Background: an optimization exercise with open tools, aiming at small area, a short achievable clock period and few clock cycles per item. Do not read the settings as production practice.
At most, simulation tests tie the RTL to the original design; equivalence was not proved.
Not every run is shown, and edits may drop behaviour that the tests do not exercise.
For runs 2, 3, 7 and 14, only the layout was checked, not whether the RTL still works.

**design/flow/run.sh**
```bash
#!/bin/bash
# synth_recipe.tcl (not shown) runs the flow's synth.tcl, then flattens the netlist and writes it again
# the make line also repeats each setting of config.mk as NAME=value (left out here)
make -C /OpenROAD-flow-scripts/flow DESIGN_CONFIG=/design/flow/config.mk WORK_HOME=/design/flow/orfs CLKGATE_MAP_FILE= SYNTH_SCRIPT=/design/flow/synth_recipe.tcl finish
```
**design/flow/config.mk**
```make
export PLATFORM = sky130hd
export DESIGN_NAME = cordicManager
export DESIGN_NICKNAME = cordicManager
export VERILOG_FILES = /design/flow/design.v
export SDC_FILE = /design/flow/constraint.sdc
export NUM_CORES = 4
export LEC_CHECK = 0
export CAP_MARGIN = 20
export CORE_MARGIN = 2
export CORE_UTILIZATION = 40
export SLEW_MARGIN = 20
```
**design/flow/constraint.sdc**
```tcl
create_clock -name core_clock -period 8.0 [get_ports {clk_i}]
set_input_delay 1.6000 -clock core_clock [delete_from_list [all_inputs] [get_ports {clk_i}]]
set_output_delay 1.6000 -clock core_clock [all_outputs]
set_load 0.01 [all_outputs]
```
**design/flow/design.v**
```verilog
`timescale 1ns / 1ps
module fixed_div#(
    parameter Q = 16,
    parameter N = 32
)(
    input 	        clk_i,
    input           nrst_i,
    input 	        valid_i,
    input 	[N-1:0] opA_i,
    input 	[N-1:0] opB_i,
    output 	        ready_o,
    output 	[N-1:0] result_o
);
reg [2*N+Q-3:0] aux_quotient_r;
reg [N-1:0]     quotient_r;			
reg [N-2+Q:0]   aux_dividend_r;	
reg [2*N+Q-3:0]	aux_divisor_r;	
reg [N-1:0]     cnt_r;
reg             done_r;	
reg             sign_r;	
reg             compute_r;
assign result_o     = {sign_r, quotient_r[N-2:0]};			
assign ready_o      = done_r;
always @(posedge clk_i or negedge nrst_i) begin
    if(~nrst_i) begin
        compute_r       <= 1'b0;
        done_r          <= 1'b0;		
        sign_r          <= 1'b0;		
        aux_quotient_r  <= 0;
        quotient_r      <= 0;		
        aux_dividend_r  <= 0;
        aux_divisor_r   <= 0;
        cnt_r           <= 0; 		
    end
    else begin
        if(valid_i) begin
            if(~compute_r) begin
                compute_r       <= 1'b1;
                done_r          <= 1'b0;
                cnt_r           <= N+Q-1;                 
                aux_quotient_r  <= 0;                      
                aux_dividend_r  <= 0;							
                aux_divisor_r   <= 0;								
                aux_dividend_r[N+Q-2:Q]         <= opA_i[N-2:0];				
                aux_divisor_r[2*N+Q-3:N+Q-1]    <= opB_i[N-2:0];		
                sign_r <= opA_i[N-1] ^ opB_i[N-1];
            end
            else if(~done_r) begin
                aux_divisor_r   <= aux_divisor_r >> 1;	
                cnt_r           <= cnt_r - 1;								
                if(aux_dividend_r >= aux_divisor_r) begin
                    aux_quotient_r[cnt_r]   <= 1'b1;										
                    aux_dividend_r          <= aux_dividend_r - aux_divisor_r;	
                end
                if(cnt_r == 0) begin
                    done_r      <= 1'b1;										
                    quotient_r  <= aux_quotient_r;		
                end           
            end
        end
        else begin
            compute_r   <= 1'b0;
            done_r      <= 1'b0;
        end
    end
end
endmodule
`timescale 1ns / 1ps
module fixed_sub #(
    parameter Q = 16,
    parameter N = 32
)(
    input           clk_i,
    input           nrst_i,
    input           valid_i,
    input   [N-1:0] opA_i,
    input   [N-1:0] opB_i,
    output          ready_o,
    output  [N-1:0] result_o
);
reg [N-1:0] result_r;
reg         ready_r;
assign ready_o  = ready_r;
assign result_o = result_r[N-1]?{1'b1,~result_r[N-2:0]}:result_r;
always @(posedge clk_i or negedge nrst_i) begin
    if(~nrst_i) begin
        result_r    <= 0;
        ready_r     <= 1'b0;
    end
    else begin
        if(valid_i)begin
            result_r    <= opA_i - opB_i;
            ready_r     <= 1'b1;
        end
        else begin
            ready_r         <= 1'b0;
        end
    end
end
endmodule
`timescale 1ns / 1ps
module fixed_sqrt #(
    parameter   Q       = 16,    
    parameter   N       = 32,  
    localparam  ITER    = (N+Q) >> 1
)(
    input           clk_i,
    input           nrst_i,
    input           valid_i,  
    input   [N-1:0] opA_i,    
    output          ready_o,   
    output  [N-1:0] result_o   
);
reg [N-1:0] radCpy_r;   
reg [N-1:0] radCpy_next_r;   
reg [N-1:0] auxRoot_r;
reg [N-1:0] auxRoot_next_r; 
reg [N+1:0] acc_r;
reg [N+1:0] acc_next_r;  
reg [N+1:0] checkSign_r;  
reg [clog2(ITER)-1:0] iterator_r;     
reg compute_r;
reg done_r;	
assign ready_o  = done_r;
assign result_o = auxRoot_next_r;
always @(*) begin
    checkSign_r = acc_r - {auxRoot_r, 2'b01};
    if (checkSign_r[N+1] == 0) begin 
        {acc_next_r, radCpy_next_r} = {checkSign_r[N-1:0], radCpy_r, 2'b0};
        auxRoot_next_r              = {auxRoot_r[N-2:0], 1'b1};
    end else begin
        {acc_next_r, radCpy_next_r} = {acc_r[N-1:0], radCpy_r, 2'b0};
        auxRoot_next_r              = auxRoot_r << 1;
    end
end
always @(posedge clk_i or negedge nrst_i) begin
    if(~nrst_i) begin
        compute_r           <= 1'b0;
        done_r              <= 1'b0;
        iterator_r          <= 0;
        auxRoot_r           <= 0;
        acc_r               <= 0;
        radCpy_r            <= 0;
    end
    else begin
        if(valid_i) begin
            if(~compute_r) begin
                compute_r           <= 1'b1;
                done_r              <= 1'b0;
                iterator_r          <= 0;
                auxRoot_r           <= 0;
                acc_r               <= 0;
                radCpy_r            <= 0;
                {acc_r, radCpy_r}   <= {{N{1'b0}}, opA_i, 2'b0};
            end
            else if(~done_r) begin
                if (iterator_r >= ITER-1) begin 
                    done_r  <= 1'b1; 
                end 
                else begin 
                    iterator_r  <= iterator_r + 1;
                    radCpy_r    <= radCpy_next_r;
                    acc_r       <= acc_next_r;
                    auxRoot_r   <= auxRoot_next_r;
                end
            end
        end
        else begin
            compute_r   <= 1'b0;
            done_r      <= 1'b0;    
        end
    end
end
function integer clog2;
input integer value;
begin  
    value = value-1;
    for (clog2=0; value>0; clog2=clog2+1)
        value = value>>1;
end  
endfunction
endmodule
`timescale 1ns / 1ps
module new_fixed_mul #(
    parameter Q = 16,
    parameter N = 32
)(
    input   clk_i, 
    input   nrst_i,
    input   signed	[(N-1):0]  opA_i, 
    input   signed	[(N-1):0]  opB_i, 
    input   valid_i, 
    output  signed	[(N-1):0]   result_o, 
    output  ready_o
);
reg	[clog2(N)-1:0]	mult_it_r;
reg	[N-1:0]	        opA_r;
reg	[N-1:0]	        opB_r;
reg	[N+N-1:0]	    result_r;
reg			        ready_r;
reg                 busy_r;
wire	last_step_w;
assign	last_step_w = (mult_it_r == 0);
wire	[N-1:0]	soft_mult_w;
assign	soft_mult_w = (opB_r[0] ? opA_r : 0);
wire [N+N-1:0] pre_result_w;
assign pre_result_w = result_r[N+N-1:0] + {1'b1, {(N-2){1'b0}}, 1'b1, {(N){1'b0}}};
assign result_o =  {(opA_i[N-1] ^ opB_i[N-1]), pre_result_w[N-2+Q : Q]};
assign ready_o =   ready_r;
always @(posedge clk_i or negedge nrst_i) begin
    if (~nrst_i) begin
        ready_r <= 1'b0;
        busy_r <= 1'b0;
    end 
    else begin
        if(valid_i) begin
            ready_r <= last_step_w;
            busy_r <= 1'b1;
        end
        else begin
            ready_r <= 1'b0;
            busy_r <= 1'b0;
        end
    end
end
always @(posedge clk_i or negedge nrst_i) begin
    if (~nrst_i) begin
        mult_it_r <= N-1;
        result_r <= 0;
        opA_r <= 0;
        opB_r <= 0;
    end 
    else begin
        if(busy_r) begin
            if (~ready_r) begin
                opB_r <= (opB_r >> 1);
                result_r[N-2:0] <= result_r[N-1:1];
                if(~last_step_w) begin
                    result_r[N+N-1:N-1] <=   {1'b0,result_r[N+N-1:N]} +
                                            { 1'b0, !soft_mult_w[N-1], soft_mult_w[N-2:0] };
                    mult_it_r <= mult_it_r - 1;
                end
                else begin
                    result_r[N+N-1:N-1] <=   { 1'b0, result_r[N+N-1:N]} +
                                                { 1'b0, soft_mult_w[N-1], ~soft_mult_w[N-2:0] };
                end
            end
        end
        else begin
            mult_it_r <= N-1;
            result_r <= 0;
            opA_r <= {1'b0, opA_i[N-2:0]};
            opB_r <= {1'b0, opB_i[N-2:0]};
        end
    end
end
function integer clog2;
input integer value;
begin  
    value = value-1;
    for (clog2=0; value>0; clog2=clog2+1)
        value = value>>1;
end  
endfunction
endmodule
`timescale 1ns / 1ps
module arcTan #(
    localparam	IW=16,      
    localparam	NSTAGES=18,
    localparam	WW=21,       
    localparam	PW=26	     
)(
	input                       clk_i,
    input                       nrst_i,
    input                       valid_i,
	input   signed	[(IW-1):0]	cos_i,
    input   signed	[(IW-1):0]	sin_i,
	output          [(IW-1):0]	phase_o,
	output                      atang_valid_o
);
wire	signed  [(WW-1):0]	    cos_w;
wire	signed  [(WW-1):0]	    sin_w;
reg	    signed  [(WW-1):0]	    x_r	    [0:NSTAGES];
reg	    signed	[(WW-1):0]	    y_r	    [0:NSTAGES];
reg		        [(PW-1):0]	    ph_r    [0:NSTAGES];
reg		        [(NSTAGES):0]   atang_valid_r;
wire	[25:0]	cordic_angles_w [0:(NSTAGES-1)];
assign	cos_w = { {(2){cos_i[(IW-1)]}}, cos_i, {(WW-IW-2){1'b0}} };
assign	sin_w = { {(2){sin_i[(IW-1)]}}, sin_i, {(WW-IW-2){1'b0}} };
assign phase_o          = ph_r[NSTAGES][(PW-2):9];
assign atang_valid_o    = atang_valid_r[NSTAGES];
always @(posedge clk_i or negedge nrst_i) begin
    if (~nrst_i) begin
        atang_valid_r <= 0;
    end
    else begin
        atang_valid_r <= { atang_valid_r[(NSTAGES-1):0], valid_i };
    end
end
always @(posedge clk_i or negedge nrst_i) begin
    if (~nrst_i) begin
        x_r[0] <= 0;
        y_r[0] <= 0;
        ph_r[0] <= 0;
    end 
    else if (valid_i) begin
        case({cos_i[IW-1], sin_i[IW-1]})
            2'b01: begin  
                x_r[0]  <=  cos_w - sin_w;
                y_r[0]  <=  cos_w + sin_w;
                ph_r[0] <= 26'b01010111111101101110111110;
            end
            2'b10: begin  
                x_r[0]  <= -cos_w + sin_w;
                y_r[0]  <= -cos_w - sin_w;
                ph_r[0] <= 26'b00100101101100101111100011;
            end
            2'b11: begin  
                x_r[0]  <= -cos_w - sin_w;
                y_r[0]  <=  cos_w - sin_w;
                ph_r[0] <= 26'b00111110110101001111010001;
            end
            default: begin  
                x_r[0]  <=  cos_w + sin_w;
                y_r[0]  <=  sin_w - cos_w;
                ph_r[0] <= 26'b00001100100100001111110110;
            end                
        endcase
    end
end
assign	cordic_angles_w[ 0] =  26'b00000111011010110001100111;  
assign	cordic_angles_w[ 1] =  26'b00000011111010110110111010;  
assign	cordic_angles_w[ 2] =  26'b00000001111111010101101110;  
assign	cordic_angles_w[ 3] =  26'b00000000111111111010101011;  
assign	cordic_angles_w[ 4] =  26'b00000000011111111111010101;  
assign	cordic_angles_w[ 5] =  26'b00000000001111111111111010;  
assign	cordic_angles_w[ 6] =  26'b00000000000111111111111111;  
assign	cordic_angles_w[ 7] =  26'b00000000000011111111111111;  
assign	cordic_angles_w[ 8] =  26'b00000000000010000000000000;  
assign	cordic_angles_w[ 9] =  26'b00000000000001000000000000;  
assign	cordic_angles_w[10] =  26'b00000000000000011111111111;  
assign	cordic_angles_w[11] =  26'b00000000000000001111111111;  
assign	cordic_angles_w[12] =  26'b00000000000000000111111111;  
assign	cordic_angles_w[13] =  26'b00000000000000000011111111;  
assign	cordic_angles_w[14] =  26'b00000000000000000010000000;  
assign	cordic_angles_w[15] =  26'b00000000000000000000111111;  
assign	cordic_angles_w[16] =  26'b00000000000000000000011111;  
assign	cordic_angles_w[17] =  26'b00000000000000000000010000;  
genvar	i;
generate 
    for(i=0; i<NSTAGES; i=i+1) begin : CORDIC_ROT
        always @(posedge clk_i or negedge nrst_i) begin
            if (~nrst_i) begin
                x_r[i+1]    <= 0;
                y_r[i+1]    <= 0;
                ph_r[i+1]   <= 0;
            end 
            else if (valid_i) begin
                if ((cordic_angles_w[i] == 0)||(i >= WW)) begin  
                    x_r[i+1]    <= x_r[i];
                    y_r[i+1]    <= y_r[i];
                    ph_r[i+1]   <= ph_r[i];
                end 
                else if (y_r[i][WW-1]) begin 
                    x_r[i+1]    <= x_r[i]   - (y_r[i]>>>(i+1));
                    y_r[i+1]    <= y_r[i]   + (x_r[i]>>>(i+1));
                    ph_r[i+1]   <= ph_r[i]  - cordic_angles_w[i];
                end 
                else begin
                    x_r[i+1]    <= x_r[i]   + (y_r[i]>>>(i+1));
                    y_r[i+1]    <= y_r[i]   - (x_r[i]>>>(i+1));
                    ph_r[i+1]   <= ph_r[i]  + cordic_angles_w[i];
                end
            end
        end
    end 
endgenerate
endmodule
`timescale 1ns / 1ps
module thetaCos #(
    parameter   [4:0]   THETAMAX_P      = 9, 
    parameter   [9:0]   FRAME_COLUMNS_P = 360, 
    parameter   [2:0]   FRAME_NUMBER_P  = 5, 
    localparam  [11:0]  TOTAL_POINTS_P  = (FRAME_COLUMNS_P*FRAME_NUMBER_P) 
)(
    input           clk_i,
    input           nrst_i,
    input           theta_iteration_valid_i,
    input   [11:0]  theta_iteration_i,
    output          thetaCos_valid_o,
    output  [33:0]  thetaCos_o
);
reg         thetaM_valid_r;
wire        thetaM_ready_w;
wire [36:0] thetaM_w;
reg         mirrorStepPoints_valid_r;
wire        mirrorStepPoints_ready_w;
wire [37:0] mirrorStepPoints_w;
wire        mirrorStep_ready_w;
wire [33:0] mirrorStep_w;
wire        thetaItStep_ready_w;
wire [47:0] thetaItStep_w;
wire        thetaStep_valid_w;
wire [33:0] thetaStep_w;
wire        thetaCos_ovr_w;
always @(posedge clk_i or negedge nrst_i) begin
    if(~nrst_i) begin
        thetaM_valid_r              <= 1'b0;
        mirrorStepPoints_valid_r    <= 1'b0;
    end
    else begin
        thetaM_valid_r              <= 1'b1;
        mirrorStepPoints_valid_r    <= 1'b1;
    end
end
new_fixed_mul #(32,37) mul_uut ( 
    .clk_i(clk_i),
    .nrst_i(nrst_i),
    .valid_i(thetaM_valid_r),
    .opA_i({THETAMAX_P, {32{1'b0}}}), 
    .opB_i({{5{1'b0}}, 32'b00000100011101111101000110101000}), 
    .ready_o(thetaM_ready_w),
    .result_o(thetaM_w)
);
fixed_div #(26,38) div_uut ( 
    .clk_i(clk_i),
    .nrst_i(nrst_i),
    .valid_i(mirrorStepPoints_valid_r), 
    .opA_i({12'd2, {26{1'b0}}}), 
    .opB_i({TOTAL_POINTS_P - 1'b1, {26{1'b0}}}), 
    .ready_o(mirrorStepPoints_ready_w),
    .result_o(mirrorStepPoints_w)
);
new_fixed_mul #(32,34) mul_uut2 ( 
    .clk_i(clk_i),
    .nrst_i(nrst_i),
    .valid_i(thetaM_ready_w & mirrorStepPoints_ready_w),
    .opA_i({mirrorStepPoints_w[27:0], {6{1'b0}}}), 
    .opB_i(thetaM_w[33:0]), 
    .ready_o(mirrorStep_ready_w),
    .result_o(mirrorStep_w)
);
new_fixed_mul #(32,48) mul_uut3 ( 
    .clk_i(clk_i),
    .nrst_i(nrst_i),
    .valid_i(mirrorStep_ready_w & theta_iteration_valid_i),
    .opA_i({{4{1'b0}}, theta_iteration_i, {32{1'b0}}}), 
    .opB_i({{14{1'b0}}, mirrorStep_w}), 
    .ready_o(thetaItStep_ready_w),
    .result_o(thetaItStep_w)
);
fixed_sub #(32,34) sub_uut ( 
    .clk_i(clk_i),
    .nrst_i(nrst_i),
    .valid_i(thetaM_ready_w & thetaItStep_ready_w),
    .opA_i(thetaM_w[33:0]), 
    .opB_i(thetaItStep_w[33:0]), 
    .ready_o(thetaStep_valid_w),
    .result_o(thetaStep_w)
);
fixed_div #(32,34) div_uut1 ( 
    .clk_i(clk_i),
    .nrst_i(nrst_i),
    .valid_i(thetaStep_valid_w&thetaM_ready_w), 
    .opA_i(thetaStep_w), 
    .opB_i(thetaM_w[33:0]), 
    .ready_o(thetaCos_valid_o),
    .result_o(thetaCos_o)
);
endmodule
`timescale 1ns / 1ps
module thetaSin(
    input           clk_i,
    input           nrst_i,
    input           thetaCos_valid_i,
    input   [33:0]  thetaCos_i,
    output          thetaSin_valid_o,
    output  [33:0]  thetaSin_o
);
wire        squared_thetaCos_ready_w;
wire [33:0] squared_thetaCos_w;
wire        pre_thetaSin_ready_w;
wire [33:0] pre_thetaSin_w;
new_fixed_mul #(32,34) mul_uut ( 
    .clk_i(clk_i),
    .nrst_i(nrst_i),
    .valid_i(thetaCos_valid_i),
    .opA_i(thetaCos_i), 
    .opB_i(thetaCos_i), 
    .ready_o(squared_thetaCos_ready_w),
    .result_o(squared_thetaCos_w)
);
fixed_sub #(32,34) sub_uut ( 
    .clk_i(clk_i),
    .nrst_i(nrst_i),
    .valid_i(squared_thetaCos_ready_w),
    .opA_i({2'b01, {32{1'b0}}}), 
    .opB_i(squared_thetaCos_w), 
    .ready_o(pre_thetaSin_ready_w),
    .result_o(pre_thetaSin_w)
);
fixed_sqrt #(32,34) fixed_sqrt_uut ( 
    .clk_i(clk_i),
    .nrst_i(nrst_i),
    .valid_i(pre_thetaSin_ready_w),    
    .opA_i(pre_thetaSin_w), 
    .ready_o(thetaSin_valid_o),   
    .result_o(thetaSin_o)
);
endmodule
`timescale 1ns / 1ps
module cordicManager #(
  parameter   [4:0]   THETAMAX_P      = 9, 
  parameter   [9:0]   FRAME_COLUMNS_P = 360, 
  parameter   [2:0]   FRAME_NUMBER_P  = 5, 
  localparam  [11:0]  TOTAL_POINTS_P  = (FRAME_COLUMNS_P*FRAME_NUMBER_P)
)(
  input           clk_i,
  input           nrst_i,
  input   [23:0]  freq_i,
  input           theta_iteration_valid_i,
  input   [11:0]  theta_iteration_i,
  output          dt_Ticks_valid_o,
  output          next_dt_Ticks_o,
  output  [15:0]  dt_Ticks_o
);
reg         new_dtTick_r, next_dtTick_r;
reg [1:0]   dtTick_states_r;
wire        thetaCos_valid_w;
wire [33:0] thetaCos_w;
wire        thetaSin_valid_w;
wire [33:0] thetaSin_w;
wire        cordic_dout_tvalid_w;
wire [15:0] cordic_dout_tdata_w;
wire        pre_dtTicks_valid_w;
wire [31:0] pre_dtTicks_w;
wire        dtTicks_valid_w;
wire [38:0] dtTicks_w;
assign  dt_Ticks_valid_o  = new_dtTick_r;
assign  next_dt_Ticks_o   = next_dtTick_r;
assign  dt_Ticks_o        = dtTicks_w[35:20];
wire [15:0] cordic_cos_w;
wire [15:0] cordic_sin_w;
assign cordic_cos_w = thetaCos_w[33] ? {1'b1,~thetaCos_w[32:18] + 1'b1}:thetaCos_w[33:18];
assign cordic_sin_w = (theta_iteration_i == TOTAL_POINTS_P-1) ? {16{1'b0}} : thetaSin_w[33:18]; 
always @(posedge clk_i or negedge nrst_i) begin
  if(~nrst_i) begin
    dtTick_states_r <= 2'b00;
    new_dtTick_r    <= 1'b0;
    next_dtTick_r   <= 1'b0;
  end
  else begin 
    dtTick_states_r <= {dtTick_states_r[0], dtTicks_valid_w};
    new_dtTick_r    <= (dtTick_states_r[0] & ~dtTick_states_r[1]);
    next_dtTick_r   <= (~dtTick_states_r[0] & dtTick_states_r[1]);
  end
end
fixed_div #(20,39) div_uut( 
  .clk_i(clk_i),
  .nrst_i(nrst_i),
  .valid_i(pre_dtTicks_valid_w), 
  .opA_i({pre_dtTicks_w, {7{1'b0}}}), 
  .opB_i({{16{1'b0}}, 23'b11001001000011111101101}),  
  .ready_o(dtTicks_valid_w),
  .result_o(dtTicks_w)
);
new_fixed_mul #(13,32) mul_uut( 
  .clk_i(clk_i),
  .nrst_i(nrst_i),
  .valid_i(cordic_dout_tvalid_w),
  .opA_i({{16{1'b0}}, cordic_dout_tdata_w}),
  .opB_i({freq_i[18:0], {13{1'b0}}}), 
  .ready_o(pre_dtTicks_valid_w),
  .result_o(pre_dtTicks_w)
);
arcTan arcTan_uut(
  .clk_i(clk_i),
  .nrst_i(nrst_i),
  .valid_i(thetaCos_valid_w & thetaSin_valid_w),
  .cos_i(cordic_cos_w),
  .sin_i(cordic_sin_w),
  .phase_o(cordic_dout_tdata_w),
  .atang_valid_o(cordic_dout_tvalid_w)
);
thetaCos  #(
  .THETAMAX_P(THETAMAX_P),
  .FRAME_COLUMNS_P(FRAME_COLUMNS_P),
  .FRAME_NUMBER_P(FRAME_NUMBER_P)
) thetaCos_uut(
  .clk_i(clk_i),
  .nrst_i(nrst_i),
  .theta_iteration_valid_i(theta_iteration_valid_i),
  .theta_iteration_i(theta_iteration_i),
  .thetaCos_valid_o(thetaCos_valid_w),
  .thetaCos_o(thetaCos_w)
);
thetaSin  thetaSin_uut(
  .clk_i(clk_i),
  .nrst_i(nrst_i),
  .thetaCos_valid_i(thetaCos_valid_w),
  .thetaCos_i(thetaCos_w),
  .thetaSin_valid_o(thetaSin_valid_w),
  .thetaSin_o(thetaSin_w)
);
endmodule
```
Run 1, cell area per tile:
(0.5 px per um) The die is cut into 34 by 34 equal tiles; white is low, dark blue is high, 0 to 100% covered.
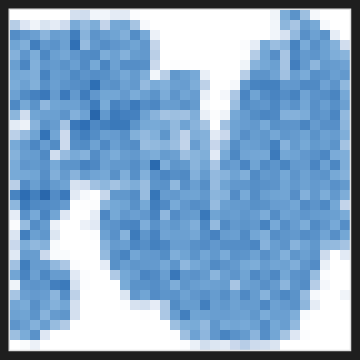
mean over tiles: 42%
nearly empty tiles: 18%
tiles over 75% full: 0.30%
fullest tile: 78%
Starting Density: 40.1%
core area: 456000 um^2
final design utilization: 43.9%

Run 1, routed clock nets over the placement:
(1 px per um)
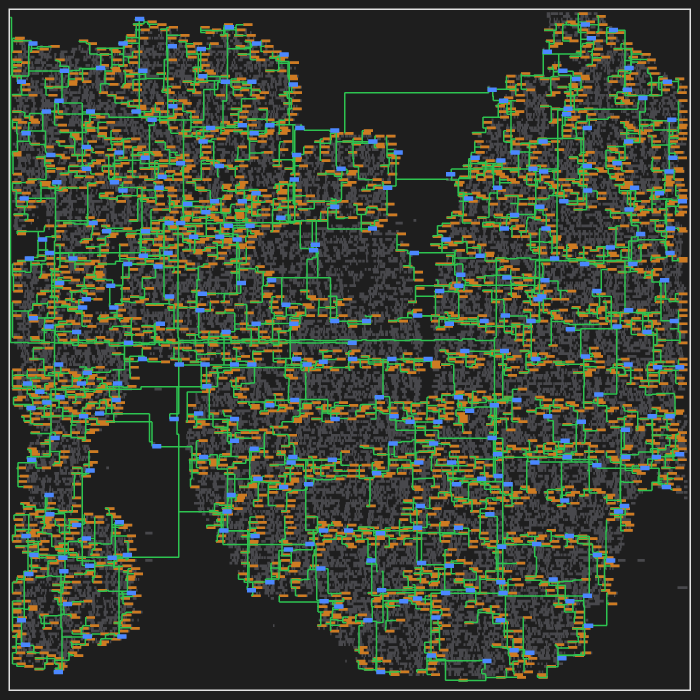
legend:
  clock drivers:
    color: blue
    count: 321
  flip-flops:
    color: orange
    count: 2590
  clock wires:
    color: green
    length: 40.7 mm
routed clock nets: 322
flops lie: widely spread

Run 1, I/O nets highlighted:
(1 px per um)
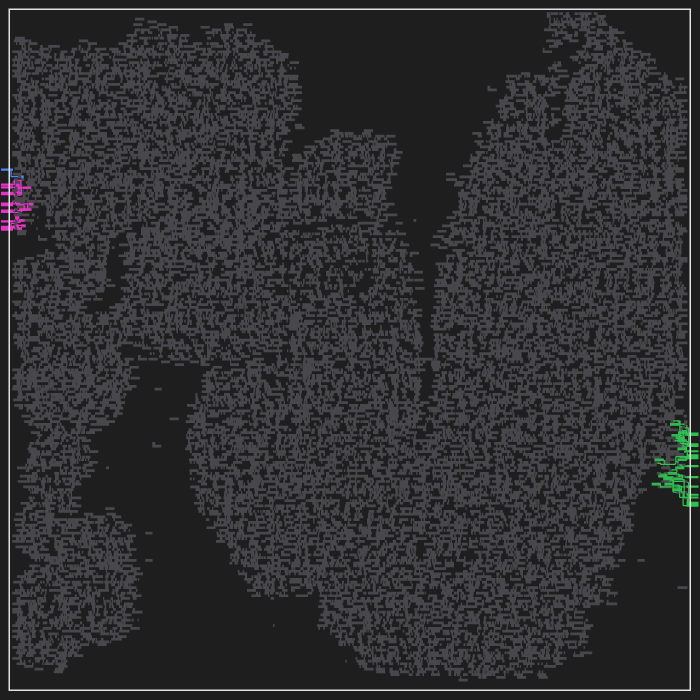
legend:
  `theta_iteration_valid_i`:
    color: blue
    bits: 1
    direction: input
    end_cells: 1
    buffers: 1
    wire: 15.9 um
  `theta_iteration_i`:
    color: magenta
    bits: 12
    direction: input
    end_cells: 16
    buffers: 12
    wire: 192 um
  `dt_Ticks_o`:
    color: green
    bits: 16
    direction: output
    end_cells: 16
    buffers: 16
    wire: 449 um

==> results.cfg, run 1 <==
[run_status]
status = timing/DRC/antenna clean

[final_layout]
post-route-cell-area_um2 = 200000
drive_gt1_share_pct = 5.44
largest_reg_flops = 447
multi_input_area_share_pct = 55.6
seq_area_um2 = 64900
nFlopsAndLatches = 2590

[setup_path]
crit_fanout = 3
cp_slowest_stage_delay_ns = 0.56
crit_path_end_kind = flop
arrival_ns = 6.93
reg2reg_slack_ns = 2.56
cpLargestDelayFamily = compound AO/OA/AOI/OAI gates
regToRegStartpoint = thetaCos_uut.div_uut1.sign_r
path_buf_inv = 3
cp_cell_sequence = clkdlybuf4s50_1, nor4bb_1, nand3_1, nand2_1, inv_1, ha_1, inv_1, fa_1, o21bai_1, a21oi_1, o21bai_1, o311ai_0, nand2_1, o41a_1, a221oi_1, o211ai_1, o21a_1, o221ai_1, and3_1, nand2b_1

[clock_tree]
cts.root.buffer_cell = clkbuf_16

[detailed_routing]
drt-met1-wl_mm = 210
routed_wl_mm = 439
wl_met3_mm = 13.3
final_antenna_net_count = 0

[logic_synthesis]
ys_ff_latch = 2590
syn_area_per_cell_um2 = 8.61
synthMuxAreaShare_pct = 2.61
synth_nets = 22900
ys_top_cells_by_count = nand2_1 (2822), dfrtp_1 (2574), o21ai_0 (2023)
synth.area.top_cells = dfrtp_1 (35%), ha_1 (11%), nand2_1 (5.8%), o21ai_0 (5.5%), xnor2_1 (5.5%)
synthAdderAreaFrac_pct = 11.7
async_flop_share_pct = 100
synth-simple-area-share_pct = 16.5
yosys_warnings = 15

[global_routing]
grt_max_degree = 249
antenna_found_initial = 7
grt_pass1_vias = 142000

[sta]
fin_crit_sh_pct = 75.4
relSlewSlack_pct = 29.3
slew_viol_final = 0
setup_slack_ns = 1.97
rsz0062_at_grt = no
tightest_slew_ns = 1.03
setup_viol = 0
fin_skew_ns = 0.0727

[placed_design]
gp_congestion = 0.863
Testbench counts for the RTL of run 1, summed over its fixed seeds: cycles 169,040, items 512.
--- run 2: outline of the changes from run 1 ---
design/flow/design.v: 605 -> 1251 lines; modules unchanged: 0
  phase_rom: new, 1092 lines
  cordicManager: edited, 94 -> 133 lines
  pfx_add: new, 25 lines
  removed: fixed_div, fixed_sub, fixed_sqrt, new_fixed_mul, arcTan, thetaCos, thetaSin
==> module pfx_add as of run 2 <==
module pfx_add #(parameter W = 8) (
  input  [W-1:0] a_i,
  input  [W-1:0] b_i,
  input          c_i,
  output [W-1:0] s_o
);
function [W-1:0] carries;            
  input [W-1:0] a, b;
  input         c;
  reg   [W-1:0] gg, pp;
  integer d, i;
  begin
    gg = a & b;
    pp = a ^ b;
    gg[0] = gg[0] | (pp[0] & c);
    for (d = 1; d < W; d = d * 2)
      for (i = W - 1; i >= d; i = i - 1) begin
        gg[i] = gg[i] | (pp[i] & gg[i-d]);
        pp[i] = pp[i] & pp[i-d];
      end
    carries = {gg[W-2:0], c};
  end
endfunction
assign s_o = a_i ^ b_i ^ carries(a_i, b_i, c_i);
endmodule
==> module cordicManager as of run 2 <==
module cordicManager (
  input           clk_i,
  input           nrst_i,
  input   [23:0]  freq_i,
  input           theta_iteration_valid_i,
  input   [11:0]  theta_iteration_i,
  output          dt_Ticks_valid_o,
  output          next_dt_Ticks_o,
  output  [15:0]  dt_Ticks_o
);
localparam S  = 3;                   
localparam NC = (18 + S - 1) / S;    
localparam FB = S * NC;              
localparam [24:0] C1 = 25'd6588397;
localparam [24:0] C2 = 25'd13176794;
reg         busy_r, fin_r, vo_r;
reg [2:0]   cnt_r;                   
wire start_w = theta_iteration_valid_i & ~busy_r & ~fin_r;
always @(posedge clk_i or negedge nrst_i) begin
  if (~nrst_i) begin
    busy_r <= 1'b0;
    fin_r  <= 1'b0;
    vo_r   <= 1'b0;
    cnt_r  <= 3'd0;
  end else begin
    vo_r <= 1'b0;
    if (start_w) begin
      busy_r <= 1'b1;
      cnt_r  <= 3'd0;
    end else if (busy_r) begin
      cnt_r <= cnt_r + 3'd1;
      if (cnt_r == NC) begin
        busy_r <= 1'b0;
        fin_r  <= 1'b1;
        vo_r   <= 1'b1;
      end
    end else if (fin_r & ~theta_iteration_valid_i) begin
      fin_r <= 1'b0;
    end
  end
end
assign dt_Ticks_valid_o = vo_r;
assign next_dt_Ticks_o  = fin_r & ~theta_iteration_valid_i;
wire [14:0] rom_w;
phase_rom rom_uut (.theta_i(theta_iteration_i[10:0]), .phase_o(rom_w));
reg  [14:0] ph_r;
reg  [S-1:0] fb_r;                   
wire [FB-1:0] fpad_w = {{(FB-18){1'b0}}, freq_i[17:0]};
wire [2:0]  fidx_w = start_w ? 3'd0 : cnt_r + 3'd1;
function [S-1:0] fsel;
  input [2:0]    idx;
  input [FB-1:0] f;
  integer k;
  begin
    fsel = f[FB-1 -: S];
    for (k = 1; k < NC; k = k + 1)
      if (idx == k) fsel = f[FB-1-S*k -: S];
  end
endfunction
wire [S-1:0] fsel_w = fsel(fidx_w, fpad_w);
always @(posedge clk_i) begin
  ph_r <= rom_w;
  fb_r <= fsel_w;
end
function [51:0] srt_step;
  input [24:0] ws;
  input [24:0] wc;
  input        b;
  input [14:0] ph;
  reg [24:0] a, c, d, s1, c1, kc, s2, c2;
  reg [4:0]  est;
  reg        qp2, qp1, qm1;
  begin
    a   = {ws[23:0], 1'b0};
    c   = {wc[23:0], 1'b0};
    d   = b ? {3'b000, ph, 7'b0} : 25'd0;
    est = a[24:20] + c[24:20] + {3'b000, d[21:20]};
    qp2 = ~est[4] & est[3];                          
    qp1 = ~est[4] & ~est[3] & (est[2] | est[1]);     
    qm1 = est[4] & ~(est[3] & est[2]);               
    kc  = qp2 ? ~C2 : qp1 ? ~C1 : qm1 ? C1 : 25'd0;  
    s1  = a ^ c ^ d;
    c1  = {(a[23:0] & c[23:0]) | (a[23:0] & d[23:0]) | (c[23:0] & d[23:0]), 1'b0};
    s2  = s1 ^ c1 ^ kc;
    c2  = {(s1[23:0] & c1[23:0]) | (s1[23:0] & kc[23:0]) | (c1[23:0] & kc[23:0]), qp2 | qp1};
    srt_step = {qp2 | qp1, qp2 | ~(qp1 | qm1), s2, c2};
  end
endfunction
reg  [24:0] ws_r, wc_r;
reg  [17:0] dhi_r, dlo_r;            
wire [24:0] ws_w [0:S];
wire [24:0] wc_w [0:S];
wire [S-1:0] dhi_w, dlo_w;
assign ws_w[0] = ws_r;
assign wc_w[0] = wc_r;
genvar g;
generate
  for (g = 0; g < S; g = g + 1) begin : STEP
    wire [51:0] r_w = srt_step(ws_w[g], wc_w[g], fb_r[S-1-g], ph_r);
    assign dhi_w[S-1-g] = r_w[51];
    assign dlo_w[S-1-g] = r_w[50];
    assign ws_w[g+1]    = r_w[49:25];
    assign wc_w[g+1]    = r_w[24:0];
  end
endgenerate
always @(posedge clk_i) begin
  ws_r  <= start_w ? 25'd0 : ws_w[S];
  wc_r  <= start_w ? 25'd0 : wc_w[S];
  dhi_r <= {dhi_r[17-S:0], dhi_w};
  dlo_r <= {dlo_r[17-S:0], dlo_w};
end
wire [24:0] w_w;
pfx_add #(25) add_w (.a_i(ws_r), .b_i(wc_r), .c_i(1'b0), .s_o(w_w));
wire        neg_w = w_w[24];
wire [22:0] r_w;
pfx_add #(23) add_r (.a_i(w_w[22:0]), .b_i(neg_w ? C1[22:0] : 23'd0), .c_i(1'b0), .s_o(r_w));
wire [17:0] qt_w;
pfx_add #(18) add_q (.a_i(dlo_r), .b_i({dhi_r[16:0], 1'b0}), .c_i(~neg_w), .s_o(qt_w));
reg  [16:0] qt_r;
reg  [2:0]  ge_r;
always @(posedge clk_i) begin
  qt_r <= qt_w[16:0];
  ge_r <= {r_w >= 23'd3598724, r_w >= 23'd203017, r_w >= 23'd3395707};
end
wire sel1_w = (qt_r > 17'd41721)  | ((qt_r == 17'd41721)  & ge_r[0]);
wire sel2_w = (qt_r > 17'd83443)  | ((qt_r == 17'd83443)  & ge_r[1]);
wire sel3_w = (qt_r > 17'd125164) | ((qt_r == 17'd125164) & ge_r[2]);
wire [16:0] qj_w = sel3_w ? 17'd125164 : sel2_w ? 17'd83443 : sel1_w ? 17'd41721 : 17'd0;
wire        bw_w = sel3_w ? ~ge_r[2] : sel2_w ? ~ge_r[1] : sel1_w & ~ge_r[0];
wire [16:0] dt_w;
pfx_add #(17) add_dt (.a_i(qt_r), .b_i(~qj_w), .c_i(~bw_w), .s_o(dt_w));
assign dt_Ticks_o = dt_w[15:0];
endmodule
--- a/design/flow/config.mk
+++ b/design/flow/config.mk
@@ -10,2 +10,3 @@
 export CORE_UTILIZATION = 40
 export SLEW_MARGIN = 20
+export SYNTH_MEMORY_MAX_BITS = 65536
Run 2, I/O nets highlighted:
(1.5 px per um)
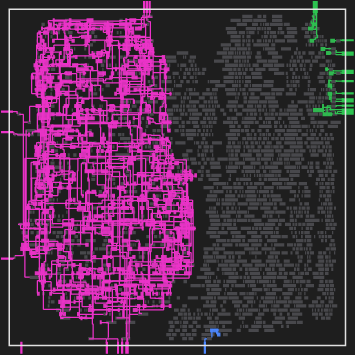
legend:
  `theta_iteration_i`:
    color: magenta
    bits: 12
    direction: input
    end_cells: 786
    buffers: 70
    wire: 11200 um
  `theta_iteration_valid_i`:
    color: blue
    bits: 1
    direction: input
    end_cells: 3
    buffers: 1
    wire: 18.9 um
  `dt_Ticks_o`:
    color: green
    bits: 16
    direction: output
    end_cells: 16
    buffers: 16
    wire: 167 um

Run 2, wire density map:
(1.5 px per um) The die is cut into 22 by 22 equal tiles; white is low, dark blue is high, scaled to the fullest tile. Values are wire area over tile area, all layers added.
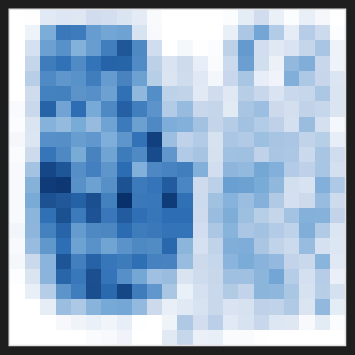
fullest tile: 0.72
tiles over half the peak: 30%
nearly empty tiles: 9.1%
mean over tiles: 0.26
Wirelength per Cell: 23.2 um
DRT Wirelength: 78.2 mm

Run 2, cell outlines without signal wires:
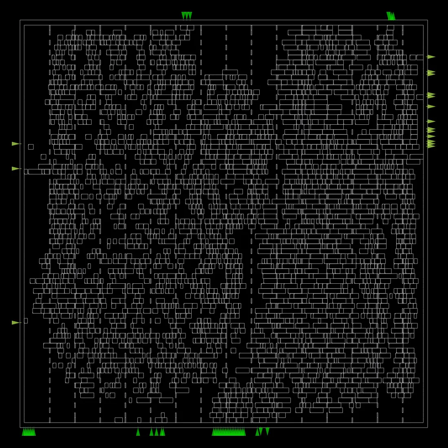
core area: 47500 um^2
Final Non-Filler Cells: 3370
Tapcells: 615
fill count: 4656
final design utilization: 49.0%

==> results.cfg, run 2 <==
[run_status]
status = timing/DRC/antenna clean

[logic_synthesis]
yosys_warnings = 6
synth_nets = 2855
synthMuxAreaShare_pct = 3.15
synth-simple-area-share_pct = 20.0
async_flop_share_pct = 4.76
syn_area_per_cell_um2 = 7.64
synth.area.top_cells = fa_1 (13%), dfxtp_1 (13%), ha_1 (11%), a21oi_1 (5.2%), o21ai_0 (5.1%)

[global_routing]
grt_pass1_vias = 20200
antenna_found_initial = 0

[sta]
fin_crit_sh_pct = 97.5
relSlewSlack_pct = 30.2
fin_skew_ns = 0.0104
setup_viol = 0
slew_viol_final = 0

[setup_path]
arrival_ns = 8.13
cpLargestDelayFamily = adder cells
crit_path_end_kind = flop
path_buf_inv = 7

[floorplan]
start_util_pct = 40.4

[final_layout]
multi_input_area_share_pct = 67.2
nFlopsAndLatches = 126

[detailed_routing]
wl_met3_mm = 5.46
final_antenna_net_count = 0

[clock_tree]
cts.root.buffer_cell = clkbuf_16
==> inputs of run 3 (changes only) <==
--- a/design/flow/design.v
+++ b/design/flow/design.v
@@ -1,5 +1,7 @@
-module phase_rom(
+module phase_lut(
     input  [10:0] theta_i,
-    output [14:0] phase_o
+    output [14:0] base_o,
+    output [10:0] slope_o,
+    output [8:0]  res_o
 );
 function [25:0] seg_tab;
@@ -1086,8 +1088,6 @@
     end
 endfunction
-wire [25:0] seg_w = seg_tab(theta_i[10:3]);
-wire [8:0] res_w = res_tab(theta_i);
-wire [13:0] lin_w = seg_w[10:0] * theta_i[2:0];
-assign phase_o = seg_w[25:11] + lin_w[13:3] + res_w;
+assign {base_o, slope_o} = seg_tab(theta_i[10:3]);
+assign res_o = res_tab(theta_i);
 endmodule
 `timescale 1ns / 1ps
@@ -1102,11 +1102,7 @@
   output  [15:0]  dt_Ticks_o
 );
-localparam S  = 3;                   
-localparam NC = (18 + S - 1) / S;    
-localparam FB = S * NC;              
-localparam [24:0] C1 = 25'd6588397;
-localparam [24:0] C2 = 25'd13176794;
+localparam [26:0] C1 = 27'd6588397;
 reg         busy_r, fin_r, vo_r;
-reg [2:0]   cnt_r;                   
+reg [3:0]   cnt_r;
 wire start_w = theta_iteration_valid_i & ~busy_r & ~fin_r;
 always @(posedge clk_i or negedge nrst_i) begin
@@ -1115,13 +1111,13 @@
     fin_r  <= 1'b0;
     vo_r   <= 1'b0;
-    cnt_r  <= 3'd0;
+    cnt_r  <= 4'd0;
   end else begin
     vo_r <= 1'b0;
     if (start_w) begin
       busy_r <= 1'b1;
-      cnt_r  <= 3'd0;
+      cnt_r  <= 4'd0;
     end else if (busy_r) begin
-      cnt_r <= cnt_r + 3'd1;
-      if (cnt_r == NC) begin
+      cnt_r <= cnt_r + 4'd1;
+      if (cnt_r == 4'd11) begin
         busy_r <= 1'b0;
         fin_r  <= 1'b1;
@@ -1135,93 +1131,168 @@
 assign dt_Ticks_valid_o = vo_r;
 assign next_dt_Ticks_o  = fin_r & ~theta_iteration_valid_i;
-wire [14:0] rom_w;
-phase_rom rom_uut (.theta_i(theta_iteration_i[10:0]), .phase_o(rom_w));
+wire [14:0] base_w;
+wire [10:0] slope_w;
+wire [8:0]  res_w;
+phase_lut lut_uut (.theta_i(theta_iteration_i[10:0]), .base_o(base_w), .slope_o(slope_w), .res_o(res_w));
+reg  [14:0] base_r;
+reg  [10:0] slope_r;
+reg  [8:0]  res_r;
+reg  [2:0]  tlo_r;
+always @(posedge clk_i) begin
+  base_r  <= base_w;
+  slope_r <= slope_w;
+  res_r   <= res_w;
+  tlo_r   <= theta_iteration_i[2:0];
+end
+function [35:0] csa;                 
+  input [17:0] x, y, z;
+  begin
+    csa = {x ^ y ^ z, (x[16:0] & y[16:0]) | (x[16:0] & z[16:0]) | (y[16:0] & z[16:0]), 1'b0};
+  end
+endfunction
+wire [17:0] pp0_w = tlo_r[0] ? {7'd0, slope_r}       : 18'd0;
+wire [17:0] pp1_w = tlo_r[1] ? {6'd0, slope_r, 1'b0} : 18'd0;
+wire [17:0] pp2_w = tlo_r[2] ? {5'd0, slope_r, 2'b0} : 18'd0;
+wire [35:0] cs1_w = csa({base_r, 3'd0}, {6'd0, res_r, 3'd0}, pp0_w);
+wire [35:0] cs2_w = csa(cs1_w[35:18], cs1_w[17:0], pp1_w);
+wire [35:0] cs3_w = csa(cs2_w[35:18], cs2_w[17:0], pp2_w);
+wire [17:0] phx_w;
+pfx_add #(18) add_ph (.a_i(cs3_w[35:18]), .b_i(cs3_w[17:0]), .c_i(1'b0), .s_o(phx_w));
+wire [14:0] phn_w = phx_w[17:3];
 reg  [14:0] ph_r;
-reg  [S-1:0] fb_r;                   
-wire [FB-1:0] fpad_w = {{(FB-18){1'b0}}, freq_i[17:0]};
-wire [2:0]  fidx_w = start_w ? 3'd0 : cnt_r + 3'd1;
-function [S-1:0] fsel;
-  input [2:0]    idx;
-  input [FB-1:0] f;
-  integer k;
+always @(posedge clk_i) ph_r <= phn_w;
+wire [20:0] fp_w = {2'b00, freq_i[17:0], 1'b0};
+function [2:0] fbits;                
+  input [3:0]  cnt;
+  input [20:0] fp;
   begin
-    fsel = f[FB-1 -: S];
-    for (k = 1; k < NC; k = k + 1)
-      if (idx == k) fsel = f[FB-1-S*k -: S];
+    case (cnt)
+      4'd1:    fbits = fp[18:16];
+      4'd2:    fbits = fp[16:14];
+      4'd3:    fbits = fp[14:12];
+      4'd4:    fbits = fp[12:10];
+      4'd5:    fbits = fp[10:8];
+      4'd6:    fbits = fp[8:6];
+      4'd7:    fbits = fp[6:4];
+      4'd8:    fbits = fp[4:2];
+      4'd9:    fbits = fp[2:0];
+      default: fbits = fp[20:18];
+    endcase
   end
 endfunction
-wire [S-1:0] fsel_w = fsel(fidx_w, fpad_w);
+wire [2:0]  bd_w   = fbits(cnt_r, fp_w);
+wire        bneg_w = bd_w[2] & ~(bd_w[1] & bd_w[0]);
+wire        bone_w = bd_w[1] ^ bd_w[0];
+wire        btwo_w = (bd_w == 3'b011) | (bd_w == 3'b100);
+wire [14:0] phm_w  = (cnt_r == 4'd0) ? phn_w : ph_r;
+wire [26:0] mag_w  = (bone_w | (cnt_r == 4'd0)) ? {5'd0, phm_w, 7'd0} :
+                     btwo_w                      ? {4'd0, phm_w, 8'd0} : 27'd0;
+reg  [26:0] db_r;
+reg         dneg_r;
 always @(posedge clk_i) begin
-  ph_r <= rom_w;
-  fb_r <= fsel_w;
+  if (cnt_r == 4'd0) begin
+    db_r   <= freq_i[17] ? mag_w : 27'd0;
+    dneg_r <= 1'b0;
+  end else begin
+    db_r   <= bneg_w ? ~mag_w : mag_w;
+    dneg_r <= bneg_w;
+  end
 end
-function [51:0] srt_step;
-  input [24:0] ws;
-  input [24:0] wc;
-  input        b;
-  input [14:0] ph;
-  reg [24:0] a, c, d, s1, c1, kc, s2, c2;
-  reg [4:0]  est;
-  reg        qp2, qp1, qm1;
+function [26:0] qc_vec;              
+  input [3:0] q;
   begin
-    a   = {ws[23:0], 1'b0};
-    c   = {wc[23:0], 1'b0};
-    d   = b ? {3'b000, ph, 7'b0} : 25'd0;
-    est = a[24:20] + c[24:20] + {3'b000, d[21:20]};
-    qp2 = ~est[4] & est[3];                          
-    qp1 = ~est[4] & ~est[3] & (est[2] | est[1]);     
-    qm1 = est[4] & ~(est[3] & est[2]);               
-    kc  = qp2 ? ~C2 : qp1 ? ~C1 : qm1 ? C1 : 25'd0;  
-    s1  = a ^ c ^ d;
-    c1  = {(a[23:0] & c[23:0]) | (a[23:0] & d[23:0]) | (c[23:0] & d[23:0]), 1'b0};
-    s2  = s1 ^ c1 ^ kc;
-    c2  = {(s1[23:0] & c1[23:0]) | (s1[23:0] & kc[23:0]) | (c1[23:0] & kc[23:0]), qp2 | qp1};
-    srt_step = {qp2 | qp1, qp2 | ~(qp1 | qm1), s2, c2};
+    case (q)
+      4'd4:    qc_vec = ~(C1 * 4);
+      4'd3:    qc_vec = ~(C1 * 3);
+      4'd2:    qc_vec = ~(C1 * 2);
+      4'd1:    qc_vec = ~C1;
+      4'd15:   qc_vec = C1;
+      4'd14:   qc_vec = C1 * 2;
+      4'd13:   qc_vec = C1 * 3;
+      4'd12:   qc_vec = C1 * 4;
+      default: qc_vec = 27'd0;
+    endcase
   end
 endfunction
-reg  [24:0] ws_r, wc_r;
-reg  [17:0] dhi_r, dlo_r;            
-wire [24:0] ws_w [0:S];
-wire [24:0] wc_w [0:S];
-wire [S-1:0] dhi_w, dlo_w;
-assign ws_w[0] = ws_r;
-assign wc_w[0] = wc_r;
-genvar g;
-generate
-  for (g = 0; g < S; g = g + 1) begin : STEP
-    wire [51:0] r_w = srt_step(ws_w[g], wc_w[g], fb_r[S-1-g], ph_r);
-    assign dhi_w[S-1-g] = r_w[51];
-    assign dlo_w[S-1-g] = r_w[50];
-    assign ws_w[g+1]    = r_w[49:25];
-    assign wc_w[g+1]    = r_w[24:0];
+function sum_neg;
+  input [5:0] x, y, k;
+  reg   [5:0] hs, hc, g, p;
+  reg         c5;
+  begin
+    hs = x ^ y ^ k;
+    hc = {(x[4:0] & y[4:0]) | (x[4:0] & k[4:0]) | (y[4:0] & k[4:0]), 1'b0};
+    g  = hs & hc;
+    p  = hs | hc;
+    c5 = g[4] | (p[4] & g[3]) | (p[4] & p[3] & g[2]) | (p[4] & p[3] & p[2] & g[1]) |
+         (p[4] & p[3] & p[2] & p[1] & g[0]);
+    sum_neg = hs[5] ^ hc[5] ^ c5;
+  end
+endfunction
+function [3:0] qsel;
+  input [5:0] x, y;
+  reg [7:0] t;                       
+  begin
+    t[0] = ~sum_neg(x, y, 6'd12);
+    t[1] = ~sum_neg(x, y, 6'd9);
+    t[2] = ~sum_neg(x, y, 6'd6);
+    t[3] = ~sum_neg(x, y, 6'd3);
+    t[4] = ~sum_neg(x, y, 6'd63);
+    t[5] = ~sum_neg(x, y, 6'd60);
+    t[6] = ~sum_neg(x, y, 6'd57);
+    t[7] = ~sum_neg(x, y, 6'd54);
+    qsel = t[7] ? 4'd4 : t[6] ? 4'd3 : t[5] ? 4'd2 : t[4] ? 4'd1 : t[3] ? 4'd0 :
+           t[2] ? 4'd15 : t[1] ? 4'd14 : t[0] ? 4'd13 : 4'd12;
   end
-endgenerate
+endfunction
+reg  [24:0] ws_r, wc_r;
+reg  [17:0] qa_r;                    
+reg  [3:0]  qd_r;                    
+wire [26:0] a_w   = {ws_r, 2'b00};
+wire [26:0] c_w   = {wc_r, 1'b0, dneg_r};
+wire [26:0] s1_w  = a_w ^ c_w ^ db_r;
+wire [26:0] c1_w  = {(a_w[25:0] & c_w[25:0]) | (a_w[25:0] & db_r[25:0]) | (c_w[25:0] & db_r[25:0]), 1'b0};
+wire [3:0]  q_w   = qsel(s1_w[26:21], c1_w[26:21]);
+wire [26:0] kc_w  = qc_vec(q_w);
+wire [26:0] s2_w  = s1_w ^ c1_w ^ kc_w;
+wire [26:0] c2_w  = {(s1_w[25:0] & c1_w[25:0]) | (s1_w[25:0] & kc_w[25:0]) | (c1_w[25:0] & kc_w[25:0]),
+                     ~q_w[3] & (q_w != 4'd0)};
+wire [17:0] qsum_w;
+pfx_add #(18) add_qs (.a_i({qa_r[15:0], 2'b00}), .b_i({{14{qd_r[3]}}, qd_r}), .c_i(1'b0), .s_o(qsum_w));
 always @(posedge clk_i) begin
-  ws_r  <= start_w ? 25'd0 : ws_w[S];
-  wc_r  <= start_w ? 25'd0 : wc_w[S];
-  dhi_r <= {dhi_r[17-S:0], dhi_w};
-  dlo_r <= {dlo_r[17-S:0], dlo_w};
+  if (cnt_r == 4'd0) begin
+    ws_r <= 25'd0;
+    wc_r <= 25'd0;
+    qa_r <= 18'd0;
+    qd_r <= 4'd0;
+  end else begin
+    ws_r <= s2_w[24:0];
+    wc_r <= c2_w[24:0];
+    qa_r <= qsum_w;
+    qd_r <= q_w;
+  end
 end
 wire [24:0] w_w;
 pfx_add #(25) add_w (.a_i(ws_r), .b_i(wc_r), .c_i(1'b0), .s_o(w_w));
-wire        neg_w = w_w[24];
-wire [22:0] r_w;
-pfx_add #(23) add_r (.a_i(w_w[22:0]), .b_i(neg_w ? C1[22:0] : 23'd0), .c_i(1'b0), .s_o(r_w));
-wire [17:0] qt_w;
-pfx_add #(18) add_q (.a_i(dlo_r), .b_i({dhi_r[16:0], 1'b0}), .c_i(~neg_w), .s_o(qt_w));
-reg  [16:0] qt_r;
-reg  [2:0]  ge_r;
+wire signed [24:0] ws_s = w_w;
+wire f0_w = ~w_w[24];
+wire a1_w = ws_s >= 25'sd3395707;
+wire a2_w = ws_s >= 25'sd203017;
+wire a3_w = ws_s >= 25'sd3598724;
+wire b1_w = ws_s >= -25'sd3192690;
+wire b2_w = ws_s >= -25'sd6385380;
+wire b3_w = ws_s >= -25'sd2989673;
+wire s1_sel = (qsum_w >= 18'd41723)  | ((qsum_w == 18'd41722)  & b1_w) | ((qsum_w == 18'd41721)  & a1_w);
+wire s2_sel = (qsum_w >= 18'd83445)  | ((qsum_w == 18'd83444)  & b2_w) | ((qsum_w == 18'd83443)  & a2_w);
+wire s3_sel = (qsum_w >= 18'd125166) | ((qsum_w == 18'd125165) & b3_w) | ((qsum_w == 18'd125164) & a3_w);
+wire [15:0] kj_w = s3_sel ? (a3_w ? 16'd5908  : b3_w ? 16'd5907  : 16'd5906)  :
+                   s2_sel ? (a2_w ? 16'd47629 : b2_w ? 16'd47628 : 16'd47627) :
+                   s1_sel ? (a1_w ? 16'd23815 : b1_w ? 16'd23814 : 16'd23813) :
+                            (f0_w ? 16'd0     : 16'd65535);
+reg  [15:0] qr_r, kj_r;
 always @(posedge clk_i) begin
-  qt_r <= qt_w[16:0];
-  ge_r <= {r_w >= 23'd3598724, r_w >= 23'd203017, r_w >= 23'd3395707};
+  qr_r <= qsum_w[15:0];
+  kj_r <= kj_w;
 end
-wire sel1_w = (qt_r > 17'd41721)  | ((qt_r == 17'd41721)  & ge_r[0]);
-wire sel2_w = (qt_r > 17'd83443)  | ((qt_r == 17'd83443)  & ge_r[1]);
-wire sel3_w = (qt_r > 17'd125164) | ((qt_r == 17'd125164) & ge_r[2]);
-wire [16:0] qj_w = sel3_w ? 17'd125164 : sel2_w ? 17'd83443 : sel1_w ? 17'd41721 : 17'd0;
-wire        bw_w = sel3_w ? ~ge_r[2] : sel2_w ? ~ge_r[1] : sel1_w & ~ge_r[0];
-wire [16:0] dt_w;
-pfx_add #(17) add_dt (.a_i(qt_r), .b_i(~qj_w), .c_i(~bw_w), .s_o(dt_w));
-assign dt_Ticks_o = dt_w[15:0];
+pfx_add #(16) add_dt (.a_i(qr_r), .b_i(kj_r), .c_i(1'b0), .s_o(dt_Ticks_o));
 endmodule
 module pfx_add #(parameter W = 8) (
Run 3, cell area per tile:
(1.5 px per um) The die is cut into 22 by 22 equal tiles; white is low, dark blue is high, 0 to 100% covered.
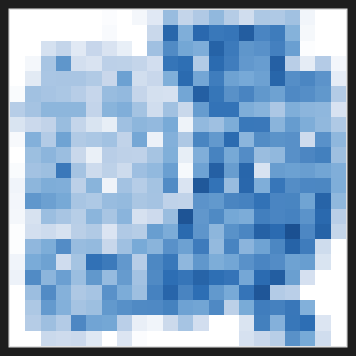
densest ninth of the die: middle right
mean over tiles: 40%
emptiest ninth of the die: upper left
fullest tile: 87%
tiles over 75% full: 6.2%
nearly empty tiles: 12%

Run 3, wire density map:
(1.5 px per um) The die is cut into 22 by 22 equal tiles; white is low, dark blue is high, scaled to the fullest tile. Values are wire area over tile area, all layers added.
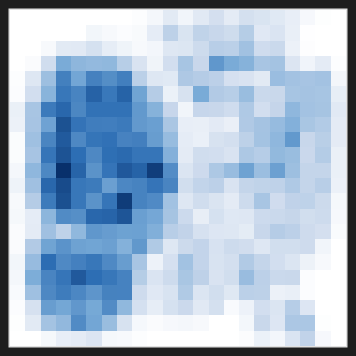
nearly empty tiles: 12%
tiles over half the peak: 24%
emptiest ninth of the die: lower right
densest ninth of the die: middle left
Wirelength per Cell: 23.7 um
Via Count: 20500
Total Routing Usage GR: 30.0%
DRT Wirelength: 76.0 mm

Run 3, routed clock nets over the placement:
(2 px per um)
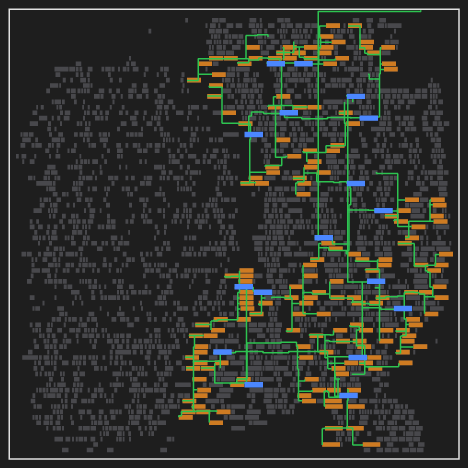
legend:
  clock drivers:
    color: blue
    count: 17
  clock wires:
    color: green
    length: 2260 um
  flip-flops:
    color: orange
    count: 173
routed clock nets: 18
Final Skew: 0.0103 ns

==> results.cfg, run 3 <==
[detailed_routing]
drt-met1-wl_mm = 31.0
wl_met3_mm = 6.08

[sta]
setup_slack_ns = 2.39
fin_crit_sh_pct = 70.1
slew_viol_final = 0
setup_viol = 0
relSlewSlack_pct = 26.7
tightest_slew_ns = 1.10

[logic_synthesis]
async_flop_share_pct = 4.05
synth_top_area_share_pct = 17.2
synthMuxAreaShare_pct = 1.91
synth.area.top_cells = dfxtp_1 (17%), ha_1 (8.8%), fa_1 (7.2%), a21oi_1 (6.0%), o21ai_0 (5.5%)
syn_area_per_cell_um2 = 7.28
synth-simple-area-share_pct = 23.0
synth_edf_count = 0
ys_top_cells_by_count = nand2_1 (262), nor2_1 (243), a21oi_1 (232)
synthAdderAreaFrac_pct = 16.5
yosys_warnings = 5
synth_nets = 2907
ys_ff_latch = 173
synth_top_area_cell = dfxtp_1

[setup_path]
cpLargestDelayFamily = compound AO/OA/AOI/OAI gates
path_buf_inv = 2
arrival_ns = 4.01
regToRegStartpoint = db_r[22]
reg2reg_slack_ns = 2.73
r2r-end = ws_r[19]
cp_slowest_stage_delay_ns = 0.60
crit_fanout = 2
cp_cell_sequence = ha_1, inv_1, fa_1, nor2b_1, o21ai_0, a21boi_0, o21ai_0, a21boi_0, o21ai_0, a21boi_0, o21ai_0, a21oi_1, nor2_1, o311ai_0, clkdlybuf4s50_1

[global_routing]
antenna_found_initial = 2
grt_pass1_vias = 19800
grt_max_degree = 147

[final_layout]
utilization_pct = 43.5
nFillCells = 5012
clkbuf_count = 19
nFlopsAndLatches = 173
post-route-cell-area_um2 = 20800
final_cells = 3209
largest_reg_flops = 25

[floorplan]
coreArea_um2 = 47700
start_util_pct = 40.6
tap_cells = 615

[clock_tree]
cts.root.buffer_cell = clkbuf_16

[run_status]
status = timing/DRC/antenna clean
==> inputs of run 4 (changes only) <==
--- a/design/flow/design.v
+++ b/design/flow/design.v
@@ -1119,5 +1119,5 @@
     end else if (busy_r) begin
       cnt_r <= cnt_r + 4'd1;
-      if (cnt_r == 4'd11) begin
+      if (cnt_r == 4'd10) begin
         busy_r <= 1'b0;
         fin_r  <= 1'b1;
@@ -1168,14 +1168,13 @@
   begin
     case (cnt)
-      4'd1:    fbits = fp[18:16];
-      4'd2:    fbits = fp[16:14];
-      4'd3:    fbits = fp[14:12];
-      4'd4:    fbits = fp[12:10];
-      4'd5:    fbits = fp[10:8];
-      4'd6:    fbits = fp[8:6];
-      4'd7:    fbits = fp[6:4];
-      4'd8:    fbits = fp[4:2];
-      4'd9:    fbits = fp[2:0];
-      default: fbits = fp[20:18];
+      4'd1:    fbits = fp[16:14];
+      4'd2:    fbits = fp[14:12];
+      4'd3:    fbits = fp[12:10];
+      4'd4:    fbits = fp[10:8];
+      4'd5:    fbits = fp[8:6];
+      4'd6:    fbits = fp[6:4];
+      4'd7:    fbits = fp[4:2];
+      4'd8:    fbits = fp[2:0];
+      default: fbits = fp[18:16];
     endcase
   end
@@ -1186,16 +1185,11 @@
 wire        btwo_w = (bd_w == 3'b011) | (bd_w == 3'b100);
 wire [14:0] phm_w  = (cnt_r == 4'd0) ? phn_w : ph_r;
-wire [26:0] mag_w  = (bone_w | (cnt_r == 4'd0)) ? {5'd0, phm_w, 7'd0} :
-                     btwo_w                      ? {4'd0, phm_w, 8'd0} : 27'd0;
+wire [26:0] mag_w  = bone_w ? {5'd0, phm_w, 7'd0} :
+                     btwo_w ? {4'd0, phm_w, 8'd0} : 27'd0;
 reg  [26:0] db_r;
 reg         dneg_r;
 always @(posedge clk_i) begin
-  if (cnt_r == 4'd0) begin
-    db_r   <= freq_i[17] ? mag_w : 27'd0;
-    dneg_r <= 1'b0;
-  end else begin
-    db_r   <= bneg_w ? ~mag_w : mag_w;
-    dneg_r <= bneg_w;
-  end
+  db_r   <= bneg_w ? ~mag_w : mag_w;
+  dneg_r <= bneg_w;
 end
 function [26:0] qc_vec;              
@@ -1261,5 +1255,5 @@
 always @(posedge clk_i) begin
   if (cnt_r == 4'd0) begin
-    ws_r <= 25'd0;
+    ws_r <= freq_i[17] ? {3'd0, phn_w, 7'd0} : 25'd0;
     wc_r <= 25'd0;
     qa_r <= 18'd0;
@@ -1289,10 +1283,9 @@
                    s1_sel ? (a1_w ? 16'd23815 : b1_w ? 16'd23814 : 16'd23813) :
                             (f0_w ? 16'd0     : 16'd65535);
-reg  [15:0] qr_r, kj_r;
-always @(posedge clk_i) begin
-  qr_r <= qsum_w[15:0];
-  kj_r <= kj_w;
-end
-pfx_add #(16) add_dt (.a_i(qr_r), .b_i(kj_r), .c_i(1'b0), .s_o(dt_Ticks_o));
+wire [15:0] dt_w;
+pfx_add #(16) add_dt (.a_i(qsum_w[15:0]), .b_i(kj_w), .c_i(1'b0), .s_o(dt_w));
+reg  [15:0] dt_r;
+always @(posedge clk_i) dt_r <= dt_w;
+assign dt_Ticks_o = dt_r;
 endmodule
 module pfx_add #(parameter W = 8) (
--- a/design/flow/config.mk
+++ b/design/flow/config.mk
@@ -6,4 +6,5 @@
 export NUM_CORES = 4
 export LEC_CHECK = 0
+export ABC_AREA = 1
 export CAP_MARGIN = 20
 export CORE_MARGIN = 2
Run 4, wire density map:
(1.5 px per um) The die is cut into 22 by 22 equal tiles; white is low, dark blue is high, scaled to the fullest tile. Values are wire area over tile area, all layers added.
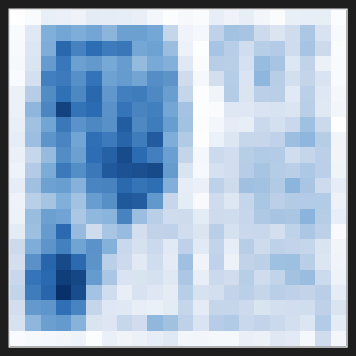
fullest tile: 0.88
tiles over half the peak: 25%
mean over tiles: 0.29
densest ninth of the die: middle left
nearly empty tiles: 1.9%
DRT Wirelength: 85.1 mm
Via Count: 22100

Run 4, I/O nets highlighted:
(1.5 px per um)
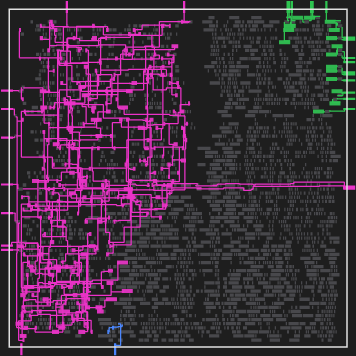
Top-Level Pins: 57
PortBufs: 49

==> results.cfg, run 4 <==
[final_layout]
final_cells = 3819
seq_area_um2 = 3280
multi_input_area_share_pct = 64.0
clkbuf_count = 17
drive_gt1_share_pct = 5.78
nFlopsAndLatches = 162
largest_reg_flops = 25

[global_routing]
grt_pass1_vias = 21700
grt_usage_pct = 33.8
grt_max_degree = 65
antenna_found_initial = 1

[clock_tree]
cts.root.buffer_cell = clkbuf_16

[logic_synthesis]
synthAdderAreaFrac_pct = 16.2
ys_ff_latch = 162
ys_top_cells_by_count = nand2_1 (770), inv_1 (551), nor2_1 (339)
synth_top_area_cell = dfxtp_1
synth_nets = 3411
syn_area_per_cell_um2 = 6.13
async_flop_share_pct = 4.32
synth_top_area_share_pct = 16.0
synthMuxAreaShare_pct = 0.155
synth_edf_count = 0
synth.area.top_cells = dfxtp_1 (16%), nand2_1 (15%), inv_1 (11%), ha_1 (9.0%), fa_1 (7.2%)

[sta]
setup_viol = 0
fin_skew_ns = 0.0172
setup_slack_ns = 2.27
rsz0062_at_grt = no
slew_viol_final = 0

[setup_path]
crit_fanout = 16
reg2reg_slack_ns = 2.27
crit_path_end_kind = flop
cp_slowest_stage_delay_ns = 0.78
path_buf_inv = 2
regToRegStartpoint = qd_r[3]
cpLargestDelayFamily = simple AND/OR/NAND/NOR gates
r2r-end = dt_r[14]

[run_status]
status = timing/DRC/antenna clean

[detailed_routing]
final_antenna_net_count = 0
Testbench counts for the RTL of run 4, summed over its fixed seeds: cycles 7,160, items 512.
Run 4, cell area per tile:
(1.5 px per um) The die is cut into 22 by 22 equal tiles; white is low, dark blue is high, 0 to 100% covered.
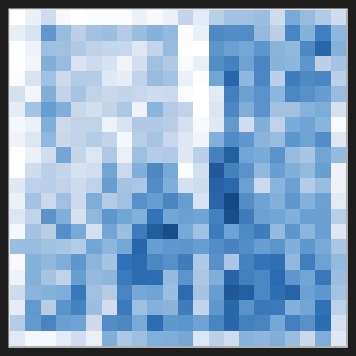
emptiest ninth of the die: upper left
tiles over 75% full: 5.4%
nearly empty tiles: 3.3%
core area: 47700 um^2
final design utilization: 44.6%
Starting Density: 40.6%

==> inputs of run 5 (changes only) <==
--- a/design/flow/config.mk
+++ b/design/flow/config.mk
@@ -10,4 +10,5 @@
 export CORE_MARGIN = 2
 export CORE_UTILIZATION = 40
+export SETUP_SLACK_MARGIN = 4
 export SLEW_MARGIN = 20
 export SYNTH_MEMORY_MAX_BITS = 65536
==> results.cfg, run 5 <==
[logic_synthesis]
synth.area.top_cells = dfxtp_1 (16%), nand2_1 (15%), inv_1 (11%), ha_1 (9.0%), fa_1 (7.2%)
ys_ff_latch = 162
yosys_warnings = 5
synth_nets = 3411
ys_top_cells_by_count = nand2_1 (770), inv_1 (551), nor2_1 (339)
synthMuxAreaShare_pct = 0.155
synth_top_area_share_pct = 16.0
synth_top_area_cell = dfxtp_1

[run_status]
status = timing/DRC/antenna clean

[final_layout]
multi_input_area_share_pct = 62.8
seq_area_um2 = 3310
post-route-cell-area_um2 = 25000
drive_gt1_share_pct = 22.4
largest_reg_flops = 25

[sta]
setup_slack_ns = 3.32
setup_viol = 0
fin_crit_sh_pct = 58.5

[setup_path]
arrival_ns = 5.03
r2r-end = dt_r[8]
crit_path_end_kind = flop
path_buf_inv = 11
cpLargestDelayFamily = simple AND/OR/NAND/NOR gates
crit_fanout = 7

[clock_tree]
cts.root.buffer_cell = clkbuf_16

[global_routing]
grt_max_degree = 67
antenna_found_initial = 1

[floorplan]
coreArea_um2 = 47700
ios = 57

[detailed_routing]
wire_per_inst_um = 22.3
drt-met1-wl_mm = 33.4
final_antenna_net_count = 0

[placed_design]
port-buffer-count = 49
Run 5, cell outlines without signal wires:
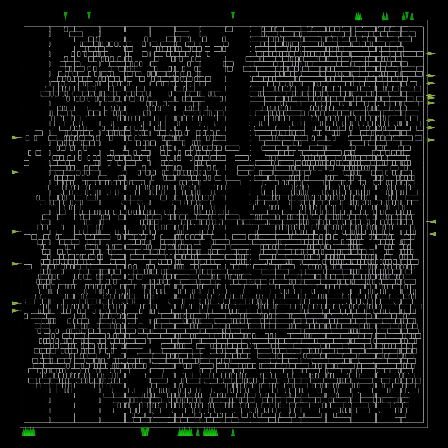
fill count: 4680
final design utilization: 52.4%
Seq/total area: 13.2%
Final Non-Filler Cells: 3993

Run 5, I/O nets highlighted:
(1.5 px per um)
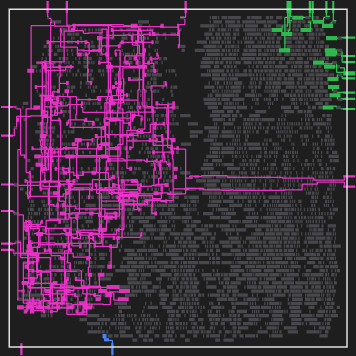
legend:
  `theta_iteration_i`:
    color: magenta
    bits: 12
    direction: input
    end_cells: 322
    buffers: 22
    wire: 6490 um
  `dt_Ticks_o`:
    color: green
    bits: 16
    direction: output
    end_cells: 16
    buffers: 16
    wire: 185 um
  `theta_iteration_valid_i`:
    color: blue
    bits: 1
    direction: input
    end_cells: 2
    buffers: 1
    wire: 15.0 um

Run 5, wire density map:
(1.5 px per um) The die is cut into 22 by 22 equal tiles; white is low, dark blue is high, scaled to the fullest tile. Values are wire area over tile area, all layers added.
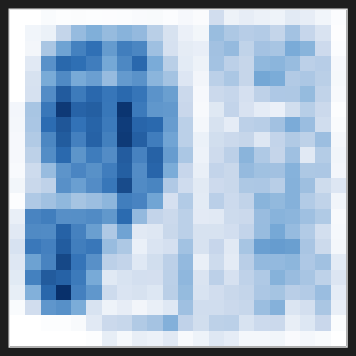
DRT Wirelength: 89.1 mm
Via Count: 23200

==> inputs of run 6 (changes only) <==
--- a/design/flow/config.mk
+++ b/design/flow/config.mk
@@ -10,5 +10,5 @@
 export CORE_MARGIN = 2
 export CORE_UTILIZATION = 40
-export SETUP_SLACK_MARGIN = 4
+export SETUP_SLACK_MARGIN = 3
 export SLEW_MARGIN = 20
 export SYNTH_MEMORY_MAX_BITS = 65536
==> results.cfg, run 6 <==
[setup_path]
reg2reg_slack_ns = 3.22
path_buf_inv = 3
cpLargestDelayFamily = compound AO/OA/AOI/OAI gates
cp_cell_sequence = clkdlybuf4s50_1, ha_1, inv_1, ha_1, nand2_1, o21ai_0, a221oi_1, o22ai_1, nand2_1, o21ai_0, o21ai_0, nand4_1, o21ai_1, inv_1
r2r-end = dt_r[13]

[final_layout]
post-route-cell-area_um2 = 22300
largest_reg_flops = 25
nFillCells = 5003
clkbuf_count = 17

[sta]
setup_viol = 0
relSlewSlack_pct = 28.8
fin_crit_sh_pct = 61.6
tightest_slew_ns = 1.06

[global_routing]
antenna_found_initial = 1
grt_max_degree = 65

[placed_design]
port-buffer-count = 49

[logic_synthesis]
ys_ff_latch = 162
synth_top_area_share_pct = 16.0
synth.area.top_cells = dfxtp_1 (16%), nand2_1 (15%), inv_1 (11%), ha_1 (9.0%), fa_1 (7.2%)
synthAdderAreaFrac_pct = 16.2
synth-simple-area-share_pct = 32.0
ys_top_cells_by_count = nand2_1 (770), inv_1 (551), nor2_1 (339)
synth_top_area_cell = dfxtp_1

[floorplan]
coreArea_um2 = 47700
ios = 57

[run_status]
status = timing/DRC/antenna clean

[detailed_routing]
routed_wl_mm = 86.4
wire_per_inst_um = 22.5
Run 6, routed clock nets over the placement:
(2 px per um)
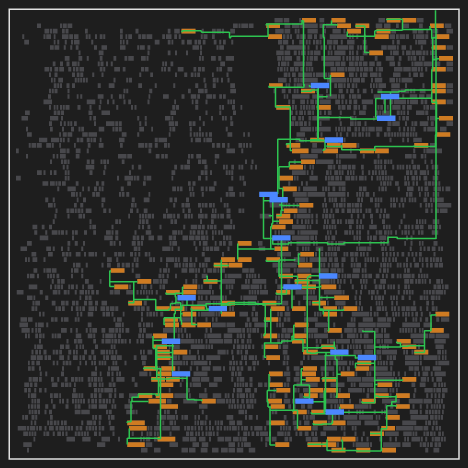
legend:
  flip-flops:
    color: orange
    count: 162
  clock wires:
    color: green
    length: 2510 um
  clock drivers:
    color: blue
    count: 17
routed clock nets: 18
clk latency of the worst-skew pair: 0.45 ns
Final Skew: 0.0189 ns

Run 6, wire density map:
(1.5 px per um) The die is cut into 22 by 22 equal tiles; white is low, dark blue is high, scaled to the fullest tile. Values are wire area over tile area, all layers added.
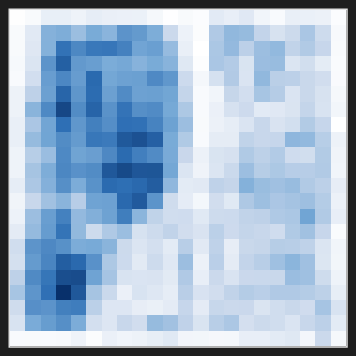
mean over tiles: 0.29
fullest tile: 0.90
densest ninth of the die: middle left
nearly empty tiles: 1.9%

Run 6, cell outlines without signal wires:
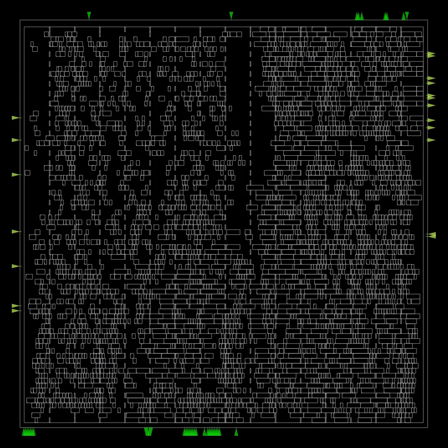
final design utilization: 46.8%
Site Rows: 80

==> run 7: too many edits to list; what changed since run 6 <==
design/flow/design.v: 1315 -> 5208 lines; modules unchanged: 2
  phase_lut: edited, 1092 -> 4985 lines
Run 7, routed clock nets over the placement:
(2 px per um)
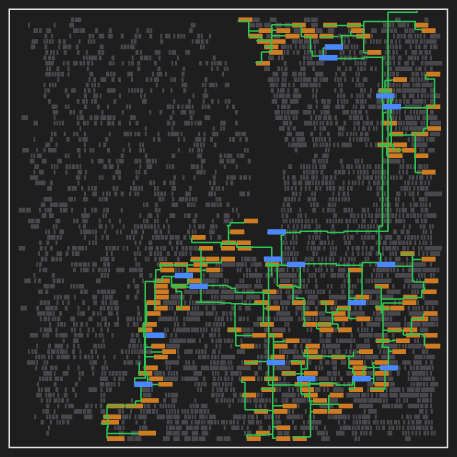
legend:
  clock drivers:
    color: blue
    count: 17
  clock wires:
    color: green
    length: 2310 um
  flip-flops:
    color: orange
    count: 162
routed clock nets: 18
clk latency of the worst-skew pair: 0.46 ns

Run 7, cell outlines without signal wires:
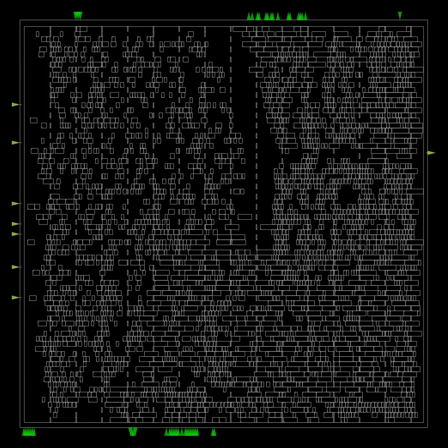
Seq Cell Count: 162
Tapcells: 600
Final Non-Filler Cells: 3690
core area: 45400 um^2
final design utilization: 46.3%

==> results.cfg, run 7 <==
[placed_design]
port-buffer-count = 49
gp_congestion = 1.09

[detailed_routing]
wire_per_inst_um = 22.0
drt-met1-wl_mm = 32.0
wl_met3_mm = 6.18
routed_wl_mm = 81.3
num_vias = 21000

[logic_synthesis]
synth.area.top_cells = dfxtp_1 (17%), nand2_1 (15%), inv_1 (11%), ha_1 (8.8%), fa_1 (7.6%)
syn_area_per_cell_um2 = 6.08
yosys_warnings = 4
async_flop_share_pct = 4.32

[sta]
rsz0062_at_grt = yes
relSlewSlack_pct = 25.3

[setup_path]
crit_fanout = 12
cpLargestDelayFamily = buffers and inverters
reg2reg_slack_ns = 3.18
cp_cell_sequence = clkdlybuf4s50_1, inv_1, ha_2, inv_1, nor2_1, inv_1, nor2_1, inv_1, nor2_1, inv_1, nand2_1, a2111oi_0, a221oi_1
crit_path_end_kind = flop

[global_routing]
grt_max_degree = 81
antenna_found_initial = 1
grt_pass1_vias = 20400

[final_layout]
seq-cell-share_pct = 15.7
multi_input_area_share_pct = 63.6

[floorplan]
start_util_pct = 40.5
ios = 57
rows = 78

[run_status]
status = timing/DRC/antenna clean
Run 7, wire density map:
(1.5 px per um) The die is cut into 22 by 22 equal tiles; white is low, dark blue is high, scaled to the fullest tile. Values are wire area over tile area, all layers added.
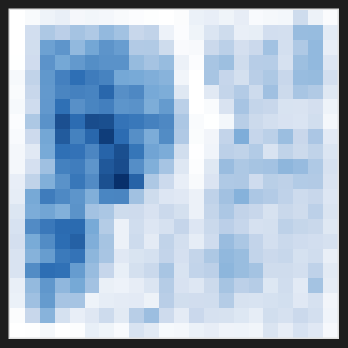
nearly empty tiles: 4.3%
tiles over half the peak: 20%
densest ninth of the die: middle left

==> inputs of run 8 (changes only) <==
--- a/design/flow/design.v
+++ b/design/flow/design.v
@@ -5053,6 +5053,4 @@
 pfx_add #(18) add_ph (.a_i(cs3_w[35:18]), .b_i(cs3_w[17:0]), .c_i(1'b0), .s_o(phx_w));
 wire [14:0] phn_w = phx_w[17:3];
-reg  [14:0] ph_r;
-always @(posedge clk_i) ph_r <= phn_w;
 wire [20:0] fp_w = {2'b00, freq_i[17:0], 1'b0};
 function [2:0] fbits;                
@@ -5077,7 +5075,6 @@
 wire        bone_w = bd_w[1] ^ bd_w[0];
 wire        btwo_w = (bd_w == 3'b011) | (bd_w == 3'b100);
-wire [14:0] phm_w  = (cnt_r == 4'd0) ? phn_w : ph_r;
-wire [26:0] mag_w  = bone_w ? {5'd0, phm_w, 7'd0} :
-                     btwo_w ? {4'd0, phm_w, 8'd0} : 27'd0;
+wire [26:0] mag_w  = bone_w ? {5'd0, phn_w, 7'd0} :
+                     btwo_w ? {4'd0, phn_w, 8'd0} : 27'd0;
 reg  [26:0] db_r;
 reg         dneg_r;
--- a/design/flow/config.mk
+++ b/design/flow/config.mk
@@ -6,5 +6,4 @@
 export NUM_CORES = 4
 export LEC_CHECK = 0
-export ABC_AREA = 1
 export CAP_MARGIN = 20
 export CORE_MARGIN = 2
==> results.cfg, run 8 <==
[final_layout]
multi_input_area_share_pct = 69.1
utilization_pct = 47.3
clkbuf_count = 18
post-route-cell-area_um2 = 21300
drive_gt1_share_pct = 15.3

[setup_path]
regToRegStartpoint = qd_r[3]
cpLargestDelayFamily = compound AO/OA/AOI/OAI gates
cp_slowest_stage_delay_ns = 0.57
path_buf_inv = 2

[sta]
setup_viol = 0
rsz0062_at_grt = yes
fin_crit_sh_pct = 77.2
setup_slack_ns = 1.82
slew_viol_final = 0

[logic_synthesis]
synth.area.top_cells = dfxtp_1 (15%), ha_1 (9.0%), fa_1 (7.7%), o21ai_0 (5.6%), a21oi_1 (5.4%)
yosys_warnings = 4
synth-simple-area-share_pct = 21.9
synthMuxAreaShare_pct = 0.620

[global_routing]
grt_max_degree = 63
grt_usage_pct = 31.1
antenna_found_initial = 3

[detailed_routing]
routed_wl_mm = 75.2

[run_status]
status = timing/DRC/antenna clean

[floorplan]
start_util_pct = 40.3
ios = 57

[placed_design]
port-buffer-count = 49

[clock_tree]
cts.root.buffer_cell = clkbuf_16
Testbench counts for the RTL of run 8, summed over its fixed seeds: cycles 7,160, items 512.
Run 8, wire density map:
(1.5 px per um) The die is cut into 22 by 22 equal tiles; white is low, dark blue is high, scaled to the fullest tile. Values are wire area over tile area, all layers added.
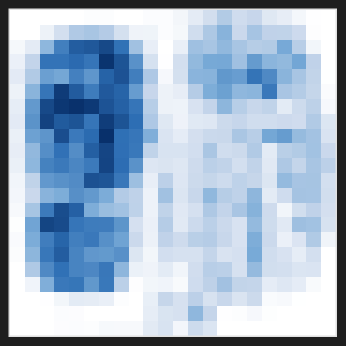
mean over tiles: 0.28
nearly empty tiles: 14%
emptiest ninth of the die: lower right
tiles over half the peak: 24%

Run 8, routed clock nets over the placement:
(3 px per um)
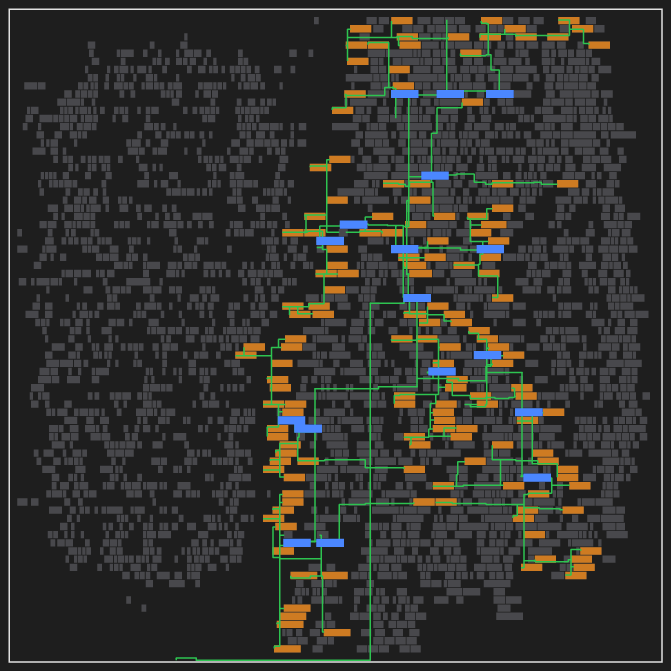
legend:
  clock wires:
    color: green
    length: 2060 um
  clock drivers:
    color: blue
    count: 17
  flip-flops:
    color: orange
    count: 147
routed clock nets: 18
Final Skew: 0.0101 ns
clk latency of the worst-skew pair: 0.44 ns

Run 8, cell outlines without signal wires:
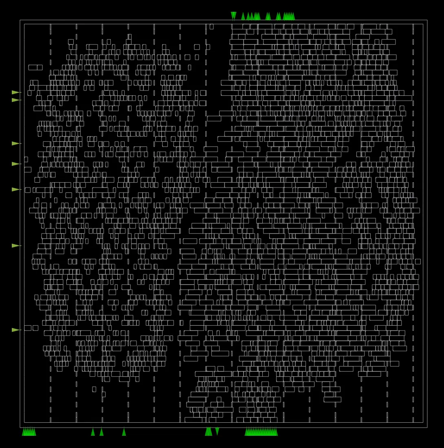
core area: 45100 um^2
Seq/total area: 14.0%
Seq Cell Count: 147
Final Non-Filler Cells: 3154

==> inputs of run 9 (changes only) <==
--- a/design/flow/config.mk
+++ b/design/flow/config.mk
@@ -6,4 +6,5 @@
 export NUM_CORES = 4
 export LEC_CHECK = 0
+export ABC_AREA = 1
 export CAP_MARGIN = 20
 export CORE_MARGIN = 2
@@ -12,2 +13,3 @@
 export SLEW_MARGIN = 20
 export SYNTH_MEMORY_MAX_BITS = 65536
+export TNS_END_PERCENT = 10
Run 9, I/O nets highlighted:
(1.5 px per um)
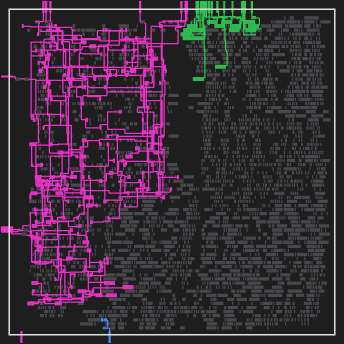

Run 9, routed clock nets over the placement:
(3 px per um)
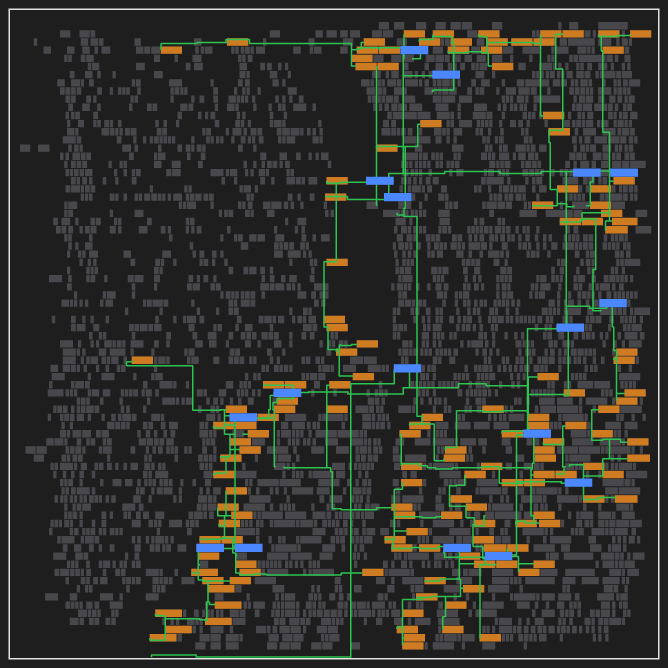
legend:
  clock drivers:
    color: blue
    count: 17
  clock wires:
    color: green
    length: 2600 um
  flip-flops:
    color: orange
    count: 147
routed clock nets: 18

Run 9, cell area per tile:
(1.5 px per um) The die is cut into 22 by 22 equal tiles; white is low, dark blue is high, 0 to 100% covered.
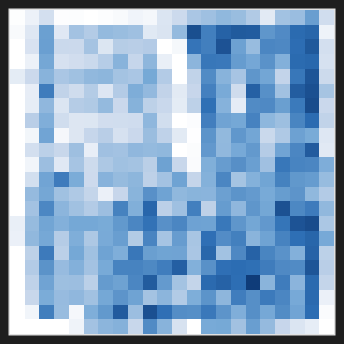
mean over tiles: 42%
emptiest ninth of the die: upper left
nearly empty tiles: 7.2%
core area: 44300 um^2
Starting Density: 40.6%
final design utilization: 46.0%

==> results.cfg, run 9 <==
[run_status]
status = timing/DRC/antenna clean

[setup_path]
r2r-end = dt_r[14]
crit_path_end_kind = flop
reg2reg_slack_ns = 3.27
regToRegStartpoint = qd_r[2]

[final_layout]
clkbuf_count = 17
drive_gt1_share_pct = 9.06
seq-cell-share_pct = 14.7
seq_area_um2 = 2990

[logic_synthesis]
synth-simple-area-share_pct = 33.4
synth_top_area_cell = nand2_1
synth_edf_count = 0
ys_ff_latch = 147
synth_top_area_share_pct = 15.6

[global_routing]
antenna_found_initial = 1
grt_pass1_vias = 20300

[floorplan]
rows = 77
tap_cells = 592
ios = 57

[sta]
rsz0062_at_grt = yes
setup_viol = 0
setup_slack_ns = 2.97

[clock_tree]
cts.root.buffer_cell = clkbuf_16

[detailed_routing]
wire_per_inst_um = 21.9
Run 9, cell outlines without signal wires:
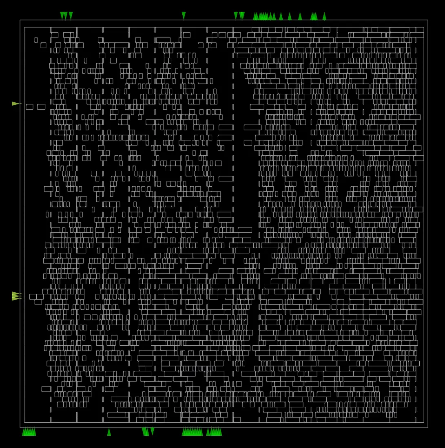

==> inputs of run 10 (changes only) <==
--- a/design/flow/config.mk
+++ b/design/flow/config.mk
@@ -10,5 +10,5 @@
 export CORE_MARGIN = 2
 export CORE_UTILIZATION = 40
-export SETUP_SLACK_MARGIN = 3
+export SETUP_SLACK_MARGIN = 3.5
 export SLEW_MARGIN = 20
 export SYNTH_MEMORY_MAX_BITS = 65536
Run 10, cell outlines without signal wires:
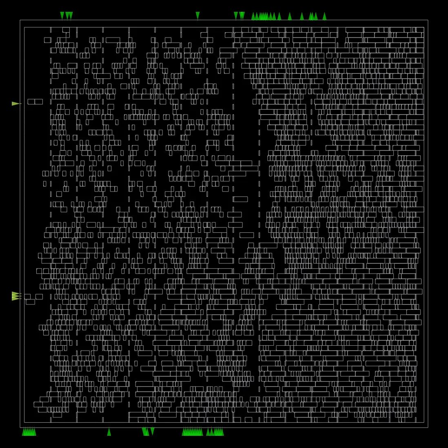
final design utilization: 49.2%
Final Non-Filler Cells: 3663
Seq/total area: 13.7%
fill count: 4527

Run 10, routed clock nets over the placement:
(3 px per um)
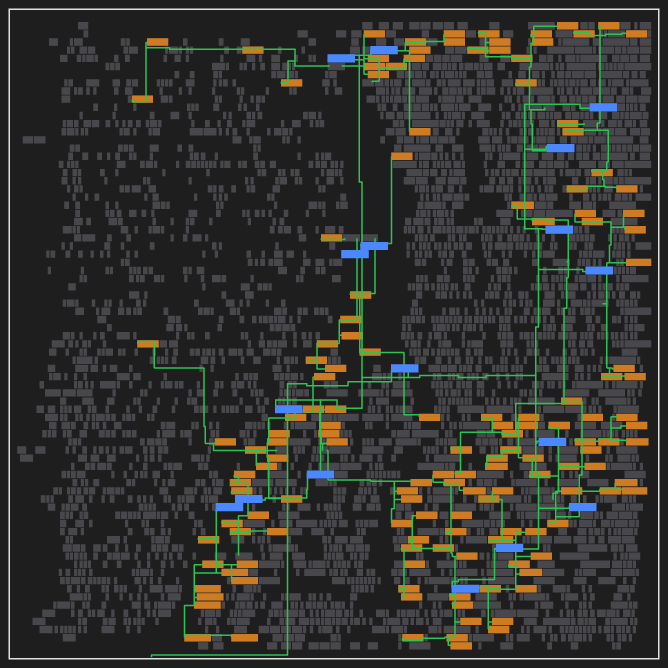
clk latency of the worst-skew pair: 0.48 ns
Final Skew: 0.0167 ns

Run 10, cell area per tile:
(1.5 px per um) The die is cut into 22 by 22 equal tiles; white is low, dark blue is high, 0 to 100% covered.
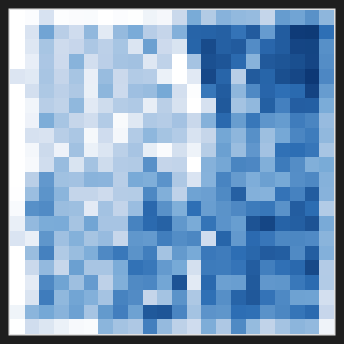
mean over tiles: 45%
nearly empty tiles: 5.6%
emptiest ninth of the die: upper left
fullest tile: 97%
tiles over 75% full: 14%
densest ninth of the die: upper right

==> results.cfg, run 10 <==
[floorplan]
start_util_pct = 40.6
ios = 57
coreArea_um2 = 44300
rows = 77

[setup_path]
cp_cell_sequence = clkdlybuf4s50_1, inv_1, ha_1, nor2_1, nand2_1, nand2_1, nand2_1, nand2_1, inv_1, o2111ai_1, nand2_1, nand2_1, o221ai_1, o21ai_0, inv_1, nand2_1
crit_path_end_kind = flop
reg2reg_slack_ns = 3.36
regToRegStartpoint = qd_r[3]

[detailed_routing]
routed_wl_mm = 82.6
final_antenna_net_count = 0
num_vias = 21000

[global_routing]
antenna_found_initial = 1
grt_usage_pct = 34.2
grt_max_degree = 62

[logic_synthesis]
synth.area.top_cells = nand2_1 (16%), dfxtp_1 (16%), inv_1 (11%), ha_1 (9.0%), fa_1 (7.8%)
synth_nets = 3198
ys_top_cells_by_count = nand2_1 (749), inv_1 (530), nor2_1 (357)
synth_top_area_share_pct = 15.6
yosys_warnings = 4
synthMuxAreaShare_pct = 0
async_flop_share_pct = 4.76

[final_layout]
post-route-cell-area_um2 = 21800
seq_area_um2 = 3000
clkbuf_count = 17
largest_reg_flops = 25
drive_gt1_share_pct = 14.9
multi_input_area_share_pct = 64.5

[sta]
setup_viol = 0
tightest_slew_ns = 0.948
relSlewSlack_pct = 36.6
slew_viol_final = 0

[clock_tree]
cts.root.buffer_cell = clkbuf_16

[run_status]
status = timing/DRC/antenna clean
==> inputs of run 11 (changes only) <==
--- a/design/flow/config.mk
+++ b/design/flow/config.mk
@@ -10,6 +10,5 @@
 export CORE_MARGIN = 2
 export CORE_UTILIZATION = 40
-export SETUP_SLACK_MARGIN = 3.5
+export SETUP_SLACK_MARGIN = 3
 export SLEW_MARGIN = 20
 export SYNTH_MEMORY_MAX_BITS = 65536
-export TNS_END_PERCENT = 10
Run 11, cell outlines without signal wires:
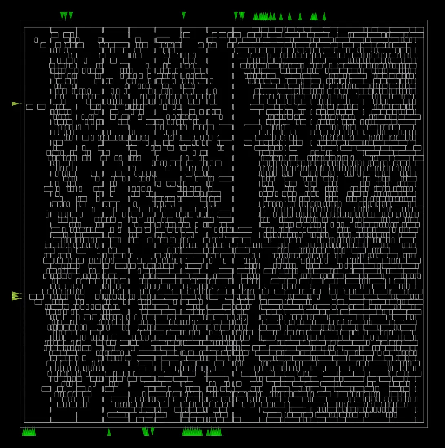
Final Non-Filler Cells: 3617
final design utilization: 46.1%
Seq/total area: 14.6%
fill count: 4743

Run 11, wire density map:
(1.5 px per um) The die is cut into 22 by 22 equal tiles; white is low, dark blue is high, scaled to the fullest tile. Values are wire area over tile area, all layers added.
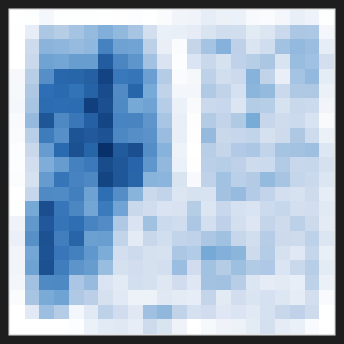
densest ninth of the die: middle left
tiles over half the peak: 23%
emptiest ninth of the die: lower right
fullest tile: 0.92
Wirelength per Cell: 22.0 um
Total Routing Usage GR: 33.5%
Via Count: 20700

Run 11, routed clock nets over the placement:
(3 px per um)
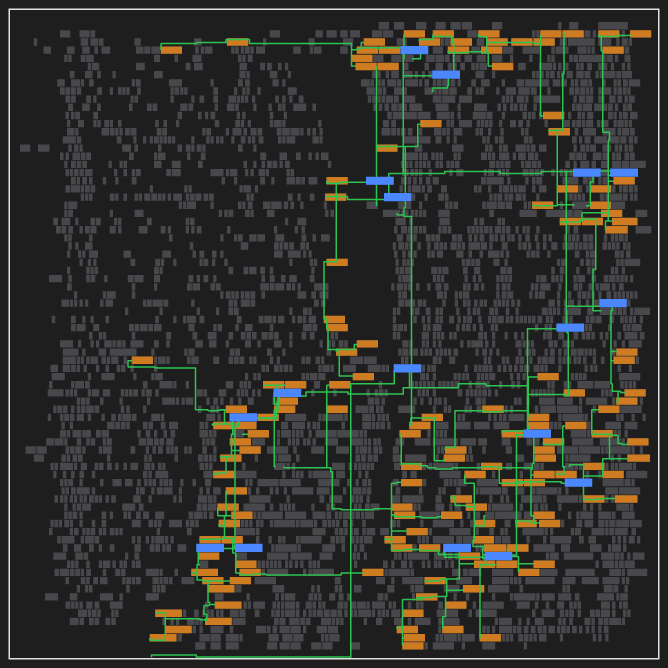
legend:
  flip-flops:
    color: orange
    count: 147
  clock drivers:
    color: blue
    count: 17
  clock wires:
    color: green
    length: 2610 um
routed clock nets: 18

==> results.cfg, run 11 <==
[detailed_routing]
routed_wl_mm = 79.5
drt-met1-wl_mm = 30.2
wl_met3_mm = 6.99

[logic_synthesis]
ys_ff_latch = 147
yosys_warnings = 4
synthMuxAreaShare_pct = 0
synth_top_area_share_pct = 15.6
syn_area_per_cell_um2 = 6.08
synth_nets = 3198

[sta]
tightest_slew_ns = 1.13
fin_skew_ns = 0.0155
fin_crit_sh_pct = 62.5
rsz0062_at_grt = yes

[floorplan]
coreArea_um2 = 44300
start_util_pct = 40.6

[setup_path]
cpLargestDelayFamily = simple AND/OR/NAND/NOR gates
cp_slowest_stage_delay_ns = 0.61
crit_path_end_kind = flop
regToRegStartpoint = qd_r[2]
r2r-end = dt_r[14]

[run_status]
status = timing/DRC/antenna clean

[final_layout]
multi_input_area_share_pct = 64.2
largest_reg_flops = 25

[global_routing]
grt_max_degree = 62
==> inputs of run 12 (changes only) <==
--- a/design/flow/design.v
+++ b/design/flow/design.v
@@ -1,2 +1,3 @@
+`timescale 1ns / 1ps
 module phase_lut(theta_i, base_o, slope_o, res_o);
   input [10:0] theta_i;
@@ -5012,5 +5013,5 @@
     end else if (busy_r) begin
       cnt_r <= cnt_r + 4'd1;
-      if (cnt_r == 4'd10) begin
+      if (cnt_r == 4'd7) begin
         busy_r <= 1'b0;
         fin_r  <= 1'b1;
@@ -5053,29 +5054,30 @@
 pfx_add #(18) add_ph (.a_i(cs3_w[35:18]), .b_i(cs3_w[17:0]), .c_i(1'b0), .s_o(phx_w));
 wire [14:0] phn_w = phx_w[17:3];
-wire [20:0] fp_w = {2'b00, freq_i[17:0], 1'b0};
-function [2:0] fbits;                
+wire [19:0] fp_w = {1'b0, freq_i[17:0], 1'b0};
+function [3:0] fbits;                
   input [3:0]  cnt;
-  input [20:0] fp;
+  input [19:0] fp;
   begin
     case (cnt)
-      4'd1:    fbits = fp[16:14];
-      4'd2:    fbits = fp[14:12];
-      4'd3:    fbits = fp[12:10];
-      4'd4:    fbits = fp[10:8];
-      4'd5:    fbits = fp[8:6];
-      4'd6:    fbits = fp[6:4];
-      4'd7:    fbits = fp[4:2];
-      4'd8:    fbits = fp[2:0];
-      default: fbits = fp[18:16];
+      4'd1:    fbits = fp[15:12];
+      4'd2:    fbits = fp[12:9];
+      4'd3:    fbits = fp[9:6];
+      4'd4:    fbits = fp[6:3];
+      4'd5:    fbits = fp[3:0];
+      default: fbits = fp[18:15];
     endcase
   end
 endfunction
-wire [2:0]  bd_w   = fbits(cnt_r, fp_w);
-wire        bneg_w = bd_w[2] & ~(bd_w[1] & bd_w[0]);
-wire        bone_w = bd_w[1] ^ bd_w[0];
-wire        btwo_w = (bd_w == 3'b011) | (bd_w == 3'b100);
-wire [26:0] mag_w  = bone_w ? {5'd0, phn_w, 7'd0} :
-                     btwo_w ? {4'd0, phn_w, 8'd0} : 27'd0;
-reg  [26:0] db_r;
+wire [3:0]  bd_w   = fbits(cnt_r, fp_w);
+wire        bneg_w = bd_w[3] & ~(bd_w[2] & bd_w[1] & bd_w[0]);
+wire [2:0]  bsum_w = {1'b0, bd_w[2], 1'b0} + {2'b00, bd_w[1]} + {2'b00, bd_w[0]};   
+wire [2:0]  bmag_w = bd_w[3] ? 3'd4 - bsum_w : bsum_w;
+wire [16:0] ph3_w;
+pfx_add #(17) add_ph3 (.a_i({2'b00, phn_w}), .b_i({1'b0, phn_w, 1'b0}), .c_i(1'b0), .s_o(ph3_w));
+wire [27:0] mag_w  = (bmag_w == 3'd1) ? {6'd0, phn_w, 7'd0} :
+                     (bmag_w == 3'd2) ? {5'd0, phn_w, 8'd0} :
+                     (bmag_w == 3'd3) ? {4'd0, ph3_w, 7'd0} :
+                     (bmag_w == 3'd4) ? {4'd0, phn_w, 9'd0} : 28'd0;
+reg  [27:0] db_r;
 reg         dneg_r;
 always @(posedge clk_i) begin
@@ -5083,64 +5085,101 @@
   dneg_r <= bneg_w;
 end
-function [26:0] qc_vec;              
-  input [3:0] q;
+function [27:0] qc_vec;              
+  input [4:0] q;
   begin
     case (q)
-      4'd4:    qc_vec = ~(C1 * 4);
-      4'd3:    qc_vec = ~(C1 * 3);
-      4'd2:    qc_vec = ~(C1 * 2);
-      4'd1:    qc_vec = ~C1;
-      4'd15:   qc_vec = C1;
-      4'd14:   qc_vec = C1 * 2;
-      4'd13:   qc_vec = C1 * 3;
-      4'd12:   qc_vec = C1 * 4;
-      default: qc_vec = 27'd0;
+      5'd1:    qc_vec = ~(C1 * 1);
+      5'd2:    qc_vec = ~(C1 * 2);
+      5'd3:    qc_vec = ~(C1 * 3);
+      5'd4:    qc_vec = ~(C1 * 4);
+      5'd5:    qc_vec = ~(C1 * 5);
+      5'd6:    qc_vec = ~(C1 * 6);
+      5'd7:    qc_vec = ~(C1 * 7);
+      5'd8:    qc_vec = ~(C1 * 8);
+      5'd9:    qc_vec = ~(C1 * 9);
+      5'd31:   qc_vec = C1 * 1;
+      5'd30:   qc_vec = C1 * 2;
+      5'd29:   qc_vec = C1 * 3;
+      5'd28:   qc_vec = C1 * 4;
+      5'd27:   qc_vec = C1 * 5;
+      5'd26:   qc_vec = C1 * 6;
+      5'd25:   qc_vec = C1 * 7;
+      5'd24:   qc_vec = C1 * 8;
+      5'd23:   qc_vec = C1 * 9;
+      default: qc_vec = 28'd0;
     endcase
   end
 endfunction
 function sum_neg;
-  input [5:0] x, y, k;
-  reg   [5:0] hs, hc, g, p;
-  reg         c5;
+  input [6:0] x, y, k;
+  reg   [6:0] hs, hc, g, p;
+  reg         c6;
   begin
     hs = x ^ y ^ k;
-    hc = {(x[4:0] & y[4:0]) | (x[4:0] & k[4:0]) | (y[4:0] & k[4:0]), 1'b0};
+    hc = {(x[5:0] & y[5:0]) | (x[5:0] & k[5:0]) | (y[5:0] & k[5:0]), 1'b0};
     g  = hs & hc;
     p  = hs | hc;
-    c5 = g[4] | (p[4] & g[3]) | (p[4] & p[3] & g[2]) | (p[4] & p[3] & p[2] & g[1]) |
-         (p[4] & p[3] & p[2] & p[1] & g[0]);
-    sum_neg = hs[5] ^ hc[5] ^ c5;
+    c6 = g[5] | (p[5] & g[4]) | (p[5] & p[4] & g[3]) | (p[5] & p[4] & p[3] & g[2]) |
+         (p[5] & p[4] & p[3] & p[2] & g[1]) | (p[5] & p[4] & p[3] & p[2] & p[1] & g[0]);
+    sum_neg = hs[6] ^ hc[6] ^ c6;
   end
 endfunction
-function [3:0] qsel;
-  input [5:0] x, y;
-  reg [7:0] t;                       
+function [4:0] qsel;
+  input [6:0] x, y;
+  reg [17:0] t;                      
   begin
-    t[0] = ~sum_neg(x, y, 6'd12);
-    t[1] = ~sum_neg(x, y, 6'd9);
-    t[2] = ~sum_neg(x, y, 6'd6);
-    t[3] = ~sum_neg(x, y, 6'd3);
-    t[4] = ~sum_neg(x, y, 6'd63);
-    t[5] = ~sum_neg(x, y, 6'd60);
-    t[6] = ~sum_neg(x, y, 6'd57);
-    t[7] = ~sum_neg(x, y, 6'd54);
-    qsel = t[7] ? 4'd4 : t[6] ? 4'd3 : t[5] ? 4'd2 : t[4] ? 4'd1 : t[3] ? 4'd0 :
-           t[2] ? 4'd15 : t[1] ? 4'd14 : t[0] ? 4'd13 : 4'd12;
+    t[0] = ~sum_neg(x, y, 7'd28);
+    t[1] = ~sum_neg(x, y, 7'd25);
+    t[2] = ~sum_neg(x, y, 7'd21);
+    t[3] = ~sum_neg(x, y, 7'd18);
+    t[4] = ~sum_neg(x, y, 7'd15);
+    t[5] = ~sum_neg(x, y, 7'd12);
+    t[6] = ~sum_neg(x, y, 7'd9);
+    t[7] = ~sum_neg(x, y, 7'd6);
+    t[8] = ~sum_neg(x, y, 7'd3);
+    t[9] = ~sum_neg(x, y, 7'd127);
+    t[10] = ~sum_neg(x, y, 7'd124);
+    t[11] = ~sum_neg(x, y, 7'd121);
+    t[12] = ~sum_neg(x, y, 7'd118);
+    t[13] = ~sum_neg(x, y, 7'd115);
+    t[14] = ~sum_neg(x, y, 7'd112);
+    t[15] = ~sum_neg(x, y, 7'd109);
+    t[16] = ~sum_neg(x, y, 7'd106);
+    t[17] = ~sum_neg(x, y, 7'd102);
+    qsel = t[17] ? 5'd9 :
+           t[16] ? 5'd8 :
+           t[15] ? 5'd7 :
+           t[14] ? 5'd6 :
+           t[13] ? 5'd5 :
+           t[12] ? 5'd4 :
+           t[11] ? 5'd3 :
+           t[10] ? 5'd2 :
+           t[9] ? 5'd1 :
+           t[8] ? 5'd0 :
+           t[7] ? 5'd31 :
+           t[6] ? 5'd30 :
+           t[5] ? 5'd29 :
+           t[4] ? 5'd28 :
+           t[3] ? 5'd27 :
+           t[2] ? 5'd26 :
+           t[1] ? 5'd25 :
+           t[0] ? 5'd24 :
+           5'd23;
   end
 endfunction
 reg  [24:0] ws_r, wc_r;
 reg  [17:0] qa_r;                    
-reg  [3:0]  qd_r;                    
-wire [26:0] a_w   = {ws_r, 2'b00};
-wire [26:0] c_w   = {wc_r, 1'b0, dneg_r};
-wire [26:0] s1_w  = a_w ^ c_w ^ db_r;
-wire [26:0] c1_w  = {(a_w[25:0] & c_w[25:0]) | (a_w[25:0] & db_r[25:0]) | (c_w[25:0] & db_r[25:0]), 1'b0};
-wire [3:0]  q_w   = qsel(s1_w[26:21], c1_w[26:21]);
-wire [26:0] kc_w  = qc_vec(q_w);
-wire [26:0] s2_w  = s1_w ^ c1_w ^ kc_w;
-wire [26:0] c2_w  = {(s1_w[25:0] & c1_w[25:0]) | (s1_w[25:0] & kc_w[25:0]) | (c1_w[25:0] & kc_w[25:0]),
-                     ~q_w[3] & (q_w != 4'd0)};
+reg  [4:0]  qd_r;                    
+wire [27:0] a_w   = {ws_r, 3'b000};
+wire [27:0] c_w   = {wc_r, 2'b00, dneg_r};
+wire [27:0] s1_w  = a_w ^ c_w ^ db_r;
+wire [27:0] c1_w  = {(a_w[26:0] & c_w[26:0]) | (a_w[26:0] & db_r[26:0]) | (c_w[26:0] & db_r[26:0]), 1'b0};
+wire [4:0]  q_w   = qsel(s1_w[27:21], c1_w[27:21]);
+wire [27:0] kc_w  = qc_vec(q_w);
+wire [27:0] s2_w  = s1_w ^ c1_w ^ kc_w;
+wire [27:0] c2_w  = {(s1_w[26:0] & c1_w[26:0]) | (s1_w[26:0] & kc_w[26:0]) | (c1_w[26:0] & kc_w[26:0]),
+                     ~q_w[4] & (q_w != 5'd0)};
 wire [17:0] qsum_w;
-pfx_add #(18) add_qs (.a_i({qa_r[15:0], 2'b00}), .b_i({{14{qd_r[3]}}, qd_r}), .c_i(1'b0), .s_o(qsum_w));
+pfx_add #(18) add_qs (.a_i({qa_r[14:0], 3'b000}), .b_i({{13{qd_r[4]}}, qd_r}), .c_i(1'b0), .s_o(qsum_w));
 always @(posedge clk_i) begin
   if (cnt_r == 4'd0) begin
@@ -5148,5 +5187,5 @@
     wc_r <= 25'd0;
     qa_r <= 18'd0;
-    qd_r <= 4'd0;
+    qd_r <= 5'd0;
   end else begin
     ws_r <= s2_w[24:0];
Run 12, wire density map:
(1.5 px per um) The die is cut into 22 by 22 equal tiles; white is low, dark blue is high, scaled to the fullest tile. Values are wire area over tile area, all layers added.
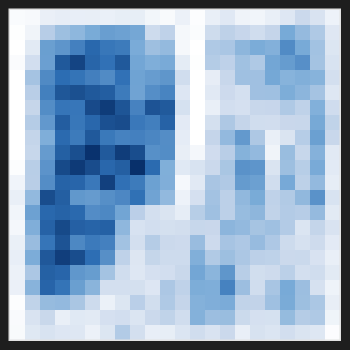
tiles over half the peak: 29%
mean over tiles: 0.31
densest ninth of the die: middle left
Via Count: 21900
DRT Wirelength: 86.9 mm

Run 12, I/O nets highlighted:
(1.5 px per um)
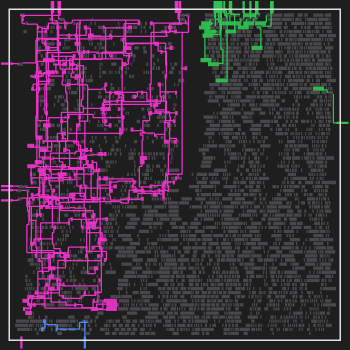

==> results.cfg, run 12 <==
[detailed_routing]
wire_per_inst_um = 23.3
wl_met3_mm = 6.48
final_antenna_net_count = 0

[sta]
relSlewSlack_pct = 31.0
setup_viol = 0

[logic_synthesis]
synth_nets = 3201
ys_top_cells_by_count = nand2_1 (573), inv_1 (528), nor2_1 (349)
ys_ff_latch = 148
synthAdderAreaFrac_pct = 17.4
async_flop_share_pct = 4.73
synth_top_area_cell = dfxtp_1
synth_edf_count = 0
syn_area_per_cell_um2 = 6.32
synth_top_area_share_pct = 15.2
synthMuxAreaShare_pct = 0
yosys_warnings = 5
synth-simple-area-share_pct = 27.7

[setup_path]
cpLargestDelayFamily = adder cells
arrival_ns = 5.75
crit_fanout = 6
reg2reg_slack_ns = 2.58
path_buf_inv = 8
cp_slowest_stage_delay_ns = 0.54
regToRegStartpoint = tlo_r[0]

[final_layout]
seq-cell-share_pct = 13.0
post-route-cell-area_um2 = 23100
multi_input_area_share_pct = 64.0
nFlopsAndLatches = 148

[floorplan]
tap_cells = 607
rows = 79
ios = 57

[global_routing]
grt_usage_pct = 35.0

[placed_design]
port-buffer-count = 49
gp_congestion = 1.08

[run_status]
status = timing/DRC/antenna clean
Testbench counts for the RTL of run 12, summed over its fixed seeds: cycles 5,624, items 512.
Run 12, routed clock nets over the placement:
(2 px per um)
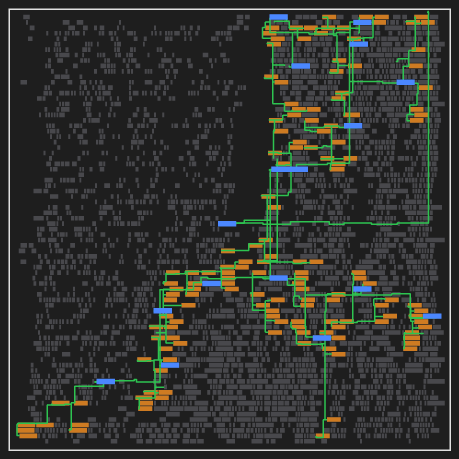
clk latency of the worst-skew pair: 0.47 ns

Run 12, cell area per tile:
(1.5 px per um) The die is cut into 22 by 22 equal tiles; white is low, dark blue is high, 0 to 100% covered.
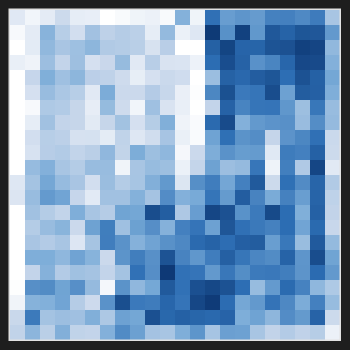

==> inputs of run 13 (changes only) <==
--- a/design/flow/config.mk
+++ b/design/flow/config.mk
@@ -10,5 +10,5 @@
 export CORE_MARGIN = 2
 export CORE_UTILIZATION = 40
-export SETUP_SLACK_MARGIN = 3
+export SETUP_SLACK_MARGIN = 2.5
 export SLEW_MARGIN = 20
 export SYNTH_MEMORY_MAX_BITS = 65536
Run 13, cell area per tile:
(1.5 px per um) The die is cut into 22 by 22 equal tiles; white is low, dark blue is high, 0 to 100% covered.
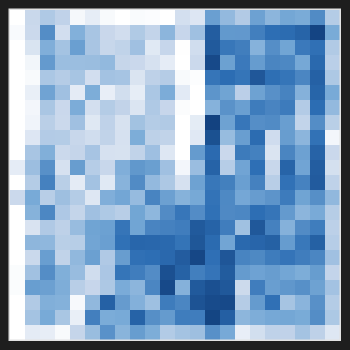
tiles over 75% full: 11%
nearly empty tiles: 5.8%
emptiest ninth of the die: upper left
densest ninth of the die: bottom center
fullest tile: 93%
mean over tiles: 44%
final design utilization: 47.8%
Starting Density: 40.2%
core area: 46300 um^2

Run 13, routed clock nets over the placement:
(2 px per um)
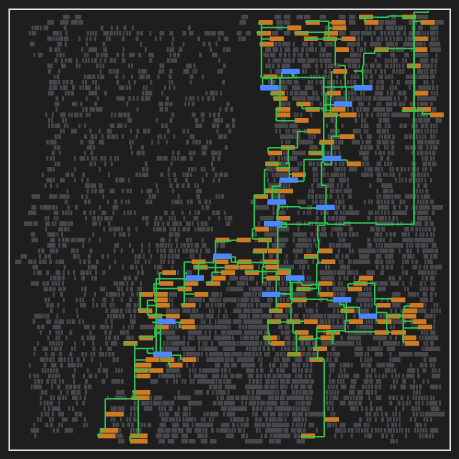
legend:
  clock wires:
    color: green
    length: 2160 um
  clock drivers:
    color: blue
    count: 17
  flip-flops:
    color: orange
    count: 148
routed clock nets: 18

Run 13, cell outlines without signal wires:
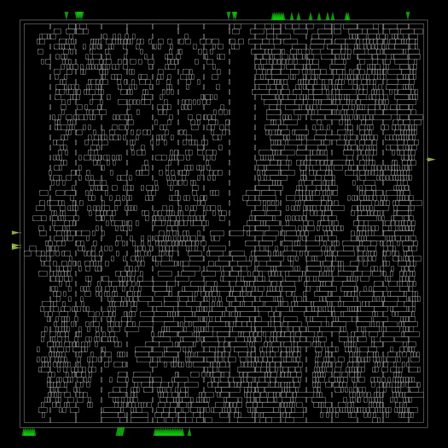
Seq Cell Count: 148
Tapcells: 607
Seq/total area: 13.6%
fill count: 4749

==> results.cfg, run 13 <==
[sta]
slew_viol_final = 0
relSlewSlack_pct = 29.6

[logic_synthesis]
synth_nets = 3201
synthAdderAreaFrac_pct = 17.4
synthMuxAreaShare_pct = 0
synth_top_area_cell = dfxtp_1
yosys_warnings = 5
syn_area_per_cell_um2 = 6.32

[detailed_routing]
num_vias = 21300
wl_met3_mm = 6.50
drt-met1-wl_mm = 32.6

[floorplan]
rows = 79

[final_layout]
clkbuf_count = 18
largest_reg_flops = 25
seq_area_um2 = 3010
post-route-cell-area_um2 = 22100

[setup_path]
path_buf_inv = 4
regToRegStartpoint = tlo_r[0]
cpLargestDelayFamily = buffers and inverters
cp_cell_sequence = clkdlybuf4s50_1, buf_4, clkinv_1, ha_2, nand2_1, nand2_1, nand2_1, inv_1, nor2_1, ha_1, nor2_1, o21ai_0, nand3_1, nand3_1, a221oi_1, nand2_1
arrival_ns = 5.80

[run_status]
status = timing/DRC/antenna clean

[global_routing]
grt_pass1_vias = 20500
grt_max_degree = 58
==> inputs of run 14 (changes only) <==
--- a/design/flow/design.v
+++ b/design/flow/design.v
@@ -5013,5 +5013,5 @@
     end else if (busy_r) begin
       cnt_r <= cnt_r + 4'd1;
-      if (cnt_r == 4'd7) begin
+      if (cnt_r == 4'd8) begin
         busy_r <= 1'b0;
         fin_r  <= 1'b1;
@@ -5060,9 +5060,9 @@
   begin
     case (cnt)
-      4'd1:    fbits = fp[15:12];
-      4'd2:    fbits = fp[12:9];
-      4'd3:    fbits = fp[9:6];
-      4'd4:    fbits = fp[6:3];
-      4'd5:    fbits = fp[3:0];
+      4'd2:    fbits = fp[15:12];
+      4'd3:    fbits = fp[12:9];
+      4'd4:    fbits = fp[9:6];
+      4'd5:    fbits = fp[6:3];
+      4'd6:    fbits = fp[3:0];
       default: fbits = fp[18:15];
     endcase
@@ -5073,10 +5073,16 @@
 wire [2:0]  bsum_w = {1'b0, bd_w[2], 1'b0} + {2'b00, bd_w[1]} + {2'b00, bd_w[0]};   
 wire [2:0]  bmag_w = bd_w[3] ? 3'd4 - bsum_w : bsum_w;
-wire [16:0] ph3_w;
-pfx_add #(17) add_ph3 (.a_i({2'b00, phn_w}), .b_i({1'b0, phn_w, 1'b0}), .c_i(1'b0), .s_o(ph3_w));
-wire [27:0] mag_w  = (bmag_w == 3'd1) ? {6'd0, phn_w, 7'd0} :
-                     (bmag_w == 3'd2) ? {5'd0, phn_w, 8'd0} :
-                     (bmag_w == 3'd3) ? {4'd0, ph3_w, 7'd0} :
-                     (bmag_w == 3'd4) ? {4'd0, phn_w, 9'd0} : 28'd0;
+wire [16:0] ph3n_w;
+pfx_add #(17) add_ph3 (.a_i({2'b00, phn_w}), .b_i({1'b0, phn_w, 1'b0}), .c_i(1'b0), .s_o(ph3n_w));
+reg  [14:0] ph_r;
+reg  [16:0] ph3_r;
+always @(posedge clk_i) begin
+  ph_r  <= phn_w;
+  ph3_r <= ph3n_w;
+end
+wire [27:0] mag_w  = (bmag_w == 3'd1) ? {6'd0, ph_r, 7'd0} :
+                     (bmag_w == 3'd2) ? {5'd0, ph_r, 8'd0} :
+                     (bmag_w == 3'd3) ? {4'd0, ph3_r, 7'd0} :
+                     (bmag_w == 3'd4) ? {4'd0, ph_r, 9'd0} : 28'd0;
 reg  [27:0] db_r;
 reg         dneg_r;
@@ -5183,6 +5189,6 @@
 pfx_add #(18) add_qs (.a_i({qa_r[14:0], 3'b000}), .b_i({{13{qd_r[4]}}, qd_r}), .c_i(1'b0), .s_o(qsum_w));
 always @(posedge clk_i) begin
-  if (cnt_r == 4'd0) begin
-    ws_r <= freq_i[17] ? {3'd0, phn_w, 7'd0} : 25'd0;
+  if (cnt_r[3:1] == 3'd0) begin
+    ws_r <= freq_i[17] ? {3'd0, ph_r, 7'd0} : 25'd0;
     wc_r <= 25'd0;
     qa_r <= 18'd0;
--- a/design/flow/config.mk
+++ b/design/flow/config.mk
@@ -10,5 +10,5 @@
 export CORE_MARGIN = 2
 export CORE_UTILIZATION = 40
-export SETUP_SLACK_MARGIN = 2.5
+export SETUP_SLACK_MARGIN = 3
 export SLEW_MARGIN = 20
 export SYNTH_MEMORY_MAX_BITS = 65536
==> results.cfg, run 14 <==
[detailed_routing]
wl_met3_mm = 5.87
routed_wl_mm = 84.4
drt-met1-wl_mm = 32.1
num_vias = 21500
wire_per_inst_um = 22.7
final_antenna_net_count = 0

[setup_path]
regToRegStartpoint = qd_r[4]
crit_path_end_kind = flop
reg2reg_slack_ns = 2.71
crit_fanout = 6
path_buf_inv = 5
cpLargestDelayFamily = simple AND/OR/NAND/NOR gates
cp_slowest_stage_delay_ns = 0.39

[sta]
slew_viol_final = 0
setup_viol = 0
tightest_slew_ns = 1.05
relSlewSlack_pct = 29.4
rsz0062_at_grt = yes
setup_slack_ns = 2.71

[final_layout]
nFillCells = 4856
largest_reg_flops = 25
post-route-cell-area_um2 = 22900
clkbuf_count = 18
layout_commonest_cell = nand2_1
multi_input_area_share_pct = 62.7
seq_area_um2 = 3630

[logic_synthesis]
synthMuxAreaShare_pct = 0
yosys_warnings = 5
synth_edf_count = 0
synthAdderAreaFrac_pct = 17.1
synth_top_area_share_pct = 17.9
synth.area.top_cells = dfxtp_1 (18%), nand2_1 (11%), inv_1 (10%), ha_1 (9.8%), fa_1 (7.3%)
synth_nets = 3224
ys_top_cells_by_count = nand2_1 (558), inv_1 (527), nor2_1 (339)
synth-simple-area-share_pct = 26.4

[global_routing]
grt_pass1_vias = 21000
grt_usage_pct = 33.1
antenna_found_initial = 1
grt_max_degree = 73

[floorplan]
rows = 80
ios = 57
die_x_um = 223
tap_cells = 615

[placed_design]
port-buffer-count = 49
gp_congestion = 1.06

[run_status]
status = timing/DRC/antenna clean

[clock_tree]
cts.root.buffer_cell = clkbuf_16
Run 14, cell outlines without signal wires:
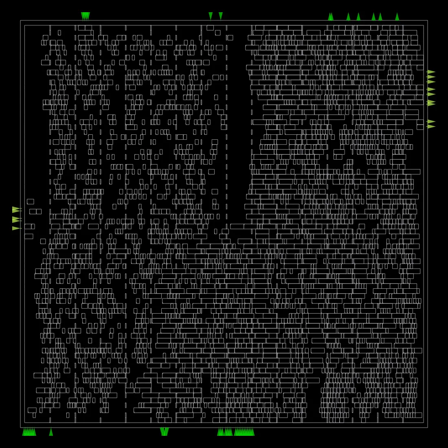
core area: 47500 um^2
Final Non-Filler Cells: 3712
Seq/total area: 15.8%

Run 14, cell area per tile:
(1.5 px per um) The die is cut into 22 by 22 equal tiles; white is low, dark blue is high, 0 to 100% covered.
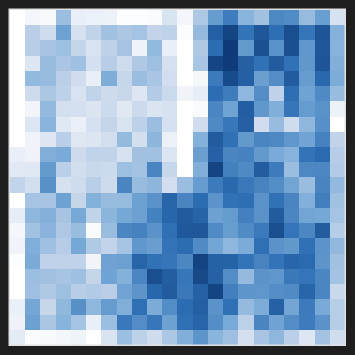
nearly empty tiles: 5.4%
tiles over 75% full: 12%
fullest tile: 96%
mean over tiles: 45%
emptiest ninth of the die: upper left
final design utilization: 48.3%
Starting Density: 40.4%

Run 14, routed clock nets over the placement:
(2 px per um)
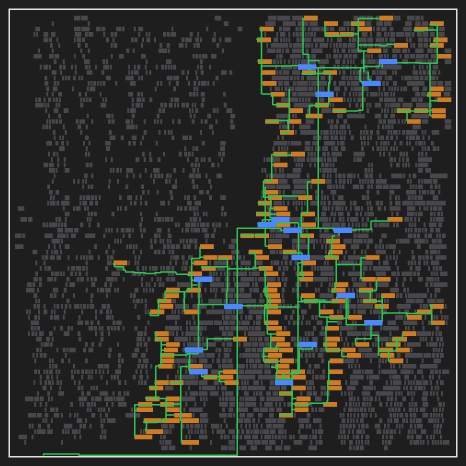
clk latency of the worst-skew pair: 0.45 ns
Final Skew: 0.0173 ns


==> screenshots <==
I/O nets highlighted.
(1.5 px per um)
shot_01.png
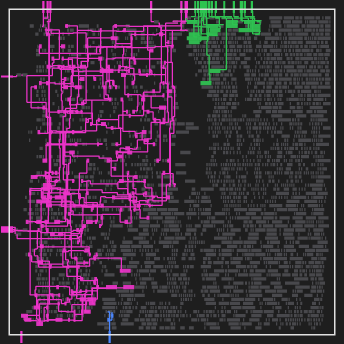
shot_02.png
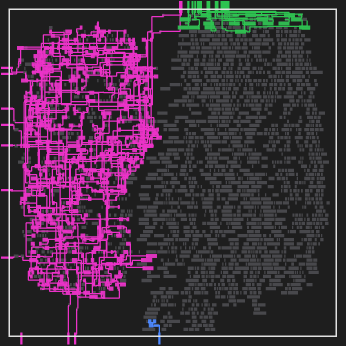
shot_03.png
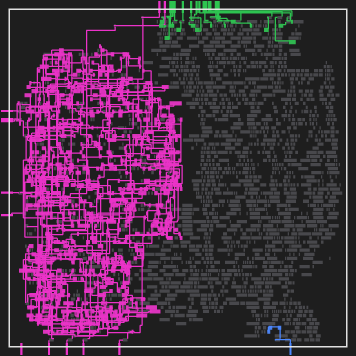
shot_04.png
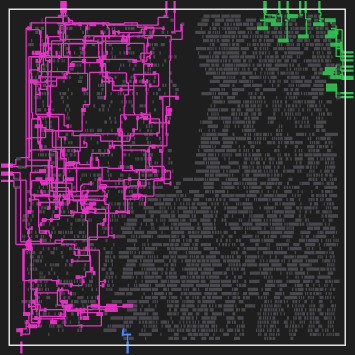
shot_05.png
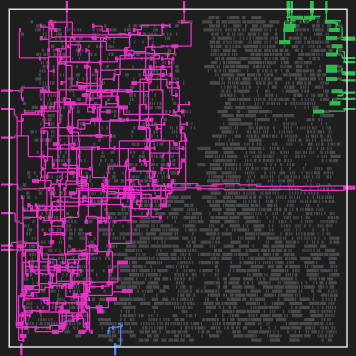
run 6: shot_05.png
run 8: shot_02.png
run 10: shot_01.png
run 14: shot_04.png
run 3: shot_03.png

Key to shot_03.png:
legend:
  `theta_iteration_valid_i`:
    color: blue
    bits: 1
    direction: input
    end_cells: 3
    buffers: 1
    wire: 33.4 um
  `theta_iteration_i`:
    color: magenta
    bits: 12
    direction: input
    end_cells: 768
    buffers: 24
    wire: 9640 um
  `dt_Ticks_o`:
    color: green
    bits: 16
    direction: output
    end_cells: 16
    buffers: 16
    wire: 491 um

port drivers added, routing unchanged:
The results above use ideal ports. As a check the final layouts listed here were re-extracted and re-timed, cells and wires unchanged. Step 1: set_driving_cell puts a clkbuf_16 on clk_i and a buf_2 on each other input, an assumption about the parent block. Step 2, shift: input delay + t, output delay - t, t = (earliest + latest rising clock arrival at the registers) / 2. This alone moves slack from input paths to output paths. Three values: ideal, step 1, step 2; two values: the first two.
| run | t (ns) | setup WS [ns] | worst slew at a driven data input, ns |
|---|---|---|---|
| run 1 | 1.054 | 1.967 / 2.058 / 1.004 | 0.10 |
| run 2 | 0.479 | 0.198 / 0.198 / -0.231 | 0.04 |
| run 3 | 0.503 | 2.391 / 2.336 / 2.147 | 0.04 |
| run 4 | 0.494 | 2.273 / 2.273 / 2.273 | 0.11 |
| run 5 | 0.496 | 3.317 / 3.317 / 3.317 | 0.11 |
| run 6 | 0.500 | 3.075 / 3.070 / 2.570 | 0.10 |
| run 7 | 0.502 | 2.977 / 3.006 / 2.503 | 0.04 |
| run 8 | 0.487 | 1.822 / 1.822 / 1.822 | 0.04 |
| run 9 | 0.512 | 2.971 / 2.993 / 2.482 | 0.04 |
| run 10 | 0.520 | 3.208 / 3.233 / 2.713 | 0.03 |
| run 11 | 0.513 | 2.998 / 3.023 / 2.510 | 0.04 |
| run 12 | 0.523 | 2.584 / 2.584 / 2.397 | 0.04 |
| run 13 | 0.496 | 2.487 / 2.515 / 2.018 | 0.04 |
| run 14 | 0.497 | 2.706 / 2.706 / 2.601 | 0.04 |
Met with ideal ports but missed after step 2: setup timing in run 2. For run 1, which loses most, drivers alone change the setup slack by +0.091 ns; drivers and shift together by -0.963 ns.
